What follows belongs to an exercise in optimizing a design on an open flow for small area, a short achievable clock period and few clock cycles per item; a production flow would make more cautious choices. RTL that was checked went through simulation tests only; none was proved equivalent to the original. Not every run is shown, and edits may drop behaviour that the tests do not exercise. The RTL of run 1 was laid out without a check of its function. Power is estimated from default activity; no workload was simulated.

--- flow/design.v: outline only ---
// module mmult: 1635 lines
module mmult(
    input clk,
    input reset_n,
    input enable,
    input [0:9*8-1] A_mat,
    input [0:9*8-1] B_mat,
    output valid,
    output reg [0:9*17-1] C_mat
);
  // ...
==> flow/flow/run.sh <==
#!/bin/bash
# Standard layout, with these changes: Yosys's "abc -fast" pre-pass is skipped
# (so the full adders extract with clean polarity), the port buffers are the
# smallest plain buffer instead of the delay buffer buffer_ports picks, and
# timing repair aims for 6.8 ns of setup slack instead of 0.
export SYNTH_ARGS=-noabc
export BUFFER_PORTS_ARGS="-buffer_cell sky130_fd_sc_hd__buf_1"
export SETUP_SLACK_MARGIN=6.8
bash standard.sh > standard.log 2>&1
==> flow/standard.sh <==
#!/bin/bash
# synth_recipe.tcl (not shown) runs the flow's synth.tcl, then flattens the netlist and writes it again
# the make line also repeats each setting of config.mk as NAME=value (left out here)
make -C /OpenROAD-flow-scripts/flow DESIGN_CONFIG=/design/flow/config.mk WORK_HOME=/design/flow/orfs CLKGATE_MAP_FILE= SYNTH_SCRIPT=/design/flow/synth_recipe.tcl "${@:-finish}"
==> flow/config.mk <==
export PLATFORM = sky130hd
export DESIGN_NAME = mmult
export DESIGN_NICKNAME = mmult
export VERILOG_FILES = /design/flow/design.v
export SDC_FILE = /design/flow/constraint.sdc
export NUM_CORES = 4
export LEC_CHECK = 0
export CAP_MARGIN = 20
export CORE_MARGIN = 2
export CORE_UTILIZATION = 40
export SLEW_MARGIN = 20
==> flow/constraint.sdc <==
create_clock -name core_clock -period 11.0 [get_ports {clk}]
set_input_delay 2.2000 -clock core_clock [delete_from_list [all_inputs] [get_ports {clk}]]
set_output_delay 2.2000 -clock core_clock [all_outputs]
set_load 0.01 [all_outputs]
### Clock distribution, run 1

Drawn at 2 px/micron.
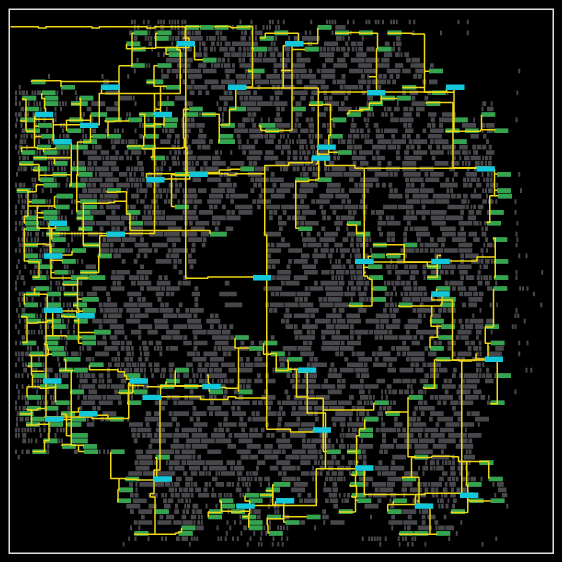
cells driving clock nets: shown in cyan, count 39. clock wires: shown in yellow, length 5130 microns. flip-flops: shown in green, count 299.
Position of the flops: spread over the die. There are 40 routed clock nets.

### Signal wires on met1, run 1

Drawn at 3 px/micron. Supply wires on this layer in gray.
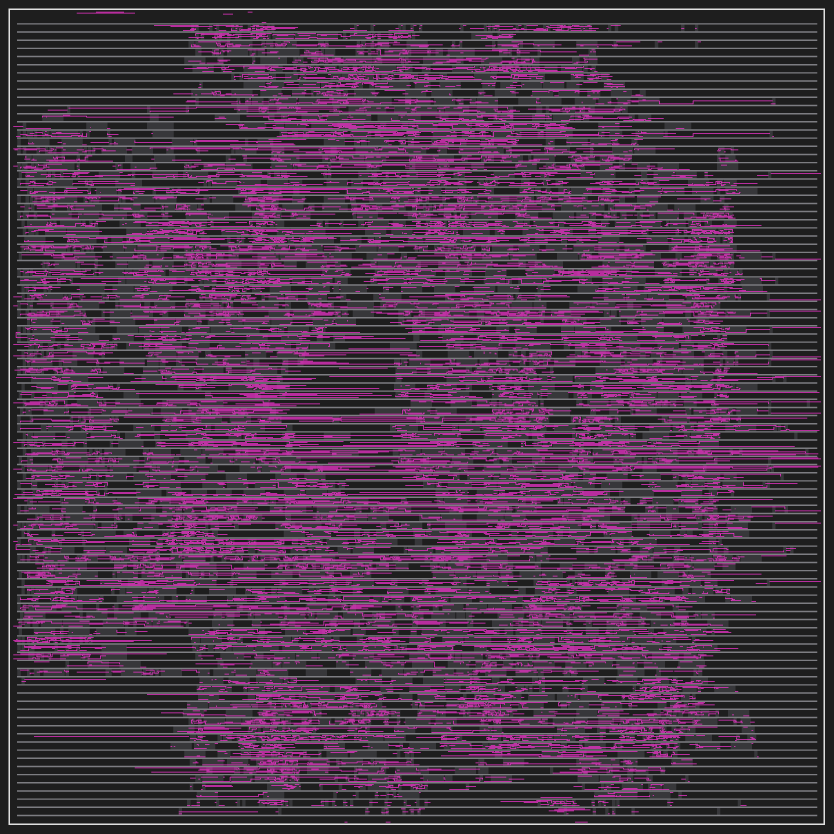
The longest straight run is 118 microns. The wires run mostly horizontal. 3606 nets have wire on it. The layer carries 39.9 mm of wire. The layer holds 45% of the routed length.

### Drive-strength map, run 1

Drawn at 1.5 px/micron.
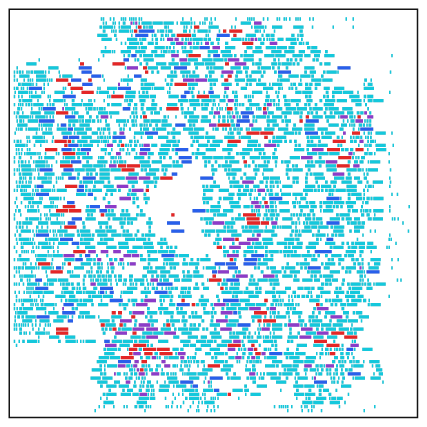
drive 1 or less: shown in cyan, cells 2907, share 89%, most used and2_1. drive 6 and up: shown in blue, cells 115, share 3.5%, most used clkbuf_16. drive 3 to 4: shown in red, cells 116, share 3.5%, most used buf_4. drive 2: shown in purple, cells 138, share 4.2%, most used fa_2.

==> summary.txt, run 1 <==
STA
Setup violations remaining at the end of the flow were counted as 0. The total count of hold-check failures in the final report is 0. The relative max-transition margin is 51.51%. The final critical-path share of the clock period is 37.84%. Setup repair after global routing could not meet its margin everywhere. The maximum operating frequency is 240.3 MHz.

At the pin with the least slew margin, the transition time is 727.4 ps. The minimum clock period is 4162 ps. Summed over all failing endpoints, the final setup total negative slack is 0 ps. Hold is met by 399.1 ps. Across the routed clock network, the largest skew measured is 31.06 ps. The final count of pins violating max slew came to 0.

Synthesis
The fraction of post-synthesis cell area in the top cell type by area is 30.91%. The most frequently used cell type in the post-synthesis netlist is sky130_fd_sc_hd__and2_1. The distinct cell type count after synthesis is 65.

The synthesized area divided by synthesized cell count is 9.641 sq um. By count the netlist is led by sky130_fd_sc_hd__and2_1, sky130_fd_sc_hd__fa_1, sky130_fd_sc_hd__nand2_1, sky130_fd_sc_hd__dfxtp_1, sky130_fd_sc_hd__ha_1. The synthesized design spends more area on one cell type than any other, namely sky130_fd_sc_hd__fa_1. The share of async-settable or async-resettable flops after synthesis is 0%.

The number of nets in the synthesized netlist is 3767. The dominant register cell in the synthesized netlist is sky130_fd_sc_hd__dfxtp_1. After technology mapping, the gate count stands at 2962. The yosys synthesis warning count is 1. In the post-synthesis netlist, the biggest area contributors are sky130_fd_sc_hd__fa_1, sky130_fd_sc_hd__dfxtp_1, sky130_fd_sc_hd__and2_1, sky130_fd_sc_hd__ha_1, sky130_fd_sc_hd__nand2_1.

The sequential share of the synthesized area is 20.96%. The synthesis-stage register bit count is 299. Summing every instance area after synthesis gives 28560 sq um. Counting flops with a built-in enable in the synthesized netlist gives 0.

Global routing
Entering global routing, the biggest net connects 86 pins. The total track usage is 22.70%. Summed over all layers, the global routing overflow is 0. The first global-routing pass estimated 130000 microns of wire. The initial antenna violation count is 11.

The number of global-route vias before repair is 22206.

Route
Once detail routing completed, the nets flagged for antenna violations numbered 0. Wires add up to 89280 microns. The first detailed-routing pass ran for 6 iterations. The post-route DRC violation count is 0.

Dividing the detail-routed via count by the number of cells gives 5.230. For this block, the initial DRC count from the detailed router was 1260. In the final routed layout, each cell accounts on average for 21.16 microns. The via count is 22065.

Setup path
The worst-case reg-to-reg path depth is 13. In this run the worst path has a maximum fanout of 12. STA classifies the critical path startpoint as a register. Counting stages on the worst path, the most repeated cell is sky130_fd_sc_hd__fa_1. The worst setup path is captured at a register. Traced cell by cell, the critical path runs through buf_12, and2_1, fa_1, fa_2, fa_1, fa_1, ha_4, a211oi_2, o211ai_1, a41oi_2, o21ai_2, a31oi_2, mux2i_1.

The critical path data required time is 11500 ps. For this design, the slowest cell found on the critical path is sky130_fd_sc_hd__fa_1. The critical path is of the register to register type. Data on the critical path arrives at its endpoint at 4660 ps. The maximum cell stage delay along the critical path is 610 ps. Setup slack on the worst reg-to-reg path comes out at 6840 ps.

Worst hold path
The path class of the tightest hold or removal check is register to register. The count of cells along the worst hold path is 2.

Clock network
After clock tree synthesis, the clock-pin slew on the worst setup and hold paths is 70 ps. The number of sinks on the clock net is 299. The depth of the CTS H-tree is 2.

The number of clock buffers added by TritonCTS is 39. For the worst-skew pair, the clock arrives at the later sink with an insertion delay of 580 ps. TritonCTS built the clock tree. The buffer type at the clock tree root is sky130_fd_sc_hd__clkbuf_16. Counting along the longest clock path gives a buffer depth of 3.

Die
The number of placed I/O pins is 301. The effective utilization at floorplan is 40.57%. The vertical die dimension is 271.2 microns. The floorplan die width is 271.2 microns.

The core region is 70390 sq um. The overall die area is 73550 sq um. The site row count is 97.

Power
The analysis attributes to cell leakage a power of 15.20 nW. The worst IR drop on VDD is 191.2 uV. The total power of the final layout is 0.009443 W. Dividing total power by cell area gives a power density of 278.0 nW/um^2.

Layout
The area added between synthesis and finish is 18.93%. The number of nets at the end of the flow is 4051. The proportion of layout cells with a drive suffix above 1 is 11.26%. The number of flip-flops in the largest register is 153. The filler cells instantiated in the layout total 6670.

Placement
The number of I/O port buffers is 300. Routability-driven placement finished with a final weighted congestion of 0.8957. The detailed placement HPWL is 60160 microns.

Outcome
The flow ran to the end and the layout has no timing, DRC or antenna violations.

Flow run
The number of maximum-capacitance violations is 0.
run 1: final cells by class:
cell class	count	area, sq um	area share (%)
inverter	35	131.4	0.3868
multi-input combinational	2474	22750	66.98
timing repair buffer	397	2507	7.383
clock inverter	18	212.7	0.6263
sequential	299	6091	17.93
antenna	3	7.507	0.02210
tap	940	1176	3.463
clock buffer	53	1089	3.205
run 1: placed cells by master, fill, tap and decap left out, types with 22 or more instances in the layout:
| cell | instances |
|---|---|
| sky130_fd_sc_hd__a211oi_1 | 31 |
| sky130_fd_sc_hd__a21o_1 | 35 |
| sky130_fd_sc_hd__a21oi_1 | 70 |
| sky130_fd_sc_hd__and2_1 | 620 |
| sky130_fd_sc_hd__and3_1 | 24 |
| sky130_fd_sc_hd__buf_1 | 298 |
| sky130_fd_sc_hd__buf_4 | 35 |
| sky130_fd_sc_hd__clkbuf_16 | 52 |
| sky130_fd_sc_hd__dfxtp_1 | 269 |
| sky130_fd_sc_hd__dfxtp_4 | 27 |
| sky130_fd_sc_hd__fa_1 | 394 |
| sky130_fd_sc_hd__fa_2 | 47 |
| sky130_fd_sc_hd__ha_1 | 173 |
| sky130_fd_sc_hd__ha_4 | 26 |
| sky130_fd_sc_hd__inv_1 | 35 |
| sky130_fd_sc_hd__nand2_1 | 369 |
| sky130_fd_sc_hd__nand3_1 | 22 |
| sky130_fd_sc_hd__nor2_1 | 175 |
| sky130_fd_sc_hd__nor3_1 | 34 |
| sky130_fd_sc_hd__o21ai_0 | 74 |
| sky130_fd_sc_hd__xnor2_1 | 47 |
| sky130_fd_sc_hd__xor2_1 | 36 |
run 1: power by group:
part,leakage [nW],switching [W],internal [W]
clock network,0.647,0.000532,0.000791
registers,2.49,0.000227,0.00127
logic,12.1,0.00359,0.00303
total,15.2,0.00435,0.00509
run 1: per-layer routing:
layer / vias up / share of wire (%) / track usage [%]
met1: 10996 / 45 / 31.32
met2: 623 / 47 / 37.27
li1: 10330 / - / -
met3: 110 / 6.3 / 3.954
met5: - / 0.037 / 0
met4: 6 / 2.5 / 5.176
run 1: through the flow:
step,setup slack [ps],area (sq um),instances,util [%]
after global routing,6684,33960,4217,48.24
after detailed placement,6055,30570,4085,43.43
after global placement,6091,30570,4085,43.43
after floorplan,6889,28560,2962,-
after CTS,6773,32410,4168,46.05
final,6838,33960,4219,48.25
run 1: critical path, delay by kind of cell (launching register included):
| kind | cells | cell delay (ps) |
|---|---|---|
| AOI/OAI and AO/OA | 5 | 1030 |
| adders and majority gates | 5 | 2150 |
| buffers and inverters | 1 | 170 |
| DFF | 1 | 390 |
| muxes | 1 | 190 |
| and+or+nand+nor | 1 | 160 |
run 1: kinds of logic after synthesis:
group	after synthesis	synth area share, %
AO/OA/AOI/OAI	379	8.627
flip-flops	299	20.96
adder cells (fa/ha/maj)	658	40.42
AND/OR/NAND/NOR	1334	24.26
XOR/XNOR	83	2.546
multiplexers	20	0.7010
buffers and inverters	189	2.484
run 1: timing repair:
item	4_1_cts	5_1_grt
setup buffers	11	35
pin swaps	8	89
resized for setup	107	228
hold buffers	0	0
setup endpoints to repair	163	120
gates cloned	1	13
hold endpoints to repair	0	0
## Run 2: large edit since run 1, in outline
flow/design.v: 1635 -> 1635 lines; modules unchanged: 0
  mmult: edited, 1635 -> 1635 lines
==> flow/flow/run.sh (replaced) <==
#!/bin/bash
# Standard layout, with these changes: Yosys's "abc -fast" pre-pass is skipped
# (so the full adders extract with clean polarity), the port buffers are the
# smallest plain buffer instead of the delay buffer buffer_ports picks, and
# timing repair aims for 6.6 ns of setup slack instead of 0.
export SYNTH_ARGS=-noabc
export BUFFER_PORTS_ARGS="-buffer_cell sky130_fd_sc_hd__buf_1"
export SETUP_SLACK_MARGIN=6.6
bash standard.sh > standard.log 2>&1
### M2 wires, run 2

Drawn at 1.5 px/micron.
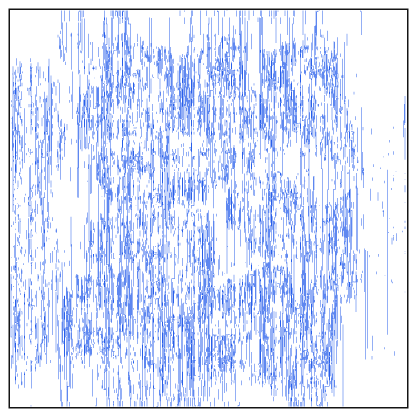
The wires run mostly vertical. 3250 nets have wire on it.

### Drive-strength map, run 2

Drawn at 1.5 px/micron.
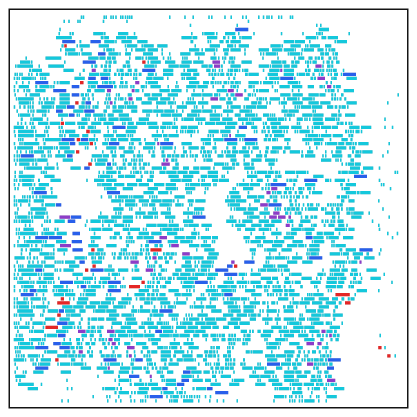
drive 2: shown in purple, cells 52, share 1.6%, most used ha_2. drive 6 and up: shown in blue, cells 89, share 2.8%, most used clkbuf_16. drive 1 or less: shown in cyan, cells 2986, share 95%, most used nor2_1. drive 3 to 4: shown in red, cells 26, share 0.82%, most used buf_4.

### Signal wires on met1, run 2

Drawn at 3 px/micron. Supply wires on this layer in gray.
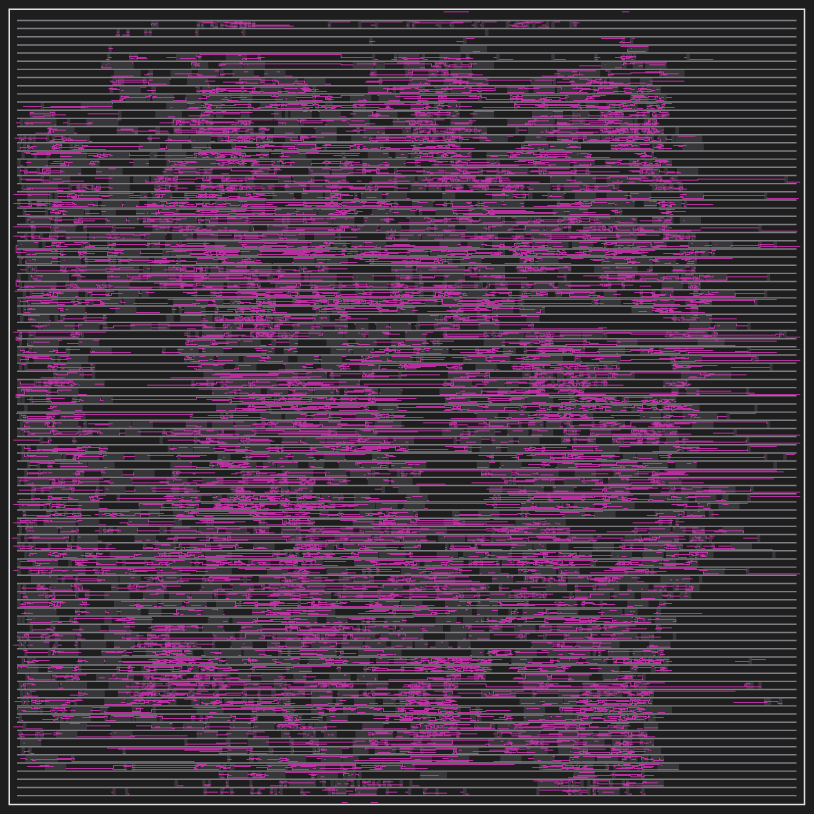
The layer carries 34.7 mm of wire. The wires run mostly horizontal. The layer holds 43% of the routed length. 3428 nets have wire on it.

==> summary.txt, run 2 <==
Clock network
Clock tree synthesis selected as its root buffer the cell sky130_fd_sc_hd__clkbuf_16. The clock transition at the registers of the reported paths is 60 ps (about the same). The number of clock buffers inserted by TritonCTS is 38 (-2.6%). The number of sinks on the clock net was 299 (unchanged). The clock latency on the worst-skew pair is 580 ps (about the same). The depth of the CTS H-tree is 2 (unchanged).

The clock tree from TritonCTS is done. The number of buffers on the longest clock path is 3 (unchanged).

STA
The final critical-path share of the clock period came to 38.63% (+0.79 points). The final count of pins violating max slew was 0 (unchanged). The relative max-transition margin is 41.84% (-9.7 points). The maximum operating frequency was 235.3 MHz (-2.1%). The total count of hold-check failures in the final report is 0 (unchanged). The minimum clock period is 4249 ps (+87.16 ps). The actual slew at the worst max-slew pin is 867.1 ps (+139.7 ps). The worst clock skew on the final layout is 27.43 ps (-3.634 ps).

Setup repair after global routing could not meet its margin everywhere. The final setup TNS came to 0 ps (unchanged). The final number of setup-violating endpoints is 0 (unchanged).

Power
The static leakage came to 13.91 nW (-8.5%). The total power of the final layout is 0.008890 W (-5.9%). The switching part of the total power is 48.34% (+2.2 points). The design internal power was 0.004592 W (-9.8%). The worst IR drop on VDD is 141.9 uV (-26%). The power density relative to cell area is 287.4 nW/um^2 (+3.4%). The clock network fraction of total power is 14.3% (+0.3 points). The switching power is 0.004298 W (-1.3%). The share of power burned in registers is 16.6% (+0.8 points).

The combinational fraction of design power was 69.1% (-1.0 points).

Synthesis
The summed instance area of the synthesized netlist is 27160 sq um (-4.9%). The net count after synthesis is 3693 (-2.0%). The synthesized area divided by synthesized cell count is 9.406 sq um (-2.4%).

The dominant register cell in the synthesized netlist is sky130_fd_sc_hd__dfxtp_1. The share of async-settable or async-resettable flops after synthesis came to 0% (unchanged). The most frequently used cell type in the post-synthesis netlist is sky130_fd_sc_hd__nor2_1. The gate count after technology mapping is 2888 (-2.5%). The cell accounting for the most synthesized area is sky130_fd_sc_hd__fa_1. The synthesis-stage register bit count came to 299 (unchanged). The fraction of post-synthesis cell area in the top cell type by area is 32.50% (+1.6 points). The yosys synthesis warning count came to 1 (unchanged). By area the synthesized netlist is led by sky130_fd_sc_hd__fa_1, sky130_fd_sc_hd__dfxtp_1, sky130_fd_sc_hd__nor2_1, sky130_fd_sc_hd__ha_1, sky130_fd_sc_hd__a21oi_1. The number of enable-type register cells in the synthesized netlist is 24 (+24).

The commonest cells after synthesis are sky130_fd_sc_hd__nor2_1, sky130_fd_sc_hd__fa_1, sky130_fd_sc_hd__dfxtp_1, sky130_fd_sc_hd__ha_1, sky130_fd_sc_hd__a21oi_1. The distinct cell type count after synthesis is 68 (+4.6%). The sequential share of the synthesized area is 22.92% (+2.0 points).

Route
The final antenna-violating net count is 0 (unchanged). The via count is 21673 (-1.8%). The post-route DRC violation count is 0 (unchanged).

The post-detailed-routing wire length is 80330 microns (-10%). The detail-routed via count per cell is 5.383 (+2.9%). The number of search-and-repair iterations in the first detailed-routing pass came to 7 (+1). The starting DRC count in detailed routing was 1503 (+19%).

The per-cell routed wire length was 19.95 microns (-5.7%).

Die
The overall die area was 70010 sq um (-4.8%). The vertical die dimension is 264.6 microns (-2.4%). The number of placed I/O pins is 301 (unchanged).

The core footprint is 67160 sq um (-4.6%). The effective utilization at floorplan is 40.45% (-0.12 points). The site row count is 95 (-2.1%). The floorplan die width is 264.6 microns (-2.4%).

Global routing
The wire length of the first global-routing pass was 126700 microns (-2.5%). The maximum number of pins on one net before global-route repair is 190 (+120%). The number of global-route vias before repair is 22318 (+0.50%). The initial antenna violation count is 0 (-11). The aggregate global routing overflow is 0 (unchanged). The total track usage was 23.17% (+0.47 points).

Layout
The most common library cell in the layout ignoring fill and taps is sky130_fd_sc_hd__nor2_1. The number of flip-flops in the largest register is 153 (unchanged). The number of inserted diodes is 0 (-3). In the layout the commonest cells are sky130_fd_sc_hd__nor2_1, sky130_fd_sc_hd__fa_1, sky130_fd_sc_hd__buf_1, sky130_fd_sc_hd__dfxtp_1, sky130_fd_sc_hd__ha_1. The area used by sequential logic in the layout is 6236 sq um (+2.4%). The final-layout fill cell count came to 6479 (-2.9%).

The proportion of layout cells with a drive suffix above 1 is 5.297% (-6.0 points). The number of nets at the end of the flow is 3930 (-3.0%). The area added between synthesis and finish is 13.87%. The area of combinational cells with multiple inputs is 20310 sq um (-11%).

Setup path
The critical path goes through buf_12, nor2_1, fa_1, fa_1, fa_1, fa_1, ha_2, and3_1, and2_1, nand2_1, o32ai_2, xnor2_1, nor2_1. The most repeated library cell on the critical path is sky130_fd_sc_hd__fa_1. The biggest fanout along the worst timing path is 12 (unchanged). The worst-case register-to-register setup slack is 6750 ps (-90 ps). The arrival time at the worst endpoint was 4670 ps (about the same). The critical path data required time is 11420 ps (-80 ps). STA classifies the critical path startpoint as a register. The cell with the biggest individual delay on the critical path is sky130_fd_sc_hd__fa_1. By startpoint and endpoint, the worst setup path is classified as register to register. The endpoint kind of the worst setup timing path is a register.

The maximum cell stage delay along the critical path came to 570 ps (-40 ps). The worst-case reg-to-reg path depth is 13 (unchanged).

Worst hold path
The count of cells along the worst hold path is 2 (unchanged). The class of the most critical hold timing path is register to register.

Placement
The number of I/O port buffers is 300 (unchanged). The detailed placement HPWL came to 58970 microns (-2.0%). The placer congestion estimate is 0.9125 (+1.9%).

Outcome
The run finished with no timing, DRC or antenna violations.

Flow run
The number of maximum-capacitance violations is 0 (unchanged).
Testbench counts for the RTL of run 2, summed over its fixed seeds: cycles 2,048, items 512.
[run 2: what timing repair did]
action,4_1_cts,5_1_grt
pin swaps,0,3
endpoints found under the setup margin,27,38
setup buffers,0,1
hold buffers,0,0
gates cloned,0,2
gates resized for setup,12,99
[run 2: layout make-up]
cell class	count	share of cell area, %
clock buffer	52	3.507
inverter	52	0.6553
sequential	299	20.16
multi-input combinational	2380	65.65
timing repair buffer	354	5.966
tap	873	3.531
clock inverter	16	0.5299
[run 2: per-stage QoR]
step | utilization [%] | instance area (sq um) | setup WS [ps] | cells | hold WS (ps)
CTS | 45.39 | 30480 | 6600 | 4023 | 468.4
finish | 46.06 | 30930 | 6751 | 4026 | 461.1
global route | 46.06 | 30930 | 6520 | 4026 | 487.1
floorplan | - | 27160 | 6838 | 2888 | 444.2
detailed placement | 43.47 | 29200 | 6225 | 3955 | 455.3
global placement | 43.47 | 29200 | 6315 | 3955 | 452.4
[run 2: critical path: cells and delay by family, from the launching register on]
kind	cells	cell delay (ps)
AND/OR/NAND/NOR	5	710
adder cells (fa/ha/maj)	5	2320
buffers and inverters	1	180
AO/OA/AOI/OAI	1	330
flip-flops	1	400
XOR/XNOR	1	160
[run 2: power by group through the flow]
stage	Sequential [W]	Combinational (W)	Clock, W
floorplan	0.00149	0.00457	0
global placement	0.00151	0.00589	0
detailed placement	0.00150	0.00589	0
CTS	0.00148	0.00594	0.00131
global route	0.00150	0.00694	0.00135
finish	0.00148	0.00614	0.00127
[run 2: logic make-up after synthesis]
logic type | share of synthesized area, %
flops | 22.92
xor+xnor | 3.192
fa+ha+maj | 42.50
mux | 0.4422
simple gates | 16.85
compound gates | 11.21
buf+inv | 2.893
[run 2: layer usage]
layer  track usage [%]  vias up  part of all wire, %
met5                 0        -                    0
met4             7.617        0                  3.4
met3             5.211      138                  7.7
met2             37.11      758                   46
met1             31.11    10676                   43
li1                  -    10101                    -
==> run 3: changes to the inputs <==
--- a/flow/config.mk
+++ b/flow/config.mk
@@ -8,4 +8,6 @@
 export CAP_MARGIN = 20
 export CORE_MARGIN = 2
 export CORE_UTILIZATION = 40
+export CTS_CLUSTER_DIAMETER = 150
+export CTS_CLUSTER_SIZE = 20
 export SLEW_MARGIN = 20
### Clock distribution, run 3

Drawn at 2 px/micron.
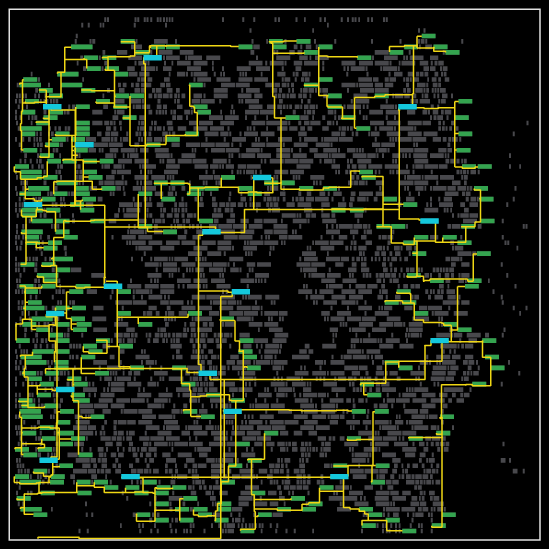
cells driving clock nets: shown in cyan, count 18. flip-flops: shown in green, count 299. clock wires: shown in yellow, length 4600 microns.
Position of the flops: spread over the die.

### Drive-strength map, run 3

Drawn at 1.5 px/micron.
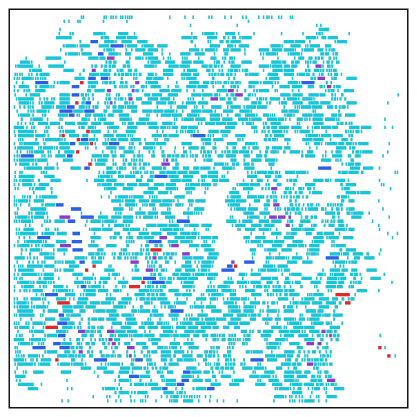
drive 1 or less: shown in cyan, cells 2989, share 96%, most used nor2_1. drive 3 to 4: shown in red, cells 21, share 0.68%, most used buf_4. drive 6 and up: shown in blue, cells 58, share 1.9%, most used clkbuf_16. drive 2: shown in purple, cells 43, share 1.4%.

### Signal wires on met1, run 3

Drawn at 3 px/micron. Supply wires on this layer in gray.
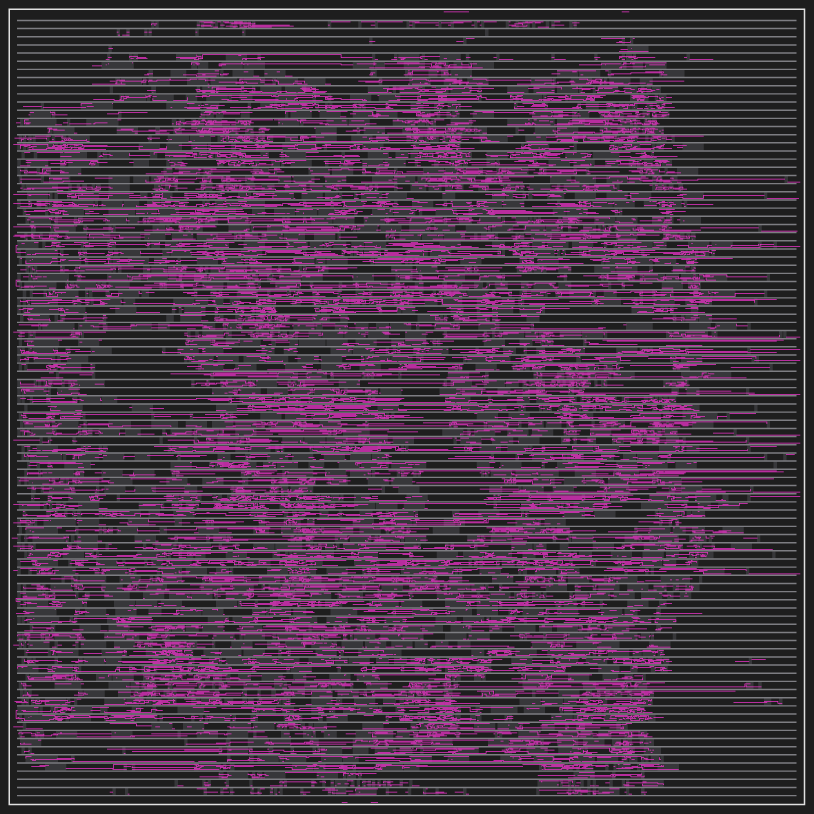
The layer carries 34.9 mm of wire. The wires run mostly horizontal.

==> summary.txt, run 3 <==
Layout
The number of nets at the end of the flow was 3909 (-0.53%). The library cells used most frequently in the layout, excluding fill and tap cells, are sky130_fd_sc_hd__nor2_1, sky130_fd_sc_hd__fa_1, sky130_fd_sc_hd__buf_1, sky130_fd_sc_hd__dfxtp_1, sky130_fd_sc_hd__ha_1. The area added between synthesis and finish is 11.06%. The most common library cell in the layout ignoring fill and taps is sky130_fd_sc_hd__nor2_1. The number of inserted diodes came to 0 (unchanged).

Die
The vertical die dimension came to 264.6 microns (unchanged). The floorplan die width is 264.6 microns (unchanged). The site row count was 95 (unchanged). The number of placed I/O pins is 301 (unchanged). The overall die area came to 70010 sq um (unchanged). The effective utilization at floorplan is 40.45% (unchanged). The core footprint was 67160 sq um (unchanged).

Outcome
The run finished with no timing, DRC or antenna violations.

STA
The relative max-transition margin came to 32.45% (-9.4 points). The final critical-path share of the clock period is 38.74% (+0.11 points). The final count of pins violating max slew was 0 (unchanged). The actual slew at the worst max-slew pin is 1013 ps (+146.1 ps). The final number of setup-violating endpoints is 0 (unchanged). The worst clock skew on the final layout is 26.18 ps (-1.243 ps). The minimum clock period came to 4261 ps (+12.06 ps). The final setup TNS is 0 ps (unchanged). The total count of hold-check failures in the final report is 0 (unchanged).

Setup path
The element type at the critical path start is a register. The cell class contributing the biggest share of worst-path delay is adder cells. The worst setup path category is register to register. The most numerous cell type found on the critical path is sky130_fd_sc_hd__fa_1. The worst-case register-to-register setup slack is 6740 ps (about the same). Walking the worst path, the cells encountered are buf_8, nor2_1, fa_1, fa_1, fa_1, fa_1, ha_2, a21oi_1, o21ai_0, a221oi_1, o31ai_1, a31oi_1, mux2i_1.

The arrival time at the worst endpoint is 4740 ps (+70 ps). The worst-case reg-to-reg path depth is 13 (unchanged). The logic depth of the worst path, buffers included is 13 (unchanged). The maximum cell stage delay along the critical path was 520 ps (-50 ps). The endpoint kind of the worst setup timing path is a register. On the critical path, the stage with the largest delay is an instance of sky130_fd_sc_hd__fa_1. The biggest fanout along the worst timing path is 24 (+12).

Synthesis
The fraction of post-synthesis cell area in the top cell type by area is 32.50% (unchanged). The number of enable-type register cells in the synthesized netlist is 24 (unchanged). The net count after synthesis was 3693 (unchanged). The yosys synthesis warning count is 1 (unchanged).

The gate count after technology mapping is 2888 (unchanged). The summed instance area of the synthesized netlist came to 27160 sq um (unchanged). The synthesis-stage register bit count came to 299 (unchanged).

Yosys instantiated no cell more often than sky130_fd_sc_hd__nor2_1. The most used flip-flop cell after synthesis is sky130_fd_sc_hd__dfxtp_1. The distinct cell type count after synthesis came to 68 (unchanged). The synthesized area divided by synthesized cell count is 9.406 sq um (unchanged).

By count the netlist is led by sky130_fd_sc_hd__nor2_1, sky130_fd_sc_hd__fa_1, sky130_fd_sc_hd__dfxtp_1, sky130_fd_sc_hd__ha_1, sky130_fd_sc_hd__a21oi_1. The cell accounting for the most synthesized area is sky130_fd_sc_hd__fa_1. The share of async-settable or async-resettable flops after synthesis is 0% (unchanged). The sequential share of the synthesized area is 22.92% (unchanged).

Global routing
The aggregate global routing overflow is 0 (unchanged). The number of global-route vias before repair is 22095 (-1.0%). The maximum number of pins on one net before global-route repair was 190 (unchanged).

The wire length of the first global-routing pass was 125800 microns (-0.71%). The total track usage was 22.90% (-0.27 points).

Route
The via count was 21588 (-0.39%). The post-detailed-routing wire length was 79880 microns (-0.56%). The post-route DRC violation count is 0 (unchanged). The final antenna-violating net count is 0 (unchanged). The starting DRC count in detailed routing was 1556 (+3.5%). The per-cell routed wire length is 20.05 microns (+0.49%). The number of search-and-repair iterations in the first detailed-routing pass is 5 (-2). The detail-routed via count per cell is 5.419 (+0.66%).

Clock network
The number of sinks on the clock net is 299 (unchanged). The clock tree from TritonCTS is done. The number of post-CTS setup repair buffers came to 0 (unchanged). The clock transition at the registers of the reported paths is 100 ps (+40 ps). The number of buffers on the longest clock path came to 3 (unchanged). The root buffer cell chosen for the clock tree is sky130_fd_sc_hd__clkbuf_16. The clock latency on the worst-skew pair is 560 ps (-20 ps). The number of clock buffers inserted by TritonCTS is 18 (-53%).

Worst hold path
The count of cells along the worst hold path came to 2 (unchanged). The min-delay analysis places its worst path in the category register to register.

Power
The worst IR drop on VDD is 159.6 uV (+13%). The static leakage is 13.54 nW (-2.7%). The total power of the final layout is 0.008339 W (-6.2%).

The power density relative to cell area is 276.4 nW/um^2 (-3.8%).

Placement
The number of I/O port buffers was 300 (unchanged). The detailed placement HPWL was 58970 microns (unchanged).

Flow run
The number of maximum-capacitance violations is 0 (unchanged).
[run 3: cell families after synthesis]
kind of cell / Yosys count / share of synthesized area [%]
xor gates and xnor gates: 99 / 3.192
AOI/OAI and AO/OA: 483 / 11.21
adders and majority gates: 658 / 42.50
buffers and inverters: 209 / 2.893
and+or+nand+nor: 1128 / 16.85
muxes: 12 / 0.4422
DFF: 299 / 22.92
[run 3: worst register-to-register path, stage by stage, from the launching register on]
cell	delay (ps)
sky130_fd_sc_hd__dfxtp_1	350
sky130_fd_sc_hd__buf_8	210
sky130_fd_sc_hd__nor2_1	130
sky130_fd_sc_hd__fa_1	460
sky130_fd_sc_hd__fa_1	470
sky130_fd_sc_hd__fa_1	520
sky130_fd_sc_hd__fa_1	500
sky130_fd_sc_hd__ha_2	320
sky130_fd_sc_hd__a21oi_1	210
sky130_fd_sc_hd__o21ai_0	120
sky130_fd_sc_hd__a221oi_1	300
sky130_fd_sc_hd__o31ai_1	180
sky130_fd_sc_hd__a31oi_1	230
sky130_fd_sc_hd__mux2i_1	200
[run 3: what timing repair did]
item / 4_1_cts / 5_1_grt
gates resized for setup: 13 / 95
setup endpoints to repair: 26 / 35
cloned: 0 / 2
pin swaps: 0 / 3
[run 3: power breakdown]
part | switching, W | internal [W] | total (W)
logic | 0.00358 | 0.00255 | 0.00614
registers | 0.000187 | 0.00129 | 0.00147
clock network | 0.000409 | 0.000319 | 0.000729
[run 3: area by class of cell]
class / count / area (sq um)
fill: 6559 / 36990
multi-input combinational: 2380 / 20290
sequential: 299 / 6236
timing repair buffer: 353 / 1837
tap: 873 / 1092
clock buffer: 27 / 505.5
inverter: 52 / 202.7
[run 3: per-layer routing]
metal / track usage [%] / up-vias / routed length (microns)
met3: 4.450 / 122 / 5955
li1: - / 10029 / -
met4: 6.619 / 0 / 2508
met5: 0 / - / 0
met1: 31.19 / 10701 / 34940
met2: 37.11 / 736 / 36470
[run 3: per-stage QoR]
stage | cell area, sq um | cells | utilization (%) | hold WS, ps | setup slack (ps)
final | 30170 | 3984 | 44.92 | 457.4 | 6739
after floorplan | 27160 | 2888 | - | 444.2 | 6838
after global placement | 29200 | 3955 | 43.47 | 452.4 | 6315
after detailed placement | 29200 | 3955 | 43.47 | 455.3 | 6225
after global routing | 30170 | 3984 | 44.92 | 489.8 | 6483
after CTS | 29740 | 3982 | 44.29 | 450.6 | 6598
==> run 4: changes to the inputs <==
--- a/flow/config.mk
+++ b/flow/config.mk
@@ -7,7 +7,7 @@
 export LEC_CHECK = 0
 export CAP_MARGIN = 20
 export CORE_MARGIN = 2
-export CORE_UTILIZATION = 40
+export CORE_UTILIZATION = 55
 export CTS_CLUSTER_DIAMETER = 150
 export CTS_CLUSTER_SIZE = 20
 export SLEW_MARGIN = 20
### Signal wires on met1, run 4

Drawn at 3 px/micron. Supply wires on this layer in gray.
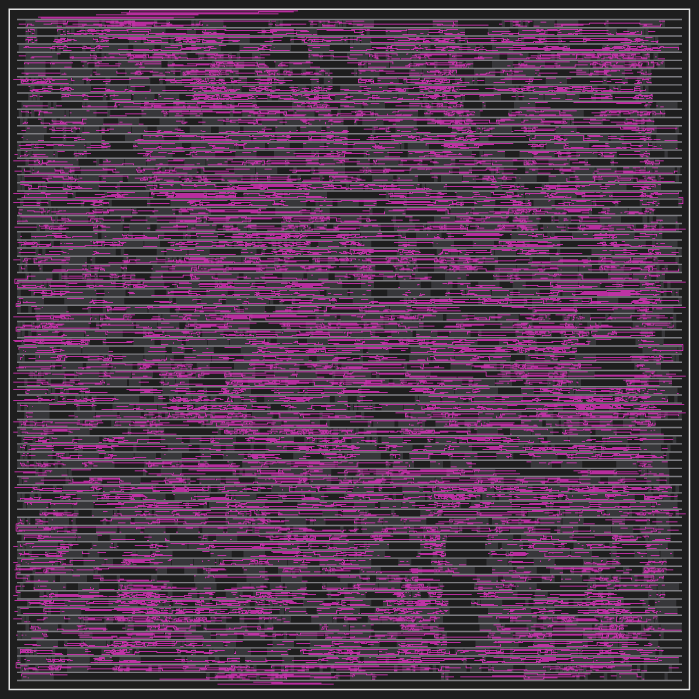
The longest straight run is 88.8 microns. 3479 nets have wire on it.

### M2 wires, run 4

Drawn at 1.5 px/micron.
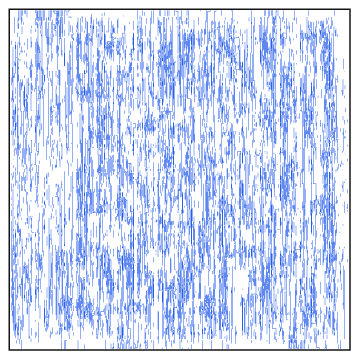
The layer holds 45% of the routed length. 3373 nets have wire on it. The layer carries 35.5 mm of wire.

### Drive-strength map, run 4

Drawn at 1.5 px/micron.
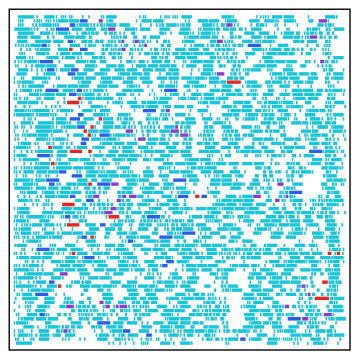
drive 6 and up: shown in blue, cells 54, share 1.7%, most used clkbuf_16. drive 2: shown in purple, cells 41, share 1.3%, most used a21oi_2. drive 1 or less: shown in cyan, cells 2989, share 96%, most used nor2_1. drive 3 to 4: shown in red, cells 24, share 0.77%, most used buf_4.

==> summary.txt, run 4 <==
Layout
From synthesis to final layout, the design area changed by 9.737%. The post-route cell area came to 29810 sq um (-1.2%). The number of nets at the end of the flow came to 3905 (-0.10%). Leaving out fill and tap cells, the most frequent cell in the layout is sky130_fd_sc_hd__nor2_1. In the layout the commonest cells are sky130_fd_sc_hd__nor2_1, sky130_fd_sc_hd__fa_1, sky130_fd_sc_hd__buf_1, sky130_fd_sc_hd__dfxtp_1, sky130_fd_sc_hd__ha_1.

Synthesis
The sequential share of the synthesized area is 22.92% (unchanged). The summed instance area of the synthesized netlist came to 27160 sq um (unchanged). The commonest cells after synthesis are sky130_fd_sc_hd__nor2_1, sky130_fd_sc_hd__fa_1, sky130_fd_sc_hd__dfxtp_1, sky130_fd_sc_hd__ha_1, sky130_fd_sc_hd__a21oi_1. The biggest area contributor in the post-synthesis netlist is sky130_fd_sc_hd__fa_1. The synthesis-stage register bit count is 299 (unchanged). The fraction of post-synthesis cell area in the top cell type by area came to 32.50% (unchanged). The share of async-settable or async-resettable flops after synthesis was 0% (unchanged). The distinct cell type count after synthesis is 68 (unchanged). The gate count after technology mapping was 2888 (unchanged).

The net count after synthesis was 3693 (unchanged). The number of enable-type register cells in the synthesized netlist came to 24 (unchanged). The most frequently used cell type in the post-synthesis netlist is sky130_fd_sc_hd__nor2_1.

The synthesized area divided by synthesized cell count came to 9.406 sq um (unchanged). The yosys synthesis warning count is 1 (unchanged).

Die
The site row count is 81 (-15%). The floorplan die width is 226.2 microns (-14%). The vertical die dimension came to 226.2 microns (-14%).

The effective utilization at floorplan is 55.61% (+15 points).

Outcome
The flow ran to the end and the layout has no timing, DRC or antenna violations.

Power
The switching power came to 0.004238 W (+1.4%). The combinational fraction of design power is 74.0% (+0.4 points). The power density relative to cell area is 281.6 nW/um^2 (+1.9%).

The worst IR drop on VDD is 143.9 uV (-9.9%). The clock network fraction of total power is 8.6% (about the same). The switching part of the total power came to 50.48% (+0.39 points). The share of power burned in registers is 17.5% (-0.2 points).

The design internal power is 0.004157 W (-0.12%).

STA
The worst clock skew on the final layout is 26.43 ps (+0.2428 ps). The final setup TNS is 0 ps (unchanged). The actual slew at the worst max-slew pin is 820.9 ps (-192.3 ps). The relative max-transition margin came to 45.28% (+13 points). The tightest hold margin was 451.9 ps (-5.537 ps). The minimum clock period is 4276 ps (+14.47 ps). The total count of hold-check failures in the final report is 0 (unchanged).

The final count of pins violating max slew was 0 (unchanged). The final number of setup-violating endpoints is 0 (unchanged).

Setup path
The worst setup path category is register to register. The biggest fanout along the worst timing path is 24 (unchanged). The most numerous cell type found on the critical path is sky130_fd_sc_hd__fa_1. Traced cell by cell, the critical path runs through buf_8, nor2_1, fa_1, fa_1, fa_1, fa_1, ha_2, a21o_1, a311o_1, o211ai_1, a21oi_1, o31a_1, nor3_1.

The arrival time at the worst endpoint came to 4720 ps (-20 ps). For the worst setup path, the data required time is 11440 ps. The maximum cell stage delay along the critical path is 560 ps (+40 ps). On the critical path, the stage with the largest delay is an instance of sky130_fd_sc_hd__fa_1. The worst-case register-to-register setup slack is 6720 ps (about the same).

The worst setup path is captured at a register.

Clock network
The clock latency on the worst-skew pair is 560 ps (about the same). The number of clock buffers inserted by TritonCTS is 18 (unchanged). The cell sitting at the root of the clock tree is a sky130_fd_sc_hd__clkbuf_16. The number of buffers on the longest clock path is 3 (unchanged).

The clock transition at the registers of the reported paths came to 100 ps (about the same). The number of sinks on the clock net is 299 (unchanged).

Route
The number of search-and-repair iterations in the first detailed-routing pass is 7 (+2). The per-cell routed wire length is 20.71 microns (+3.3%). The via count is 21931 (+1.6%). The starting DRC count in detailed routing is 1443 (-7.3%). The post-route DRC violation count is 0 (unchanged). The detail-routed via count per cell came to 5.813 (+7.3%). The post-detailed-routing wire length was 78150 microns (-2.2%). The final antenna-violating net count is 0 (unchanged).

Worst hold path
The path class of the tightest hold or removal check is register to register. The count of cells along the worst hold path came to 2 (unchanged).

Flow run
The number of maximum-capacitance violations came to 0 (unchanged).

Global routing
The wire length of the first global-routing pass was 123500 microns (-1.8%). The maximum number of pins on one net before global-route repair is 174 (-8.4%). The aggregate global routing overflow is 0 (unchanged). The number of global-route vias before repair came to 22942 (+3.8%).

Placement
The number of I/O port buffers is 300 (unchanged). The detailed placement HPWL is 58480 microns (-0.84%). The placed standard-cell area is 28910 sq um (-0.97%).
## run 4: cell types whose count changed in the layout (fill, tap and decap cells not counted), sizes merged
cell	before	now
buf	351	349
clkbuf	29	28
diode	0	1
## run 4: routing by layer
| layer | wire length [microns] | GRT usage, % |
|---|---|---|
| met1 | 33770 | 41.93 |
| met4 | 3174 | 11.38 |
| met3 | 5720 | 6.102 |
| met5 | 0 | 0 |
| met2 | 35480 | 50.05 |
## run 4: cell type report
cell class | instances | area (sq um)
antenna | 1 | 2.502
clock buffer | 28 | 509.2
fill | 4314 | 19040
inverter | 52 | 202.7
multi-input combinational | 2380 | 20310
sequential | 299 | 6241
tap | 664 | 830.8
timing repair buffer | 349 | 1710
## run 4: kinds of logic (layout without fill, tap and decap cells)
group / after synthesis / in the layout / share of synthesized area (%)
buffers and inverters: 209 / 429 / 2.893
multiplexers: 12 / 12 / 0.4422
adder cells (fa/ha/maj): 658 / 658 / 42.50
other: 0 / 1 / 0
XOR/XNOR: 99 / 99 / 3.192
AND/OR/NAND/NOR: 1128 / 1128 / 16.85
flip-flops: 299 / 299 / 22.92
AO/OA/AOI/OAI: 483 / 483 / 11.21
## run 4: power groups by stage
| stage | clock (W) | sequential [W] | combinational (W) |
|---|---|---|---|
| after global routing | 0.000771 | 0.00149 | 0.00693 |
| final | 0.000721 | 0.00147 | 0.00621 |
| after detailed placement | 0 | 0.00149 | 0.00596 |
| after floorplan | 0 | 0.00149 | 0.00457 |
| after CTS | 0.000740 | 0.00147 | 0.00602 |
| after global placement | 0 | 0.00149 | 0.00593 |
## run 4: stage by stage
step | std cells | util, % | worst slack (ps) | total power [W]
after global routing | 3772 | 61.02 | 6558 | 0.009192
after floorplan | 2888 | - | 6838 | 0.006060
after detailed placement | 3743 | 59.19 | 5952 | 0.007454
after global placement | 3743 | 59.19 | 5999 | 0.007416
after CTS | 3771 | 60.31 | 6587 | 0.008225
final | 3773 | 61.02 | 6724 | 0.008394
## run 4: timing repair
action,in CTS,in global routing
cloned,0,0
setup buffers,0,1
resized for setup,15,81
hold buffers,0,0
endpoints found under the setup margin,52,38
pin swaps,0,2
## run 4: worst max-delay path: cells and delay by family, from the launching register on
kind	cells	cell delay [ps]
adders and majority gates	5	2260
and+or+nand+nor	2	270
buffers and inverters	1	240
AOI/OAI and AO/OA	5	1030
DFF	1	350
==> run 5: changes to the inputs <==
--- a/flow/design.v
+++ b/flow/design.v
@@ -1627,7 +1627,7 @@
             C_mat <= 153'd0;
         end else begin
             A <= {A[8:23], 8'hff, A[32:47], 8'hff, A[56:71], 8'hff};
-            B[0:47] <= B[24:71];
+            B <= {B[24:71], 24'hffffff};
             if (!valid) cnt <= cnt + 2'd1;
             C_mat <= {c00_s, c01_s, c02_s, c10_s, c11_s, c12_s, c20_s, c21_s, c22_s};
         end
--- a/flow/config.mk
+++ b/flow/config.mk
@@ -7,7 +7,7 @@
 export LEC_CHECK = 0
 export CAP_MARGIN = 20
 export CORE_MARGIN = 2
-export CORE_UTILIZATION = 55
+export CORE_UTILIZATION = 40
 export CTS_CLUSTER_DIAMETER = 150
 export CTS_CLUSTER_SIZE = 20
 export SLEW_MARGIN = 20
### M2 wires, run 5

Drawn at 1.5 px/micron.
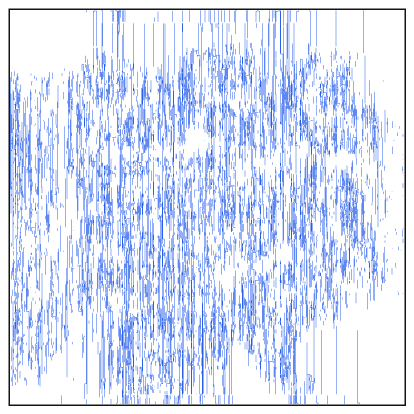
The layer holds 46% of the routed length. 3258 nets have wire on it.

### Drive-strength map, run 5

Drawn at 1.5 px/micron.
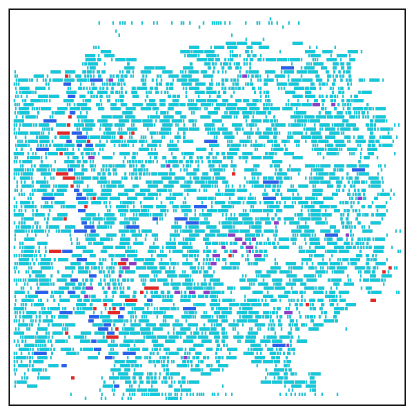
drive 3 to 4: shown in red, cells 33, share 1.1%, most used buf_4. drive 2: shown in purple, cells 33, share 1.1%. drive 1 or less: shown in cyan, cells 2979, share 96%, most used nor2_1. drive 6 and up: shown in blue, cells 56, share 1.8%, most used clkbuf_16.

### Signal wires on met1, run 5

Drawn at 3 px/micron. Supply wires on this layer in gray.
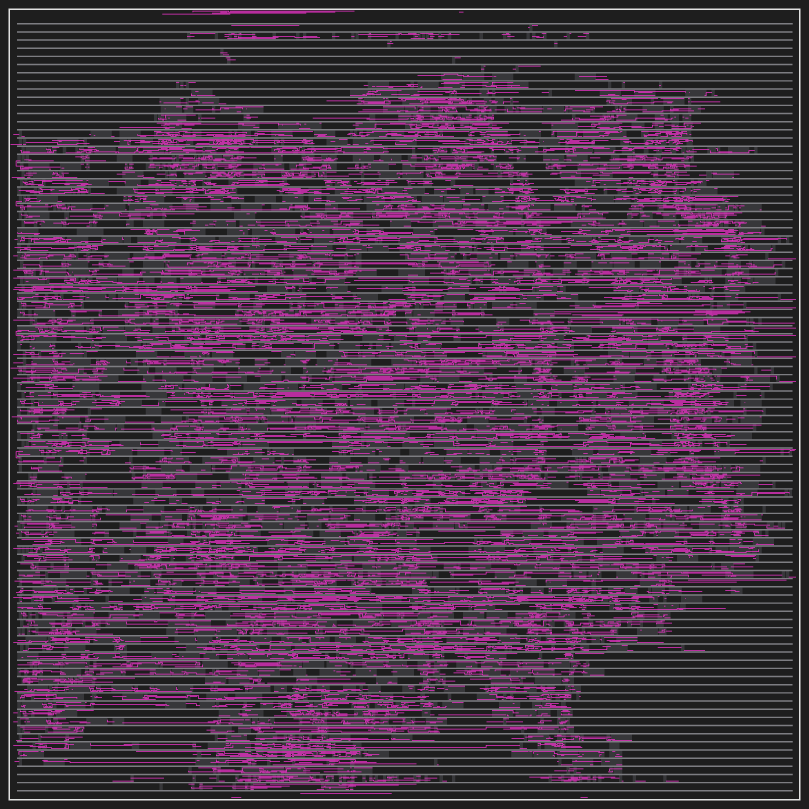
3411 nets have wire on it. The wires run mostly horizontal. The longest straight run is 80.0 microns. The layer holds 44% of the routed length.

==> summary.txt, run 5 <==
Power
The total power of the final layout came to 0.008212 W (-2.2%). The worst IR drop on VDD is 130.3 uV (-9.5%). The static leakage is 13.38 nW.

The power density relative to cell area is 275.7 nW/um^2 (-2.1%).

Synthesis
The sequential share of the synthesized area is 22.31% (-0.61 points). The cell accounting for the most synthesized area is sky130_fd_sc_hd__fa_1. In the synthesized netlist, the cells that appear most often are sky130_fd_sc_hd__nor2_1, sky130_fd_sc_hd__fa_1, sky130_fd_sc_hd__dfxtp_1, sky130_fd_sc_hd__ha_1, sky130_fd_sc_hd__a21oi_1. The share of async-settable or async-resettable flops after synthesis is 0% (unchanged). The synthesis-stage register bit count is 299 (unchanged).

The most used flip-flop cell after synthesis is sky130_fd_sc_hd__dfxtp_1. The summed instance area of the synthesized netlist is 26830 sq um (-1.2%). The fraction of post-synthesis cell area in the top cell type by area came to 32.91% (+0.40 points). The net count after synthesis is 3682 (-0.30%).

The synthesized area divided by synthesized cell count was 9.326 sq um (-0.85%). The yosys synthesis warning count is 1 (unchanged). The most frequently used cell type in the post-synthesis netlist is sky130_fd_sc_hd__nor2_1.

By area the synthesized netlist is led by sky130_fd_sc_hd__fa_1, sky130_fd_sc_hd__dfxtp_1, sky130_fd_sc_hd__nor2_1, sky130_fd_sc_hd__ha_1, sky130_fd_sc_hd__a21oi_1. The number of enable-type register cells in the synthesized netlist is 0 (-100%). The gate count after technology mapping is 2877 (-0.38%). The distinct cell type count after synthesis is 63 (-7.4%).

STA
The minimum clock period was 4204 ps (-72.26 ps). The total count of hold-check failures in the final report is 0 (unchanged). For this run, the top clock speed supported by timing is 237.9 MHz. The final critical-path share of the clock period is 38.21%. The final number of setup-violating endpoints is 0 (unchanged).

The actual slew at the worst max-slew pin is 995.1 ps (+174.3 ps). The relative max-transition margin was 33.66% (-12 points). The final count of pins violating max slew was 0 (unchanged). Setup repair after global routing left no endpoint under its margin. The worst clock skew on the final layout is 32.02 ps (+5.594 ps). The final setup TNS is 0 ps (unchanged).

Setup path
The signal on the critical path passes through buf_12, nor2_1, fa_1, fa_1, fa_1, fa_1, ha_2, nand3_1, o221ai_2, a211oi_1, o221ai_1, xnor2_1, nor2_1. The most numerous cell type found on the critical path is sky130_fd_sc_hd__fa_1. The worst setup path category is register to register. The worst-case register-to-register setup slack is 6800 ps (+70 ps). The arrival time at the worst endpoint is 4620 ps (-100 ps). The worst setup path is captured at a register. The biggest fanout along the worst timing path is 24 (unchanged). The critical path data required time is 11420 ps (-20 ps). The maximum cell stage delay along the critical path came to 560 ps (about the same). Measured in cells, the most critical reg-to-reg path has a length of 13. STA classifies the critical path startpoint as a register. The cell with the biggest individual delay on the critical path is sky130_fd_sc_hd__fa_1.

Clock network
The number of sinks on the clock net is 299 (unchanged). The depth of the CTS H-tree is 1. The clock tree from TritonCTS is done.

The post-cts hold buffer count is 0 (unchanged). The tree is rooted in a sky130_fd_sc_hd__clkbuf_16. The number of buffers on the longest clock path is 3 (unchanged).

The number of clock buffers inserted by TritonCTS is 18 (unchanged). The clock latency on the worst-skew pair is 570 ps (about the same). The clock transition at the registers of the reported paths was 100 ps (about the same).

Layout
The proportion of layout cells with a drive suffix above 1 is 3.934%. The number of inserted diodes came to 0 (-1). The number of flip-flops in the largest register is 153. The top cell types in the final layout, fill and taps aside, are sky130_fd_sc_hd__nor2_1, sky130_fd_sc_hd__fa_1, sky130_fd_sc_hd__buf_1, sky130_fd_sc_hd__dfxtp_1, sky130_fd_sc_hd__ha_1. The number of nets at the end of the flow is 3906 (+0.026%). Compared with the post-synthesis result, the final layout area differs by 11.01%.

The most common library cell in the layout ignoring fill and taps is sky130_fd_sc_hd__nor2_1.

Die
The overall die area is 69160 sq um. The core region is 66100 sq um. The vertical die dimension is 263.0 microns (+16%). The site row count is 94 (+16%). The floorplan die width is 263.0 microns (+16%). The effective utilization at floorplan was 40.59% (-15 points). 301 I/O pins were placed.

Global routing
The initial antenna violation count is 2. The met2 usage in global routing is 37.62% (-12 points). The number of global-route vias before repair is 22178 (-3.3%). The wire length of the first global-routing pass is 124900 microns (+1.1%).

The aggregate global routing overflow is 0 (unchanged). The met3 track utilization from global routing is 3.985% (-2.1 points). The total track usage is 22.75%. The maximum number of pins on one net before global-route repair was 111 (-36%). met2 is the most crowded layer.

The met1 capacity usage during global routing came to 31.32% (-11 points).

Worst hold path
The count of cells along the worst hold path was 2 (unchanged). The path class of the tightest hold or removal check is register to register.

Placement
The number of I/O port buffers is 300 (unchanged). The placer congestion estimate is 0.9130. The detailed placement HPWL is 60170 microns (+2.9%).

Route
The post-route DRC violation count was 0 (unchanged). The number of search-and-repair iterations in the first detailed-routing pass is 5 (-2). The per-cell routed wire length is 19.96 microns (-3.6%). The starting DRC count in detailed routing is 1308 (-9.4%). The via count is 21378 (-2.5%). The detail-routed via count per cell is 5.392 (-7.2%). The post-detailed-routing wire length is 79130 microns (+1.3%). The final antenna-violating net count came to 0 (unchanged).

Outcome
The run finished with no timing, DRC or antenna violations.

Flow run
The number of maximum-capacitance violations came to 0 (unchanged).
Testbench counts for the RTL of run 5, summed over its fixed seeds: cycles 2,048, items 512.
==> run 5: cell types whose count changed in the layout (fill, tap and decap cells not counted), moves of 9 or more <==
cell / before / now
sky130_fd_sc_hd__o21bai_1: 4 / 15
sky130_fd_sc_hd__edfxtp_1: 24 / 0
sky130_fd_sc_hd__a21o_1: 23 / 32
sky130_fd_sc_hd__a211oi_1: 36 / 55
sky130_fd_sc_hd__inv_1: 51 / 18
sky130_fd_sc_hd__nand2_1: 119 / 146
sky130_fd_sc_hd__o21ai_0: 86 / 99
sky130_fd_sc_hd__dfxtp_1: 271 / 292
==> run 5: layout make-up <==
type | instances | area, sq um
Multi-Input combinational cell | 2404 | 20280
Tap cell | 864 | 1081
Clock buffer | 19 | 454.2
Fill cell | 6559 | 36310
Clock inverter | 1 | 30.03
Sequential cell | 299 | 6012
Inverter | 18 | 67.56
Timing Repair Buffer | 360 | 1854
==> run 5: critical path, delay by kind of cell (launching register included) <==
kind            cells  cell delay (ps)
flops               1              370
simple gates        3              330
fa+ha+maj           5             2310
compound gates      3              670
xor+xnor            1              160
buf+inv             1              200
==> run 5: power by group <==
group / internal, W / leakage, nW / switching, W
Combinational: 0.00251 / 10.7 / 0.00352
Sequential: 0.00128 / 2.48 / 0.000206
Clock: 0.000300 / 0.234 / 0.000408
Total: 0.00408 / 13.4 / 0.00413
==> run 5: metal layers <==
metal	wire length (microns)	share of wire, %
met4	1823	2.3
met1	34950	44
met2	36750	46
met5	20	0.025
met3	5583	7.1
==> run 5: logic make-up after synthesis <==
logic type / after synthesis / share of synthesized area [%]
buffers and inverters: 174 / 2.439
flip-flops: 299 / 22.31
AND/OR/NAND/NOR: 1121 / 16.64
XOR/XNOR: 93 / 3.036
adder cells (fa/ha/maj): 658 / 43.03
AO/OA/AOI/OAI: 520 / 12.10
multiplexers: 12 / 0.4477
==> run 5: stage by stage <==
step	util, %	std cells	cell area, sq um	setup WS [ps]	hold slack, ps
6_report	45.06	3965	29780	6796	439.6
5_1_grt	45.06	3965	29780	6588	462.6
4_1_cts	44.41	3955	29350	6568	445.7
3_5_place_dp	43.62	3935	28830	6051	454.9
3_3_place_gp	43.62	3935	28830	6087	451.8
2_1_floorplan	-	2877	26830	6729	444.2
==> run 5: repair_timing <==
action / CTS / global route
setup endpoints to repair: 35 / 34
gates resized for setup: 13 / 81
pin swaps: 0 / 2
cloned: 0 / 2
setup buffers: 0 / 8
==> run 6: changes to the inputs <==
--- a/flow/config.mk
+++ b/flow/config.mk
@@ -8,6 +8,6 @@
 export CAP_MARGIN = 20
 export CORE_MARGIN = 2
 export CORE_UTILIZATION = 40
-export CTS_CLUSTER_DIAMETER = 150
-export CTS_CLUSTER_SIZE = 20
+export CTS_CLUSTER_DIAMETER = 130
+export CTS_CLUSTER_SIZE = 18
 export SLEW_MARGIN = 20
### M2 wires, run 6

Drawn at 1.5 px/micron.
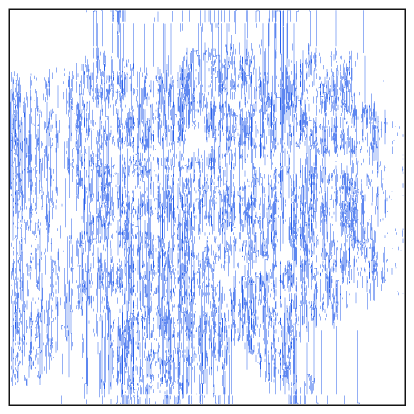
3270 nets have wire on it. The layer carries 36.7 mm of wire. The longest straight run is 94.2 microns.

### Signal wires on met1, run 6

Drawn at 3 px/micron. Supply wires on this layer in gray.
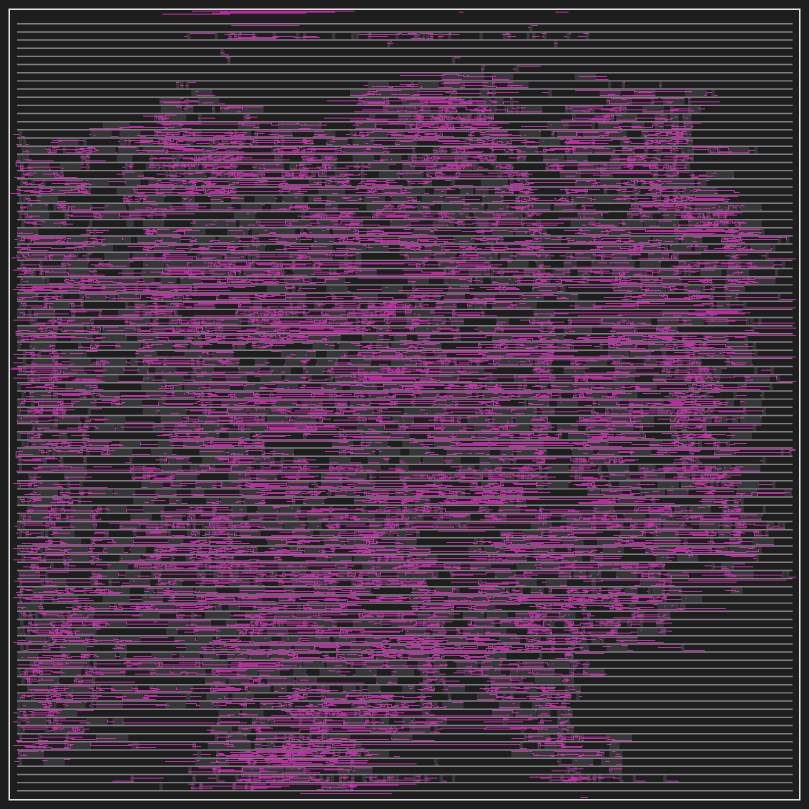
The wires run mostly horizontal. The layer holds 44% of the routed length.

### Clock distribution, run 6

Drawn at 2 px/micron.
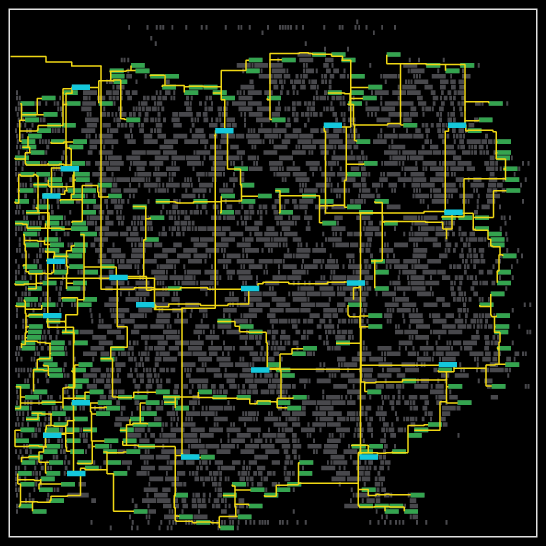
cells driving clock nets: shown in cyan, count 20. clock wires: shown in yellow, length 4560 microns. flip-flops: shown in green, count 299.
Position of the flops: spread over the die.

==> summary.txt, run 6 <==
STA
Setup repair after global routing left no endpoint under its margin. The maximum operating frequency is 236.4 MHz (-0.64%). The worst-case setup margin in the final layout was 6769 ps (-27.24 ps). The tightest hold margin was 450.5 ps (+10.88 ps).

The total count of hold-check failures in the final report is 0 (unchanged). The actual slew at the worst max-slew pin is 995.9 ps (+0.7869 ps). The final number of setup-violating endpoints is 0 (unchanged). The minimum clock period is 4231 ps (+27.24 ps). The relative max-transition margin is 33.61% (-0.052 points). The final critical-path share of the clock period is 38.46% (+0.25 points). The final setup TNS is 0 ps (unchanged).

The worst clock skew on the final layout is 31.33 ps (-0.6915 ps). The final count of pins violating max slew is 0 (unchanged).

Synthesis
The share of async-settable or async-resettable flops after synthesis is 0% (unchanged). The net count after synthesis was 3682 (unchanged). The yosys synthesis warning count was 1 (unchanged). The dominant register cell in the synthesized netlist is sky130_fd_sc_hd__dfxtp_1. By count the netlist is led by sky130_fd_sc_hd__nor2_1, sky130_fd_sc_hd__fa_1, sky130_fd_sc_hd__dfxtp_1, sky130_fd_sc_hd__ha_1, sky130_fd_sc_hd__a21oi_1. The number of enable-type register cells in the synthesized netlist is 0 (unchanged). The fraction of post-synthesis cell area in the top cell type by area is 32.91% (unchanged). The gate count after technology mapping is 2877 (unchanged). The distinct cell type count after synthesis was 63 (unchanged). The most frequently used cell type in the post-synthesis netlist is sky130_fd_sc_hd__nor2_1. The cell accounting for the most synthesized area is sky130_fd_sc_hd__fa_1.

After synthesis, the cell types taking the most area are sky130_fd_sc_hd__fa_1, sky130_fd_sc_hd__dfxtp_1, sky130_fd_sc_hd__nor2_1, sky130_fd_sc_hd__ha_1, sky130_fd_sc_hd__a21oi_1. The summed instance area of the synthesized netlist came to 26830 sq um (unchanged). The sequential share of the synthesized area is 22.31% (unchanged). The synthesis-stage register bit count is 299 (unchanged).

Global routing
The aggregate global routing overflow is 0 (unchanged). The met3 track utilization from global routing is 4.050% (+0.065 points). The number of global-route vias before repair was 22260 (+0.37%). The wire length of the first global-routing pass was 125300 microns (+0.32%). The met1 capacity usage during global routing is 31.28% (-0.040 points). The initial antenna violation count was 2 (unchanged).

The maximum number of pins on one net before global-route repair came to 111 (unchanged). The most utilized layer in the global route result is met2. The total track usage was 22.83% (+0.084 points). The met2 usage in global routing is 37.48% (-0.14 points).

Clock network
The number of buffers on the longest clock path is 3 (unchanged). The clock latency on the worst-skew pair is 580 ps (about the same). The number of clock buffers inserted by TritonCTS is 20 (+2). The clock transition at the registers of the reported paths is 90 ps (about the same). The clock tree from TritonCTS is done. The tree is rooted in a sky130_fd_sc_hd__clkbuf_16. The number of sinks on the clock net is 299 (unchanged). The post-cts hold buffer count is 0 (unchanged).

The depth of the CTS H-tree is 1 (unchanged).

Placement
The number of I/O port buffers is 300 (unchanged). The detailed placement HPWL was 60170 microns (unchanged). The placed standard-cell area is 28830 sq um (unchanged). The worst setup slack after placement is 6051 ps (unchanged). The placer congestion estimate is 0.9130 (unchanged).

Layout
The most common library cell in the layout ignoring fill and taps is sky130_fd_sc_hd__nor2_1. Compared with the post-synthesis result, the final layout area differs by 11.28%. The number of flip-flops in the largest register came to 153 (unchanged).

The final-layout fill cell count was 6551 (-0.12%). The number of nets at the end of the flow came to 3908 (+0.051%). The post-route cell area came to 29860 sq um (+0.24%).

The proportion of layout cells with a drive suffix above 1 was 4.027% (+0.093 points). In the layout the commonest cells are sky130_fd_sc_hd__nor2_1, sky130_fd_sc_hd__fa_1, sky130_fd_sc_hd__buf_1, sky130_fd_sc_hd__dfxtp_1, sky130_fd_sc_hd__ha_1.

Setup path
The worst setup path is captured at a register. The worst-case register-to-register setup slack is 6770 ps (-30 ps). The element type at the critical path start is a register.

The biggest fanout along the worst timing path came to 24 (unchanged). The arrival time at the worst endpoint is 4720 ps (+100 ps). The worst setup path category is register to register. The worst-case reg-to-reg path depth was 13 (unchanged). The critical path data required time is 11490 ps (+70 ps).

Die
The number of placed I/O pins is 301 (unchanged). The site row count is 94 (unchanged). The effective utilization at floorplan is 40.59% (unchanged). The floorplan die width is 263.0 microns (unchanged). The core footprint is 66100 sq um (unchanged). The vertical die dimension is 263.0 microns (unchanged). The overall die area came to 69160 sq um (unchanged).

Route
The post-route DRC violation count is 0 (unchanged). The detail-routed via count per cell came to 5.414 (+0.41%). The via count is 21481 (+0.48%). The post-detailed-routing wire length was 79240 microns (+0.14%). The number of search-and-repair iterations in the first detailed-routing pass was 5 (unchanged). The starting DRC count in detailed routing came to 1326 (+1.4%). The per-cell routed wire length was 19.97 microns (about the same). The final antenna-violating net count is 0 (unchanged).

Power
The switching power is 0.004132 W (about the same). The clock network fraction of total power is 9.3% (+0.7 points). The static leakage is 13.41 nW (+0.29%). The combinational fraction of design power is 72.8% (-0.5 points).

The share of power burned in registers is 17.9% (about the same). The switching part of the total power is 49.98% (-0.30 points). The worst IR drop on VDD was 129.7 uV (-0.44%). The power density relative to cell area is 276.9 nW/um^2 (+0.44%). The design internal power was 0.004136 W (+1.3%).

Outcome
The flow ran to the end and the layout has no timing, DRC or antenna violations.

Worst hold path
The class of the most critical hold timing path is register to register. The count of cells along the worst hold path is 2 (unchanged).

Flow run
The number of maximum-capacitance violations is 0 (unchanged).
run 6: layout make-up:
type | instances | area [sq um] | share of cell area (%)
Timing Repair Buffer | 360 | 1849 | 6.194
Tap cell | 864 | 1081 | 3.621
Inverter | 18 | 67.56 | 0.2263
Clock inverter | 3 | 65.06 | 0.2179
Sequential cell | 299 | 6012 | 20.14
Multi-Input combinational cell | 2404 | 20280 | 67.93
Clock buffer | 20 | 500.5 | 1.676
run 6: kinds of logic (layout without fill, tap and decap cells):
group | count (synthesis) | in the layout | share of synthesized area [%]
AOI/OAI and AO/OA | 520 | 520 | 12.10
xor gates and xnor gates | 93 | 93 | 3.036
adders and majority gates | 658 | 658 | 43.03
buffers and inverters | 174 | 401 | 2.439
DFF | 299 | 299 | 22.31
muxes | 12 | 12 | 0.4477
and+or+nand+nor | 1121 | 1121 | 16.64
run 6: routing by layer:
metal	wire length, microns	vias to the layer above
li1	-	10017
met1	34930	10739
met2	36720	635
met3	5451	88
met4	2126	2
met5	20	-
run 6: power by group through the flow:
stage	Sequential (W)	Combinational, W	Clock (W)
2_1_floorplan	0.00148	0.00454	0
3_3_place_gp	0.00152	0.00584	0
3_5_place_dp	0.00152	0.00586	0
4_1_cts	0.00149	0.00591	0.000799
5_1_grt	0.00151	0.00684	0.000832
6_report	0.00148	0.00602	0.000772
run 6: what timing repair did:
| action | in CTS | in global routing |
|---|---|---|
| buffers inserted | 0 | 8 |
| pin swaps | 0 | 3 |
| setup endpoints to repair | 39 | 33 |
| resized for setup | 15 | 78 |
| cloned | 0 | 2 |
run 6: worst max-delay path: stages, from the launching register on:
cell and delay, ps:
sky130_fd_sc_hd__dfxtp_1 340, sky130_fd_sc_hd__buf_6 240, sky130_fd_sc_hd__nor2_1 110, sky130_fd_sc_hd__fa_1 460, sky130_fd_sc_hd__fa_1 560, sky130_fd_sc_hd__fa_1 440, sky130_fd_sc_hd__fa_1 500, sky130_fd_sc_hd__ha_2 310
sky130_fd_sc_hd__a21o_1 190, sky130_fd_sc_hd__o21ba_2 220, sky130_fd_sc_hd__a311oi_2 260, sky130_fd_sc_hd__nor2_1 80, sky130_fd_sc_hd__a211oi_2 220, sky130_fd_sc_hd__mux2i_1 190
run 6: through the flow:
step	util, %	instances	total power, W
floorplan	-	2877	0.006028
global placement	43.62	3935	0.007365
detailed placement	43.62	3935	0.007374
CTS	44.54	3958	0.008200
global route	45.17	3968	0.009175
finish	45.17	3968	0.008269
==> run 7: changes to the inputs <==
--- a/flow/design.v
+++ b/flow/design.v
@@ -1627,7 +1627,7 @@
             C_mat <= 153'd0;
         end else begin
             A <= {A[8:23], 8'hff, A[32:47], 8'hff, A[56:71], 8'hff};
-            B <= {B[24:71], 24'hffffff};
+            B[0:47] <= B[24:71];
             if (!valid) cnt <= cnt + 2'd1;
             C_mat <= {c00_s, c01_s, c02_s, c10_s, c11_s, c12_s, c20_s, c21_s, c22_s};
         end
--- a/flow/config.mk
+++ b/flow/config.mk
@@ -8,6 +8,7 @@
 export CAP_MARGIN = 20
 export CORE_MARGIN = 2
 export CORE_UTILIZATION = 40
-export CTS_CLUSTER_DIAMETER = 130
-export CTS_CLUSTER_SIZE = 18
+export CTS_BUF_LIST = sky130_fd_sc_hd__clkbuf_8
+export CTS_CLUSTER_DIAMETER = 60
+export CTS_CLUSTER_SIZE = 10
 export SLEW_MARGIN = 20
### M2 wires, run 7

Drawn at 1.5 px/micron.
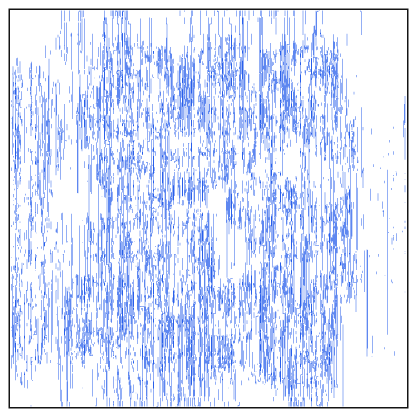
The layer carries 36.7 mm of wire. The wires run mostly vertical. The layer holds 46% of the routed length. The longest straight run is 110 microns.

### Signal wires on met1, run 7

Drawn at 3 px/micron. Supply wires on this layer in gray.
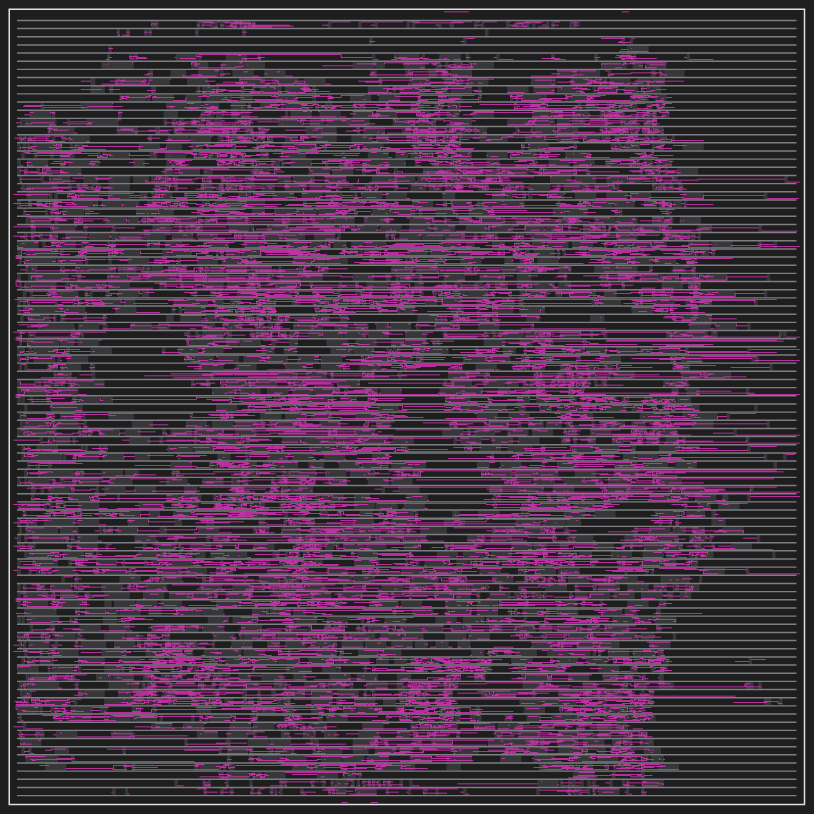
The wires run mostly horizontal. The layer carries 35.0 mm of wire. 3432 nets have wire on it. The layer holds 44% of the routed length.

### Clock distribution, run 7

Drawn at 2 px/micron.
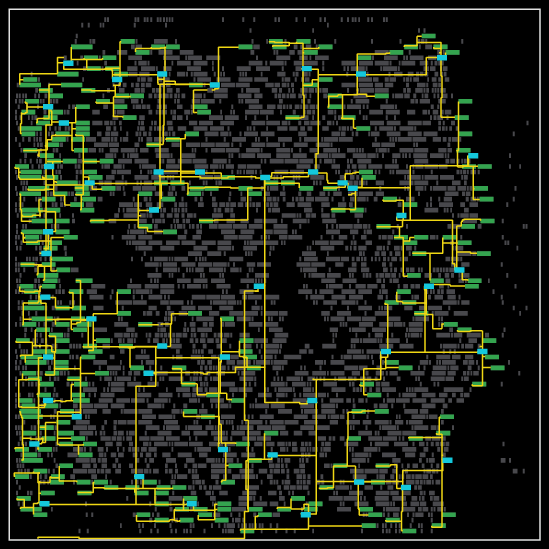
cells driving clock nets: shown in cyan, count 46. clock wires: shown in yellow, length 5180 microns. flip-flops: shown in green, count 299.
Position of the flops: spread over the die.

==> summary.txt, run 7 <==
Outcome
The flow ran to the end and the layout has no timing, DRC or antenna violations.

STA
The minimum clock period was 4300 ps (+68.68 ps). The actual slew at the worst max-slew pin is 995.1 ps (-0.8304 ps). The maximum operating frequency is 232.6 MHz (-1.6%). The relative max-transition margin is 33.66% (+0.055 points). The final critical-path share of the clock period came to 39.09% (+0.62 points).

Setup repair after global routing could not meet its margin everywhere. The final number of setup-violating endpoints was 0 (unchanged). The total count of hold-check failures in the final report is 0 (unchanged). The final count of pins violating max slew is 0 (unchanged). The worst clock skew on the final layout was 39.80 ps (+8.467 ps). The worst-case setup margin in the final layout came to 6700 ps (-68.68 ps).

The final setup TNS is 0 ps (unchanged).

Synthesis
Averaged over all synthesized cells, the footprint is 9.406 sq um. The fraction of post-synthesis cell area in the top cell type by area is 32.50% (-0.40 points). The synthesis-stage register bit count is 299 (unchanged). The yosys synthesis warning count is 1 (unchanged). The gate count after technology mapping is 2888 (+0.38%). The cell accounting for the most synthesized area is sky130_fd_sc_hd__fa_1. By area the synthesized netlist is led by sky130_fd_sc_hd__fa_1, sky130_fd_sc_hd__dfxtp_1, sky130_fd_sc_hd__nor2_1, sky130_fd_sc_hd__ha_1, sky130_fd_sc_hd__a21oi_1. The number of enable-type register cells in the synthesized netlist is 24 (+24). The summed instance area of the synthesized netlist is 27160 sq um (+1.2%). Among all flip-flop cells after synthesis, the most frequent one is sky130_fd_sc_hd__dfxtp_1. The distinct cell type count after synthesis is 68 (+7.9%). The sequential share of the synthesized area came to 22.92% (+0.61 points). The share of async-settable or async-resettable flops after synthesis is 0% (unchanged). The net count after synthesis was 3693 (+0.30%).

By count the netlist is led by sky130_fd_sc_hd__nor2_1, sky130_fd_sc_hd__fa_1, sky130_fd_sc_hd__dfxtp_1, sky130_fd_sc_hd__ha_1, sky130_fd_sc_hd__a21oi_1. The most frequently used cell type in the post-synthesis netlist is sky130_fd_sc_hd__nor2_1.

Placement
The worst setup slack after placement is 6225 ps (+173.8 ps). The detailed placement HPWL is 58970 microns (-2.0%). The placer congestion estimate is 0.9125 (about the same). The number of I/O port buffers is 300 (unchanged).

Clock network
TritonCTS built the clock tree. The clock transition at the registers of the reported paths is 70 ps (-20 ps). The number of buffers on the longest clock path is 3 (unchanged).

The clock latency on the worst-skew pair is 660 ps (+80 ps). The depth of the CTS H-tree is 2 (+1). The post-cts hold buffer count is 0 (unchanged). The number of clock buffers inserted by TritonCTS is 46 (+130%). The buffer type at the clock tree root is sky130_fd_sc_hd__clkbuf_8. The number of sinks on the clock net is 299 (unchanged).

Setup path
For this design, the slowest cell found on the critical path is sky130_fd_sc_hd__fa_1. The signal on the critical path passes through buf_8, nor2_1, fa_1, fa_1, fa_1, fa_1, ha_2, a21oi_1, o21ai_0, a221oi_1, o31ai_1, a31oi_1, mux2i_1. The critical path data required time is 11570 ps (+80 ps). The element type at the critical path start is a register. The arrival time at the worst endpoint is 4870 ps (+150 ps). The maximum cell stage delay along the critical path came to 520 ps (-40 ps). The biggest fanout along the worst timing path came to 24 (unchanged). The most repeated library cell on the critical path is sky130_fd_sc_hd__fa_1. The worst-case reg-to-reg path depth was 13 (unchanged). The endpoint kind of the worst setup timing path is a register. The worst-case register-to-register setup slack was 6700 ps (-70 ps).

The worst setup path category is register to register.

Global routing
The aggregate global routing overflow is 0 (unchanged). The total track usage was 23.18% (+0.35 points). The number of global-route vias before repair was 22345 (+0.38%). The maximum number of pins on one net before global-route repair was 190 (+71%). The initial antenna violation count came to 1 (-1). The wire length of the first global-routing pass is 126700 microns (+1.2%).

Power
The total power of the final layout is 0.008507 W (+2.9%). The worst IR drop on VDD is 142.6 uV (+9.9%). The static leakage was 13.76 nW (+2.6%).

The power density relative to cell area is 279.1 nW/um^2 (+0.78%).

Route
The starting DRC count in detailed routing is 1489 (+12%). The post-route DRC violation count is 0 (unchanged). The post-detailed-routing wire length was 80330 microns (+1.4%). The number of search-and-repair iterations in the first detailed-routing pass is 5 (unchanged). The per-cell routed wire length is 19.90 microns (-0.36%). The via count is 21731 (+1.2%). The detail-routed via count per cell came to 5.383 (-0.57%). The final antenna-violating net count is 0 (unchanged).

Layout
The final-layout fill cell count is 6550 (-0.015%). The top cell types in the final layout, fill and taps aside, are sky130_fd_sc_hd__nor2_1, sky130_fd_sc_hd__fa_1, sky130_fd_sc_hd__buf_1, sky130_fd_sc_hd__dfxtp_1, sky130_fd_sc_hd__ha_1. The number of nets at the end of the flow is 3938 (+0.77%). The number of flip-flops in the largest register was 153 (unchanged). The proportion of layout cells with a drive suffix above 1 is 5.311% (+1.3 points). Compared with the post-synthesis result, the final layout area differs by 12.21%. The most common library cell in the layout ignoring fill and taps is sky130_fd_sc_hd__nor2_1.

Worst hold path
The class of the most critical hold timing path is register to register. The count of cells along the worst hold path is 2 (unchanged).

Die
The effective utilization at floorplan is 40.45% (-0.14 points). The number of placed I/O pins is 301 (unchanged). The floorplan die width is 264.6 microns (+0.61%). The core footprint came to 67160 sq um (+1.6%). The vertical die dimension is 264.6 microns (+0.61%). The site row count is 95 (+1.1%). The overall die area is 70010 sq um (+1.2%).

Flow run
The number of maximum-capacitance violations is 0 (unchanged).
Testbench counts for the RTL of run 7, summed over its fixed seeds: cycles 2,048, items 512.
## run 7: changes by cell type after synthesis, sizes merged, moves of 8 or more
cell    previous run  this run
a211o              1         9
a211oi            59        38
a21o              32        23
dfxtp            299       275
edfxtp             0        24
inv               18        51
nand2            147       119
nand3             19        27
o21a              22        14
o21ai            104        89
o21bai            16         4
## run 7: kinds of logic (layout without fill, tap and decap cells)
logic type / count (synthesis) / count (layout) / share of synthesized area, %
AOI/OAI and AO/OA: 483 / 483 / 11.21
xor gates and xnor gates: 99 / 99 / 3.192
adders and majority gates: 658 / 658 / 42.50
buffers and inverters: 209 / 484 / 2.893
DFF: 299 / 299 / 22.92
muxes: 12 / 12 / 0.4422
other: 0 / 1 / 0
and+or+nand+nor: 1128 / 1128 / 16.85
## run 7: critical path: cells and delay by family, from the launching register on
kind	cells	cell delay, ps
compound gates	5	1080
fa+ha+maj	5	2250
buf+inv	1	210
flops	1	340
mux	1	210
simple gates	1	110
## run 7: timing repair
action	4_1_cts	5_1_grt
gates cloned	0	2
endpoints found under the hold margin	0	0
pin swaps	0	1
endpoints found under the setup margin	30	38
setup buffers	0	1
gates resized for setup	18	91
## run 7: layer usage
metal  track usage [%]  wire length, microns  vias up
li1                  -                     -    10120
met1             31.21                 35040    10749
met2             37.18                 36710      732
met3             5.202                  6060      130
met4             7.325                  2517        0
met5                 0                     0        -
## run 7: per-stage QoR
stage,std cells,area (sq um),util [%],hold WS [ps]
after floorplan,2888,27160,-,444.2
after global placement,3955,29200,43.47,452.4
after detailed placement,3955,29200,43.47,455.3
after CTS,4033,30070,44.78,465.2
after global routing,4037,30480,45.38,484.7
final,4037,30480,45.38,461.4
## run 7: area by class of cell
type,count,area (sq um),area share [%]
antenna,1,2.502,0.008210
sequential,299,6238,20.47
clock inverter,32,180.2,0.5911
clock buffer,46,633.1,2.077
tap,873,1092,3.584
multi-input combinational,2380,20300,66.59
timing repair buffer,354,1834,6.018
inverter,52,202.7,0.6650
## run 7: power by group
| part | leakage, nW | internal, W | switching (W) |
|---|---|---|---|
| sequential | 2.53 | 0.00129 | 0.000185 |
| combinational | 10.8 | 0.00255 | 0.00358 |
| clock | 0.461 | 0.000398 | 0.000505 |
==> run 8: changes to the inputs <==
==> flow/flow/run.sh (replaced) <==
#!/bin/bash
# Standard layout, with these changes: Yosys's "abc -fast" pre-pass is skipped
# (so the full adders extract with clean polarity), the port buffers are the
# smallest plain buffer instead of the delay buffer buffer_ports picks, and
# timing repair aims for 7.0 ns of setup slack instead of 0.
export SYNTH_ARGS=-noabc
export BUFFER_PORTS_ARGS="-buffer_cell sky130_fd_sc_hd__buf_1"
export SETUP_SLACK_MARGIN=7.0
bash standard.sh > standard.log 2>&1
--- a/flow/config.mk
+++ b/flow/config.mk
@@ -8,7 +8,6 @@
 export CAP_MARGIN = 20
 export CORE_MARGIN = 2
 export CORE_UTILIZATION = 40
-export CTS_BUF_LIST = sky130_fd_sc_hd__clkbuf_8
-export CTS_CLUSTER_DIAMETER = 60
-export CTS_CLUSTER_SIZE = 10
+export CTS_CLUSTER_DIAMETER = 150
+export CTS_CLUSTER_SIZE = 20
 export SLEW_MARGIN = 20
### Drive-strength map, run 8

Drawn at 1.5 px/micron.
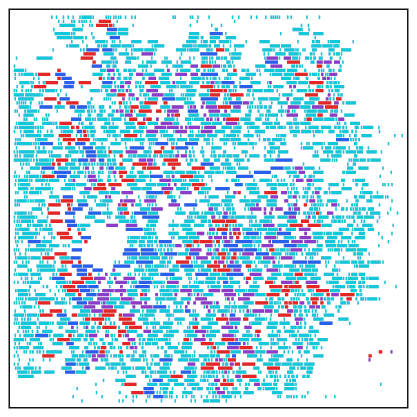
drive 3 to 4: shown in red, cells 215, share 6.7%, most used buf_4. drive 1 or less: shown in cyan, cells 2607, share 81%, most used nor2_1. drive 2: shown in purple, cells 277, share 8.6%, most used nor2_2. drive 6 and up: shown in blue, cells 130, share 4.0%, most used buf_12.

### Signal wires on met1, run 8

Drawn at 3 px/micron. Supply wires on this layer in gray.
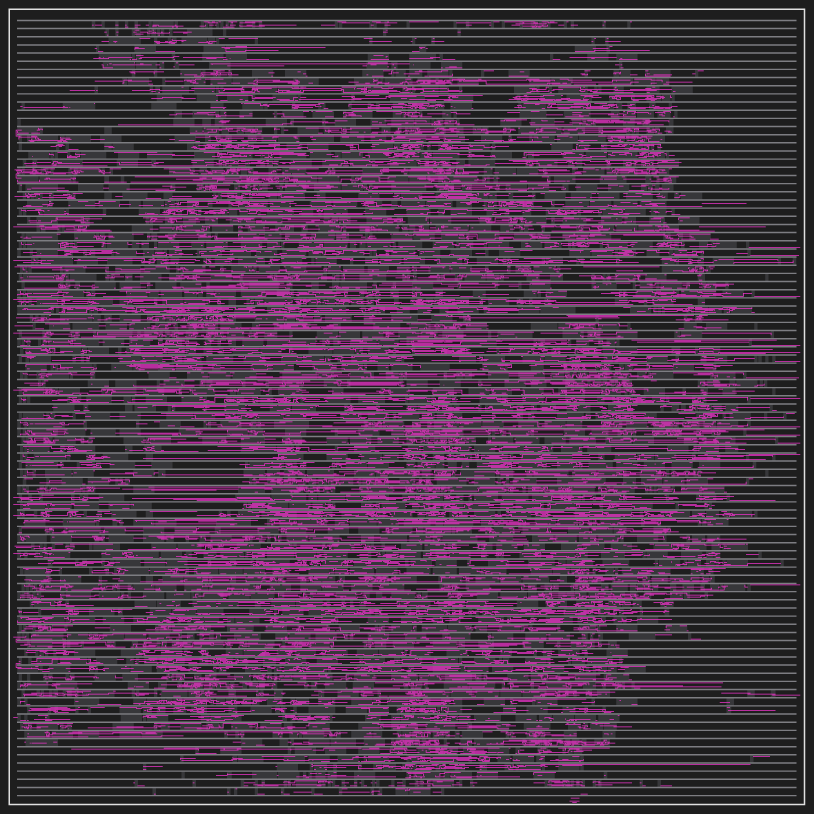
The wires run mostly horizontal. The longest straight run is 86.0 microns. The layer holds 41% of the routed length.

### M2 wires, run 8

Drawn at 1.5 px/micron.
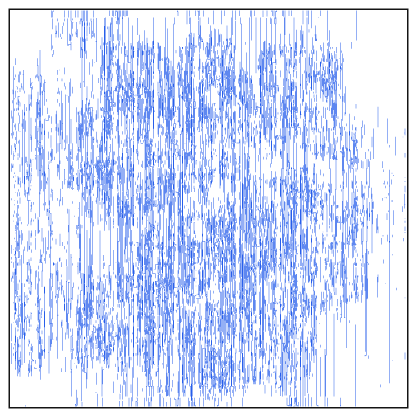
3452 nets have wire on it. The layer carries 42.8 mm of wire. The layer holds 45% of the routed length. The wires run mostly vertical. The longest straight run is 142 microns.

==> summary.txt, run 8 <==
Die
The vertical die dimension is 264.6 microns (unchanged). The overall die area came to 70010 sq um (unchanged). The site row count was 95 (unchanged). The number of placed I/O pins came to 301 (unchanged). The floorplan die width is 264.6 microns (unchanged). The core footprint is 67160 sq um (unchanged).

Route
The final antenna-violating net count is 0 (unchanged). The detail-routed via count per cell is 5.556 (+3.2%). The post-detailed-routing wire length was 94440 microns (+18%).

The post-route DRC violation count is 0 (unchanged). The via count is 22792 (+4.9%). The starting DRC count in detailed routing is 1798 (+21%). The number of search-and-repair iterations in the first detailed-routing pass was 6 (+1).

The per-cell routed wire length came to 23.02 microns (+16%).

STA
The final number of setup-violating endpoints came to 0 (unchanged). The relative max-transition margin is 59.37% (+26 points). The maximum operating frequency is 246.4 MHz (+5.9%).

The tightest hold margin is 448.6 ps (-12.77 ps). The final count of pins violating max slew is 0 (unchanged). The minimum clock period is 4059 ps (-240.5 ps).

The total count of hold-check failures in the final report is 0 (unchanged). The actual slew at the worst max-slew pin is 609.5 ps (-385.6 ps). The final critical-path share of the clock period is 36.90% (-2.2 points). The worst clock skew on the final layout came to 27.97 ps (-11.82 ps). The final setup TNS is 0 ps (unchanged).

Layout
The number of inserted diodes is 0 (-1). Leaving out fill and tap cells, the most frequent cell in the layout is sky130_fd_sc_hd__nor2_1. The area added between synthesis and finish is 26.96%. The number of flip-flops in the largest register is 153 (unchanged).

The number of nets at the end of the flow was 4026 (+2.2%). In the layout the commonest cells are sky130_fd_sc_hd__nor2_1, sky130_fd_sc_hd__fa_1, sky130_fd_sc_hd__buf_1, sky130_fd_sc_hd__dfxtp_1, sky130_fd_sc_hd__a21oi_1. The area of combinational cells with multiple inputs is 22240 sq um (+9.6%). The proportion of layout cells with a drive suffix above 1 is 19.26% (+14 points).

The final-layout fill cell count is 6095 (-6.9%). The area used by sequential logic in the layout is 6372 sq um (+2.1%). The post-route cell area is 34490 sq um (+13%).

Worst hold path
The class of the most critical hold timing path is register to register. The count of cells along the worst hold path was 2 (unchanged).

Setup path
The arrival time at the worst endpoint is 4560 ps (-310 ps). The worst-case register-to-register setup slack is 6940 ps (+240 ps). The biggest fanout along the worst timing path is 12 (-50%). The worst setup path is launched from a register. The critical path goes through buf_12, nor2_1, fa_2, fa_1, fa_1, fa_1, ha_1, a21o_1, nand3_1, a21oi_1, nor3_1, a21oi_2, mux2i_1.

The worst setup path is of the register to register kind. The worst-case reg-to-reg path depth is 13 (unchanged). The cell with the biggest individual delay on the critical path is sky130_fd_sc_hd__fa_1.

The most repeated library cell on the critical path is sky130_fd_sc_hd__fa_1. The critical path data required time was 11500 ps (-70 ps). The endpoint kind of the worst setup timing path is a register. The maximum cell stage delay along the critical path is 530 ps (about the same).

Synthesis
The synthesized area divided by synthesized cell count is 9.406 sq um (unchanged). The most used flip-flop cell after synthesis is sky130_fd_sc_hd__dfxtp_1. By area the synthesized netlist is led by sky130_fd_sc_hd__fa_1, sky130_fd_sc_hd__dfxtp_1, sky130_fd_sc_hd__nor2_1, sky130_fd_sc_hd__ha_1, sky130_fd_sc_hd__a21oi_1. The share of async-settable or async-resettable flops after synthesis was 0% (unchanged). The sequential share of the synthesized area came to 22.92% (unchanged). The most frequently used cell type in the post-synthesis netlist is sky130_fd_sc_hd__nor2_1.

The fraction of post-synthesis cell area in the top cell type by area is 32.50% (unchanged). The gate count after technology mapping is 2888 (unchanged). The summed instance area of the synthesized netlist is 27160 sq um (unchanged). The cell accounting for the most synthesized area is sky130_fd_sc_hd__fa_1.

The distinct cell type count after synthesis is 68 (unchanged). The yosys synthesis warning count is 1 (unchanged). After synthesis, the most frequently instantiated cells are sky130_fd_sc_hd__nor2_1, sky130_fd_sc_hd__fa_1, sky130_fd_sc_hd__dfxtp_1, sky130_fd_sc_hd__ha_1, sky130_fd_sc_hd__a21oi_1.

The synthesis-stage register bit count is 299 (unchanged). The number of enable-type register cells in the synthesized netlist was 24 (unchanged). The net count after synthesis came to 3693 (unchanged).

Global routing
The number of global-route vias before repair is 22772 (+1.9%). The wire length of the first global-routing pass was 133600 microns (+5.4%). The total track usage is 24.88% (+1.7 points). The maximum number of pins on one net before global-route repair is 125 (-34%).

The aggregate global routing overflow is 0 (unchanged). The initial antenna violation count is 0 (-1).

Placement
The number of I/O port buffers is 300 (unchanged). The placer congestion estimate was 0.8700 (-4.7%). The placed standard-cell area is 29200 sq um (about the same). The detailed placement HPWL is 58940 microns (about the same).

Clock network
The buffer type at the clock tree root is sky130_fd_sc_hd__clkbuf_16. The number of buffers on the longest clock path is 3 (unchanged). TritonCTS built the clock tree. The clock transition at the registers of the reported paths is 100 ps (+30 ps). The number of sinks on the clock net is 299 (unchanged). The post-cts hold buffer count was 0 (unchanged). The number of clock buffers inserted by TritonCTS is 19 (-59%). The depth of the CTS H-tree is 1 (-1).

Outcome
The flow ran to the end and the layout has no timing, DRC or antenna violations.

Power
The power density relative to cell area is 303.1 nW/um^2 (+8.6%). The worst IR drop on VDD is 144.2 uV (+1.2%). The static leakage is 14.76 nW (+7.3%).

Flow run
The number of maximum-capacitance violations is 0 (unchanged).
==> run 8: cell counts after synthesis <==
Identical to the previous run, type by type.
==> run 8: layout make-up <==
cell class | count | area share, %
multi-input combinational | 2380 | 64.49
tap | 873 | 3.167
inverter | 52 | 0.6023
sequential | 299 | 18.48
clock buffer | 26 | 1.455
timing repair buffer | 469 | 11.73
clock inverter | 3 | 0.07619
==> run 8: what timing repair did <==
item,4_1_cts,5_1_grt
buffers inserted,18,53
endpoints found under the setup margin,137,68
pin swaps,45,187
hold endpoints to repair,0,0
gates resized for setup,307,406
gates cloned,25,22
==> run 8: layer usage <==
layer	track usage (%)	vias up	wire length (microns)	share of wire, %
met5	0	-	0	0
met4	8.108	0	3782	4.0
li1	-	10319	-	-
met2	39.82	944	42800	45
met1	32.89	11342	38790	41
met3	6.503	187	9068	9.6
==> run 8: worst max-delay path: cells and delay by family (launching register included) <==
| family | cells | cell delay, ps |
|---|---|---|
| adders and majority gates | 5 | 2320 |
| buffers and inverters | 1 | 150 |
| AOI/OAI and AO/OA | 3 | 590 |
| muxes | 1 | 200 |
| and+or+nand+nor | 3 | 370 |
| DFF | 1 | 360 |
==> run 8: through the flow <==
| step | total power (W) | utilization [%] | std cells | setup slack [ps] |
|---|---|---|---|---|
| floorplan | 0.006070 | - | 2888 | 6978 |
| CTS | 0.009049 | 47.61 | 4027 | 6945 |
| global placement | 0.007410 | 43.48 | 3955 | 6292 |
| finish | 0.01045 | 51.35 | 4102 | 6941 |
| global route | 0.01127 | 51.35 | 4102 | 6830 |
| detailed placement | 0.007408 | 43.48 | 3955 | 6198 |
==> run 8: where the power goes <==
group | switching, W | internal (W)
logic | 0.00438 | 0.00382
registers | 0.000205 | 0.00129
clock network | 0.000430 | 0.000324
total | 0.00502 | 0.00543
==> run 8: cells by family after synthesis <==
logic type      synth area share, %
flops                         22.92
xor+xnor                      3.192
mux                          0.4422
compound gates                11.21
simple gates                  16.85
buf+inv                       2.893
fa+ha+maj                     42.50
==> run 9: changes to the inputs <==
==> flow/flow/run.sh (replaced) <==
#!/bin/bash
# Standard layout, with these changes: Yosys's "abc -fast" pre-pass is skipped
# (so the full adders extract with clean polarity), the port buffers are the
# smallest plain buffer instead of the delay buffer buffer_ports picks, and
# timing repair aims for 6.7 ns of setup slack instead of 0.
export SYNTH_ARGS=-noabc
export BUFFER_PORTS_ARGS="-buffer_cell sky130_fd_sc_hd__buf_1"
export SETUP_SLACK_MARGIN=6.7
bash standard.sh > standard.log 2>&1
### Signal wires on met1, run 9

Drawn at 3 px/micron. Supply wires on this layer in gray.
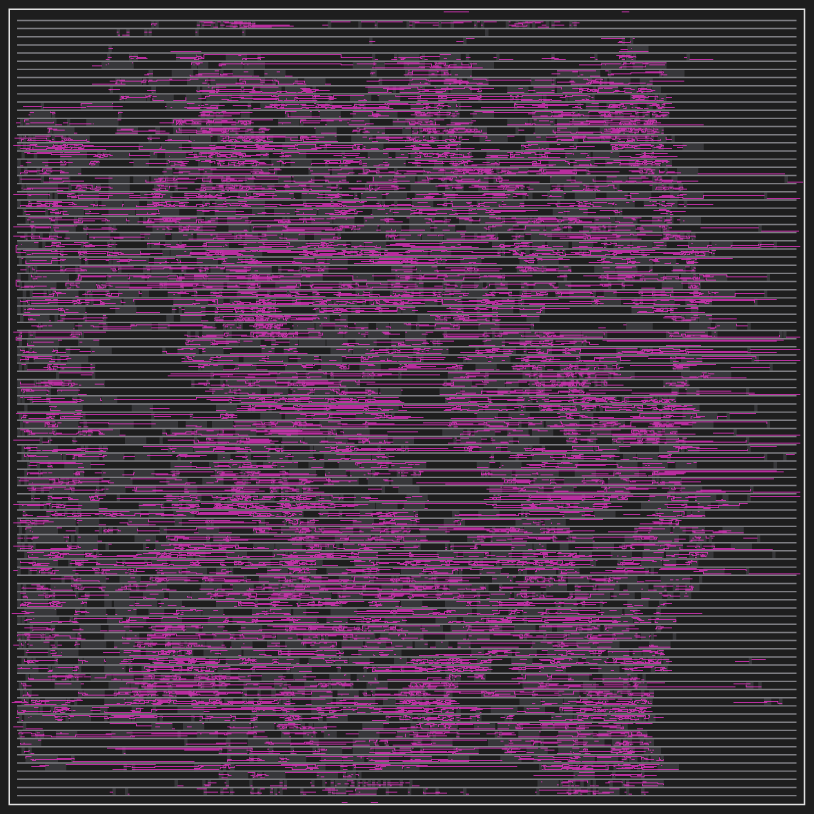
3416 nets have wire on it. The longest straight run is 129 microns. The layer carries 34.9 mm of wire. The layer holds 43% of the routed length. The wires run mostly horizontal.

### Clock distribution, run 9

Drawn at 2 px/micron.
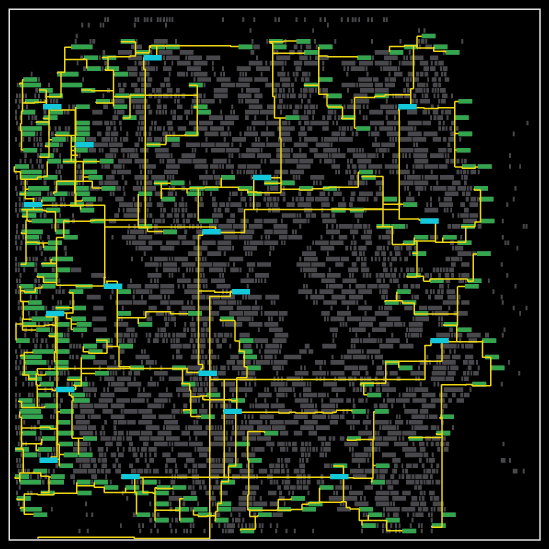
clock wires: shown in yellow, length 4610 microns. flip-flops: shown in green, count 299. cells driving clock nets: shown in cyan, count 18.
Position of the flops: spread over the die. There are 19 routed clock nets.

### Drive-strength map, run 9

Drawn at 1.5 px/micron.
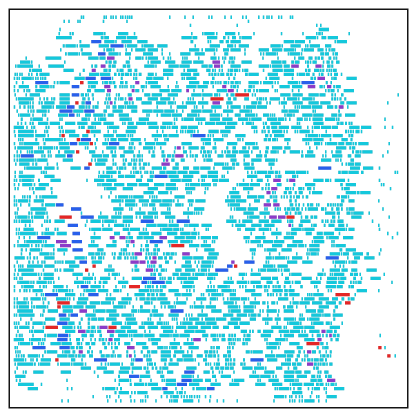
drive 6 and up: shown in blue, cells 62, share 2.0%, most used clkbuf_16. drive 2: shown in purple, cells 63, share 2.0%, most used ha_2. drive 1 or less: shown in cyan, cells 2963, share 95%, most used nor2_1. drive 3 to 4: shown in red, cells 27, share 0.87%, most used buf_4.

==> summary.txt, run 9 <==
Global routing
The met1 capacity usage during global routing is 31.36% (-1.5 points). In this run the most used layer during global routing was met2. The wire length of the first global-routing pass was 126100 microns (-5.6%). The met2 usage in global routing came to 37.65% (-2.2 points).

The total track usage is 22.91% (-2.0 points). The maximum number of pins on one net before global-route repair was 190 (+52%). The aggregate global routing overflow was 0 (unchanged). The met3 track utilization from global routing is 4.199% (-2.3 points). The initial antenna violation count is 0 (unchanged).

The number of global-route vias before repair was 22098 (-3.0%).

Synthesis
The adder and majority cell fraction of the synthesized area is 42.50% (unchanged). By area, the combinational part of the netlist is dominated by adder cells. The distinct cell type count after synthesis came to 68 (unchanged). The most frequently used cell type in the post-synthesis netlist is sky130_fd_sc_hd__nor2_1.

The net count after synthesis was 3693 (unchanged). Counting instances in the post-synthesis netlist gives the leading cell types as sky130_fd_sc_hd__nor2_1, sky130_fd_sc_hd__fa_1, sky130_fd_sc_hd__dfxtp_1, sky130_fd_sc_hd__ha_1, sky130_fd_sc_hd__a21oi_1. The gate count after technology mapping came to 2888 (unchanged). The number of enable-type register cells in the synthesized netlist is 24 (unchanged).

The cell accounting for the most synthesized area is sky130_fd_sc_hd__fa_1. The synthesis-stage register bit count is 299 (unchanged). The fraction of the mapped netlist area in compound gates came to 11.21% (unchanged). The fraction of post-synthesis cell area in the top cell type by area is 32.50% (unchanged). For this run, the leading register cell type out of synthesis is sky130_fd_sc_hd__dfxtp_1. The xor-xnor portion of the synthesized cell area is 3.192% (unchanged).

The simple logic cell fraction of the synthesized area came to 16.85% (unchanged). The summed instance area of the synthesized netlist is 27160 sq um (unchanged). The multiplexer fraction of the synthesized cell area is 0.4422% (unchanged). The synthesized area divided by synthesized cell count came to 9.406 sq um (unchanged). After synthesis, the cell types taking the most area are sky130_fd_sc_hd__fa_1, sky130_fd_sc_hd__dfxtp_1, sky130_fd_sc_hd__nor2_1, sky130_fd_sc_hd__ha_1, sky130_fd_sc_hd__a21oi_1. The yosys synthesis warning count came to 1 (unchanged). The sequential share of the synthesized area is 22.92% (unchanged). The share of async-settable or async-resettable flops after synthesis is 0% (unchanged).

Route
The per-cell routed wire length is 20.18 microns (-12%). The final antenna-violating net count was 0 (unchanged). The detail-routed via count per cell is 5.420 (-2.4%). The post-route DRC violation count is 0 (unchanged). The number of search-and-repair iterations in the first detailed-routing pass is 5 (-1). The starting DRC count in detailed routing is 1393 (-23%). The post-detailed-routing wire length is 80490 microns (-15%). The via count was 21616 (-5.2%).

STA
The final number of setup-violating endpoints came to 0 (unchanged). The actual slew at the worst max-slew pin is 966.6 ps (+357.2 ps). The final setup TNS is 0 ps (unchanged). The worst-case setup margin in the final layout was 6785 ps (-155.8 ps). The relative max-transition margin is 35.56% (-24 points). The tightest hold margin is 461.0 ps (+12.41 ps). The final count of pins violating max slew is 0 (unchanged). The minimum clock period is 4215 ps (+155.8 ps). The final critical-path share of the clock period is 38.32% (+1.4 points). The maximum operating frequency is 237.3 MHz (-3.7%). Setup repair after global routing could not meet its margin everywhere. The worst clock skew on the final layout is 23.64 ps (-4.328 ps).

The total count of hold-check failures in the final report was 0 (unchanged).

Clock network
The number of clock buffers inserted by TritonCTS is 18 (-1). The number of buffers on the longest clock path is 3 (unchanged). The number of sinks on the clock net was 299 (unchanged).

The post-cts hold buffer count is 0 (unchanged). The depth of the CTS H-tree is 1 (unchanged). The buffer type at the clock tree root is sky130_fd_sc_hd__clkbuf_16. The clock transition at the registers of the reported paths is 100 ps (about the same).

TritonCTS built the clock tree. The clock reaches the later pin of the worst-skew pair after 560 ps.

Layout
The final core utilization came to 45.37% (-6.0 points). The area of combinational cells with multiple inputs is 20460 sq um (-8.0%). From synthesis to final layout, the design area changed by 12.18%. The final-layout fill cell count came to 6535 (+7.2%). The library cells used most frequently in the layout, excluding fill and tap cells, are sky130_fd_sc_hd__nor2_1, sky130_fd_sc_hd__fa_1, sky130_fd_sc_hd__buf_1, sky130_fd_sc_hd__dfxtp_1, sky130_fd_sc_hd__ha_1.

The most common library cell in the layout ignoring fill and taps is sky130_fd_sc_hd__nor2_1. The final non-filler cell total is 3988 (-2.8%). The number of flip-flops in the largest register came to 153 (unchanged). The number of inserted diodes was 0 (unchanged). The number of nets at the end of the flow is 3913 (-2.8%).

The proportion of layout cells with a drive suffix above 1 is 4.880% (-14 points). The area used by sequential logic in the layout is 6240 sq um (-2.1%).

Power
The static leakage is 13.62 nW (-7.7%). The power density relative to cell area was 278.9 nW/um^2 (-8.0%). The worst IR drop on VDD is 159.5 uV (+11%).

Setup path
The worst setup path is launched from a register. The arrival time at the worst endpoint is 4630 ps (+70 ps). The cell with the biggest individual delay on the critical path is sky130_fd_sc_hd__fa_1. The worst-case register-to-register setup slack is 6790 ps (-160 ps). The biggest fanout along the worst timing path is 24 (+12). The critical path data required time was 11410 ps (-90 ps). Walking the worst path, the cells encountered are buf_8, nor2_1, fa_1, fa_1, fa_1, fa_1, ha_2, and3_1, and2_1, nand2_1, nor4_4, o31a_1, nor3_2.

The sum of buffers and inverters on the critical path is 1 (unchanged). The worst setup path is captured at a register. The cell class contributing the biggest share of worst-path delay is adder cells. The critical path is of the register to register type. The logic depth of the worst path, buffers included is 13 (unchanged).

The maximum cell stage delay along the critical path is 570 ps (+40 ps). The worst-case reg-to-reg path depth is 13 (unchanged). By instance count, the cell type seen most on the critical path is sky130_fd_sc_hd__fa_1.

Placement
The placed cell count is 3955 (unchanged). The placer congestion estimate came to 0.9125 (+4.9%). The worst setup slack after placement is 6225 ps (+27.28 ps). The detailed placement HPWL was 58970 microns (about the same). The number of I/O port buffers is 300 (unchanged).

Die
The core footprint was 67160 sq um (unchanged). The number of placed I/O pins is 301 (unchanged). The floorplan die width is 264.6 microns (unchanged). The effective utilization at floorplan is 40.45%. The overall die area is 70010 sq um (unchanged). The site row count was 95 (unchanged). The vertical die dimension is 264.6 microns (unchanged).

Worst hold path
The count of cells along the worst hold path came to 2 (unchanged). The path class of the tightest hold or removal check is register to register.

Flow run
The number of maximum-capacitance violations is 0 (unchanged).

Outcome
The flow ran to the end and the layout has no timing, DRC or antenna violations.
## run 9: cell counts after synthesis
Identical to the previous run, type by type.
## run 9: final cells by class
class / count / share of cell area [%]
flip-flops and latches: 299 / 20.48
multi-input cells: 2380 / 67.13
well taps: 873 / 3.584
inverters: 52 / 0.6652
clock buffers: 27 / 1.659
repair buffers: 357 / 6.487
## run 9: repair_timing
action | in CTS | in global routing
hold endpoints to repair | 0 | 0
endpoints found under the setup margin | 42 | 40
setup buffers | 0 | 3
gates resized for setup | 42 | 118
cloned | 0 | 3
pin swaps | 1 | 4
## run 9: stage by stage
stage | power, W | instance area [sq um]
after floorplan | 0.006060 | 27160
after global placement | 0.007400 | 29200
after detailed placement | 0.007393 | 29200
after CTS | 0.008196 | 29850
after global routing | 0.009384 | 30470
final | 0.008498 | 30470
## run 9: cells by family after synthesis
kind of cell    count (synthesis)
simple gates                 1128
fa+ha+maj                     658
compound gates                483
flops                         299
buf+inv                       209
xor+xnor                       99
mux                            12
## run 9: power breakdown
part	switching (W)	total, W	internal, W
clock	0.000411	0.000730	0.000319
sequential	0.000185	0.00147	0.00129
combinational	0.00365	0.00629	0.00265
total	0.00425	0.00850	0.00425
## run 9: worst register-to-register path, stage by stage, from the launching register on
cell and delay, ps:
sky130_fd_sc_hd__dfxtp_1 360, sky130_fd_sc_hd__buf_8 250, sky130_fd_sc_hd__nor2_1 120, sky130_fd_sc_hd__fa_1 420, sky130_fd_sc_hd__fa_1 570, sky130_fd_sc_hd__fa_1 430, sky130_fd_sc_hd__fa_1 450, sky130_fd_sc_hd__ha_2 390
sky130_fd_sc_hd__and3_1 230, sky130_fd_sc_hd__and2_1 180, sky130_fd_sc_hd__nand2_1 140, sky130_fd_sc_hd__nor4_4 330, sky130_fd_sc_hd__o31a_1 180, sky130_fd_sc_hd__nor3_2 40
## run 9: metal layers
metal,up-vias,share of wire [%]
li1,10045,-
met1,10735,43
met2,729,47
met3,107,7.6
met4,0,2.5
met5,-,0
==> run 10: changes to the inputs <==
--- a/flow/design.v
+++ b/flow/design.v
@@ -1627,7 +1627,7 @@
             C_mat <= 153'd0;
         end else begin
             A <= {A[8:23], 8'hff, A[32:47], 8'hff, A[56:71], 8'hff};
-            B[0:47] <= B[24:71];
+            B <= {B[24:71], 24'hffffff};
             if (!valid) cnt <= cnt + 2'd1;
             C_mat <= {c00_s, c01_s, c02_s, c10_s, c11_s, c12_s, c20_s, c21_s, c22_s};
         end
### M2 wires, run 10

Drawn at 1.5 px/micron.
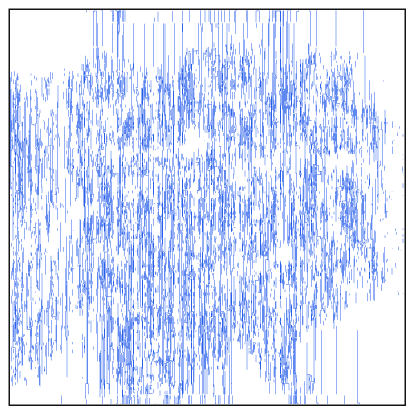
The wires run mostly vertical. 3279 nets have wire on it. The layer carries 37.8 mm of wire. The longest straight run is 94.2 microns.

### Signal wires on met1, run 10

Drawn at 3 px/micron. Supply wires on this layer in gray.
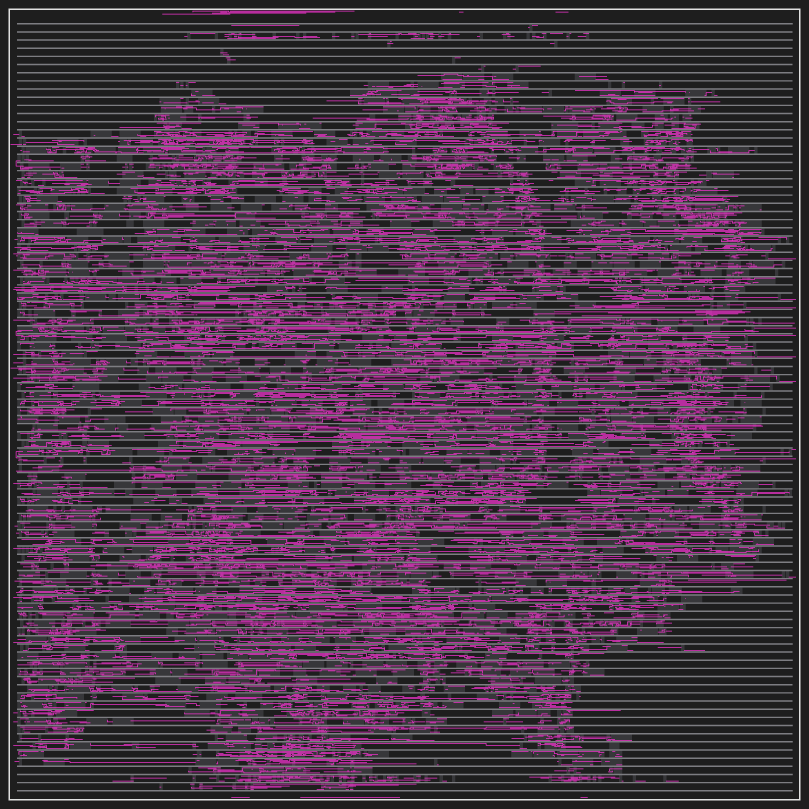
The longest straight run is 66.9 microns. 3429 nets have wire on it. The wires run mostly horizontal.

### Drive-strength map, run 10

Drawn at 1.5 px/micron.
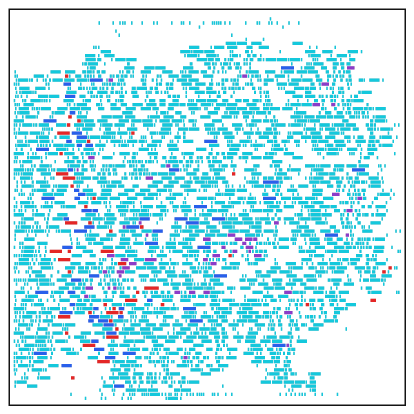
drive 6 and up: shown in blue, cells 64, share 2.1%, most used clkbuf_16. drive 2: shown in purple, cells 51, share 1.6%, most used ha_2. drive 3 to 4: shown in red, cells 46, share 1.5%, most used buf_4. drive 1 or less: shown in cyan, cells 2956, share 95%, most used nor2_1.

==> summary.txt, run 10 <==
Outcome
The run finished with no timing, DRC or antenna violations.

STA
The final number of setup-violating endpoints came to 0 (unchanged). The total count of hold-check failures in the final report came to 0 (unchanged). The worst clock skew on the final layout is 30.76 ps (+7.119 ps). The final count of pins violating max slew was 0 (unchanged). The actual slew at the worst max-slew pin is 999.0 ps (+32.39 ps). The final critical-path share of the clock period is 38.24% (-0.079 points). The final setup TNS is 0 ps (unchanged). Setup repair after global routing could not meet its margin everywhere.

The minimum clock period is 4206 ps (-8.670 ps). The relative max-transition margin was 33.40% (-2.2 points). The maximum operating frequency came to 237.7 MHz (+0.21%). The worst-case setup margin in the final layout is 6794 ps (+8.670 ps).

Flow run
The number of maximum-capacitance violations came to 0 (unchanged).

Synthesis
Yosys instantiated no cell more often than sky130_fd_sc_hd__nor2_1. The distinct cell type count after synthesis is 63 (-7.4%). The sequential share of the synthesized area is 22.31% (-0.61 points). The gate count after technology mapping is 2877 (-0.38%). By area the synthesized netlist is led by sky130_fd_sc_hd__fa_1, sky130_fd_sc_hd__dfxtp_1, sky130_fd_sc_hd__nor2_1, sky130_fd_sc_hd__ha_1, sky130_fd_sc_hd__a21oi_1. The net count after synthesis is 3682 (-0.30%). The number of enable-type register cells in the synthesized netlist is 0 (-100%).

By count the netlist is led by sky130_fd_sc_hd__nor2_1, sky130_fd_sc_hd__fa_1, sky130_fd_sc_hd__dfxtp_1, sky130_fd_sc_hd__ha_1, sky130_fd_sc_hd__a21oi_1. The cell accounting for the most synthesized area is sky130_fd_sc_hd__fa_1. The synthesized area divided by synthesized cell count was 9.326 sq um (-0.85%).

The fraction of post-synthesis cell area in the top cell type by area is 32.91% (+0.40 points). The yosys synthesis warning count is 1 (unchanged). The synthesis-stage register bit count is 299 (unchanged).

The share of async-settable or async-resettable flops after synthesis is 0% (unchanged). The summed instance area of the synthesized netlist is 26830 sq um (-1.2%). The dominant register cell in the synthesized netlist is sky130_fd_sc_hd__dfxtp_1.

Global routing
The initial antenna violation count is 2 (+2). The total track usage is 22.80% (-0.10 points). The wire length of the first global-routing pass is 125100 microns (-0.79%). The maximum number of pins on one net before global-route repair came to 111 (-42%). The aggregate global routing overflow was 0 (unchanged). The number of global-route vias before repair came to 22190 (+0.42%).

Placement
The worst setup slack after placement was 6051 ps (-173.8 ps). The detailed placement HPWL is 60170 microns (+2.0%). The number of I/O port buffers is 300 (unchanged). The placed cell count is 3935 (-0.51%). The placer congestion estimate was 0.9130 (about the same).

Setup path
The worst-case register-to-register setup slack is 6790 ps (about the same). The critical path data required time is 11490 ps (+80 ps). The element type at the critical path start is a register.

Counting stages on the worst path, the most repeated cell is sky130_fd_sc_hd__fa_1. The worst-case reg-to-reg path depth was 12 (-1). The signal on the critical path passes through buf_2, nor2_1, fa_1, fa_1, fa_1, fa_1, ha_2, and3_2, a41o_1, a221o_1, a21oi_2, mux2i_1.

The cell with the biggest individual delay on the critical path is sky130_fd_sc_hd__fa_1. The biggest fanout along the worst timing path came to 7 (-71%). The arrival time at the worst endpoint was 4700 ps (+70 ps).

The maximum cell stage delay along the critical path came to 510 ps (-60 ps). The endpoint kind of the worst setup timing path is a register. The sum of buffers and inverters on the critical path is 1 (unchanged).

The critical path is of the register to register type. The logic depth of the worst path, buffers included is 12 (-1). The cell class contributing the biggest share of worst-path delay is adder cells.

Layout
The area added between synthesis and finish is 12.42%. The final core utilization was 45.63% (+0.26 points). The proportion of layout cells with a drive suffix above 1 came to 5.165% (+0.29 points). The number of nets at the end of the flow is 3922 (+0.23%). The final-layout fill cell count was 6524 (-0.17%).

The area used by sequential logic in the layout came to 6031 sq um (-3.3%). The final non-filler cell total is 3981 (-0.18%). The area of combinational cells with multiple inputs is 20350 sq um (-0.50%).

The number of flip-flops in the largest register is 153 (unchanged). The number of inserted diodes was 0 (unchanged). The library cell used most frequently in the layout, excluding fill and tap cells, is sky130_fd_sc_hd__nor2_1. The library cells used most frequently in the layout, excluding fill and tap cells, are sky130_fd_sc_hd__nor2_1, sky130_fd_sc_hd__fa_1, sky130_fd_sc_hd__buf_1, sky130_fd_sc_hd__dfxtp_1, sky130_fd_sc_hd__ha_1.

Power
The worst IR drop on VDD is 130.9 uV (-18%). The static leakage is 13.52 nW (-0.76%). The power density relative to cell area is 275.3 nW/um^2 (-1.3%).

Route
The final antenna-violating net count is 0 (unchanged). The via count came to 21516 (-0.46%). The number of search-and-repair iterations in the first detailed-routing pass is 5 (unchanged). The post-detailed-routing wire length was 81170 microns (+0.85%). The starting DRC count in detailed routing came to 1334 (-4.2%). The post-route DRC violation count is 0 (unchanged). The detail-routed via count per cell is 5.405 (-0.29%). The per-cell routed wire length was 20.39 microns (+1.0%).

Die
The site row count was 94 (-1.1%). The core footprint is 66100 sq um (-1.6%). The vertical die dimension came to 263.0 microns (-0.61%). The effective utilization at floorplan was 40.59% (+0.14 points).

The overall die area is 69160 sq um (-1.2%). The floorplan die width is 263.0 microns (-0.61%). The number of placed I/O pins was 301 (unchanged).

Worst hold path
The class of the most critical hold timing path is register to register. The count of cells along the worst hold path is 2 (unchanged).

Clock network
The number of sinks on the clock net is 299 (unchanged). The clock tree from TritonCTS is done. The clock latency on the worst-skew pair came to 570 ps (about the same). The number of buffers on the longest clock path was 3 (unchanged). The root buffer cell chosen for the clock tree is sky130_fd_sc_hd__clkbuf_16. The depth of the CTS H-tree is 1 (unchanged). The number of clock buffers inserted by TritonCTS is 18 (unchanged). The clock transition at the registers of the reported paths is 100 ps (about the same).
Testbench counts for the RTL of run 10, summed over its fixed seeds: cycles 2,048, items 512.
## run 10: changes by cell type after synthesis, sizes merged, moves of 12 or more
cell	before	now
o21bai	4	16
edfxtp	24	0
a211oi	38	59
inv	51	18
dfxtp	275	299
o21ai	89	104
nand2	119	147
## run 10: kinds of logic after synthesis
group                    share of synthesized area, %
buffers and inverters                           2.439
adder cells (fa/ha/maj)                         43.03
XOR/XNOR                                        3.036
multiplexers                                   0.4477
AO/OA/AOI/OAI                                   12.10
flip-flops                                      22.31
AND/OR/NAND/NOR                                 16.64
## run 10: per-stage QoR
stage	total power, W	hold slack (ps)	area, sq um
after floorplan	0.006028	444.2	26830
after global placement	0.007365	451.8	28830
after detailed placement	0.007374	454.9	28830
after CTS	0.008144	445.7	29530
after global routing	0.009196	470.2	30160
final	0.008304	441.7	30160
## run 10: routing by layer
metal	vias up	part of all wire (%)	track usage [%]
li1	10043	-	-
met1	10738	44	31.28
met2	660	47	37.74
met3	73	6.7	4.088
met4	2	2.2	4.849
met5	-	0.025	0
## run 10: repair_timing
| item | 4_1_cts | 5_1_grt |
|---|---|---|
| pin swaps | 0 | 4 |
| setup buffers | 4 | 15 |
| setup endpoints to repair | 51 | 40 |
| resized for setup | 46 | 99 |
| cloned | 0 | 7 |
| hold buffers | 0 | 0 |
## run 10: tightest hold or removal path, cell delays in order (launching register included)
cell and delay (ps):
sky130_fd_sc_hd__dfxtp_1 300, sky130_fd_sc_hd__nor2_1 90, sky130_fd_sc_hd__a21oi_1 40
## run 10: report_power, final
part | switching, W | internal (W)
registers | 0.000208 | 0.00128
logic | 0.00355 | 0.00256
clock network | 0.000405 | 0.000300
## run 10: cell type report
class / count / share of cell area (%)
Clock buffer: 19 / 1.506
Clock inverter: 1 / 0.09956
Inverter: 18 / 0.2240
Multi-Input combinational cell: 2404 / 67.48
Sequential cell: 299 / 19.99
Tap cell: 864 / 3.584
Timing Repair Buffer: 376 / 7.110

==> gallery <==
M2 wires.
Drawn at 1.5 px/micron.
panel A
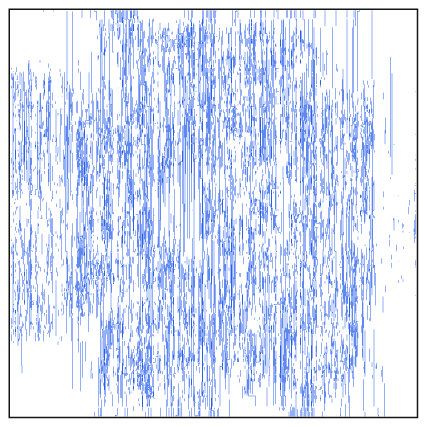
panel B
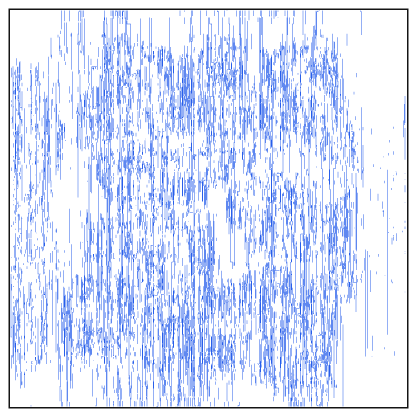
Panel B is run 3.
Panel A is run 1.

Key to panel A:
The layer carries 41.5 mm of wire. The wires run mostly vertical. The layer holds 47% of the routed length. 3318 nets have wire on it. The longest straight run is 120 microns.


## Gallery

Clock distribution.
picture 1
Drawn at 2 px/micron.
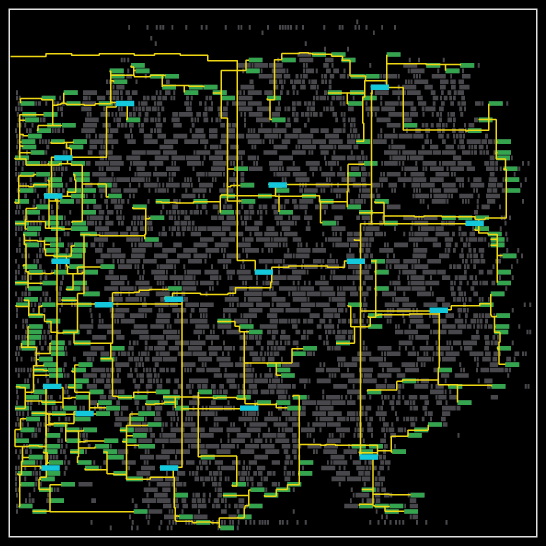
picture 2
Drawn at 2 px/micron.
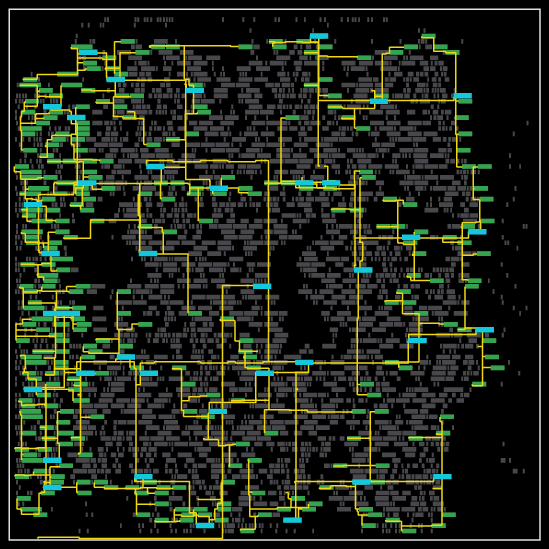
picture 3
Drawn at 3 px/micron.
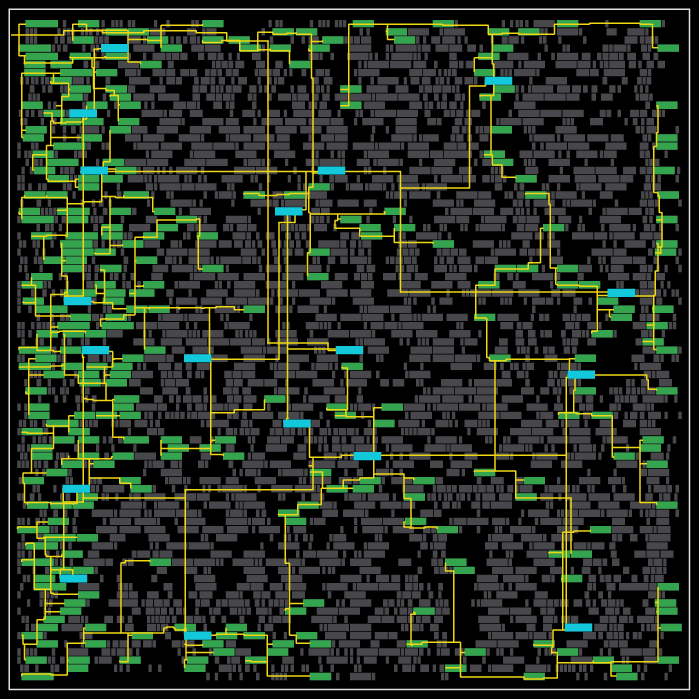
| picture | from |
|---|---|
| picture 3 | run 4 |
| picture 1 | run 10 |
| picture 2 | run 2 |

Key to picture 3:
flip-flops: shown in green, count 299. clock wires: shown in yellow, length 4270 microns. cells driving clock nets: shown in cyan, count 18.
There are 19 routed clock nets.

==> afterwards: timing with drivers on the ports <==
The results above use ideal ports. As a check the final layouts listed here were re-extracted and re-timed, cells and wires unchanged. Step 1 assumes that a clkbuf_16 drives the clock port and a buf_2 every other input. Step 2 times the ports against the registers' clock, not the clock port: input delays grow and output delays shrink by t, the midpoint of the rising clock arrivals with the driver on. Slacks: ideal / step 1 / step 2; pairs: ideal / step 1.
run	t (ns)	slack for setup (ns)	latest minus earliest clock arrival (ns)	worst register clock-pin slew, ns	cell pins on the clock port's net
run 1	0.629	6.838 / 6.838 / 6.486	0.034 / 0.034	0.07 / 0.07	1
run 2	0.619	6.751 / 6.751 / 6.467	0.028 / 0.028	0.07 / 0.07	1
run 3	0.604	6.739 / 6.739 / 6.491	0.027 / 0.028	0.11 / 0.11	1
run 4	0.605	6.724 / 6.724 / 6.188	0.028 / 0.027	0.11 / 0.11	1
run 5	0.613	6.796 / 6.796 / 6.363	0.033 / 0.032	0.11 / 0.11	1
run 6	0.629	6.769 / 6.769 / 6.360	0.032 / 0.031	0.10 / 0.10	1
run 7	0.696	6.700 / 6.700 / 6.500	0.053 / 0.053	0.08 / 0.08	1
run 8	0.617	6.941 / 6.941 / 6.620	0.029 / 0.028	0.10 / 0.10	1
run 9	0.607	6.785 / 6.785 / 6.503	0.029 / 0.029	0.11 / 0.11	1
run 10	0.613	6.794 / 6.794 / 6.346	0.031 / 0.031	0.10 / 0.10	1
After both steps every run listed still meets setup and hold. The setup slack of run 4, which loses most, moves by 0.000 ns with the drivers and by -0.536 ns with both steps.
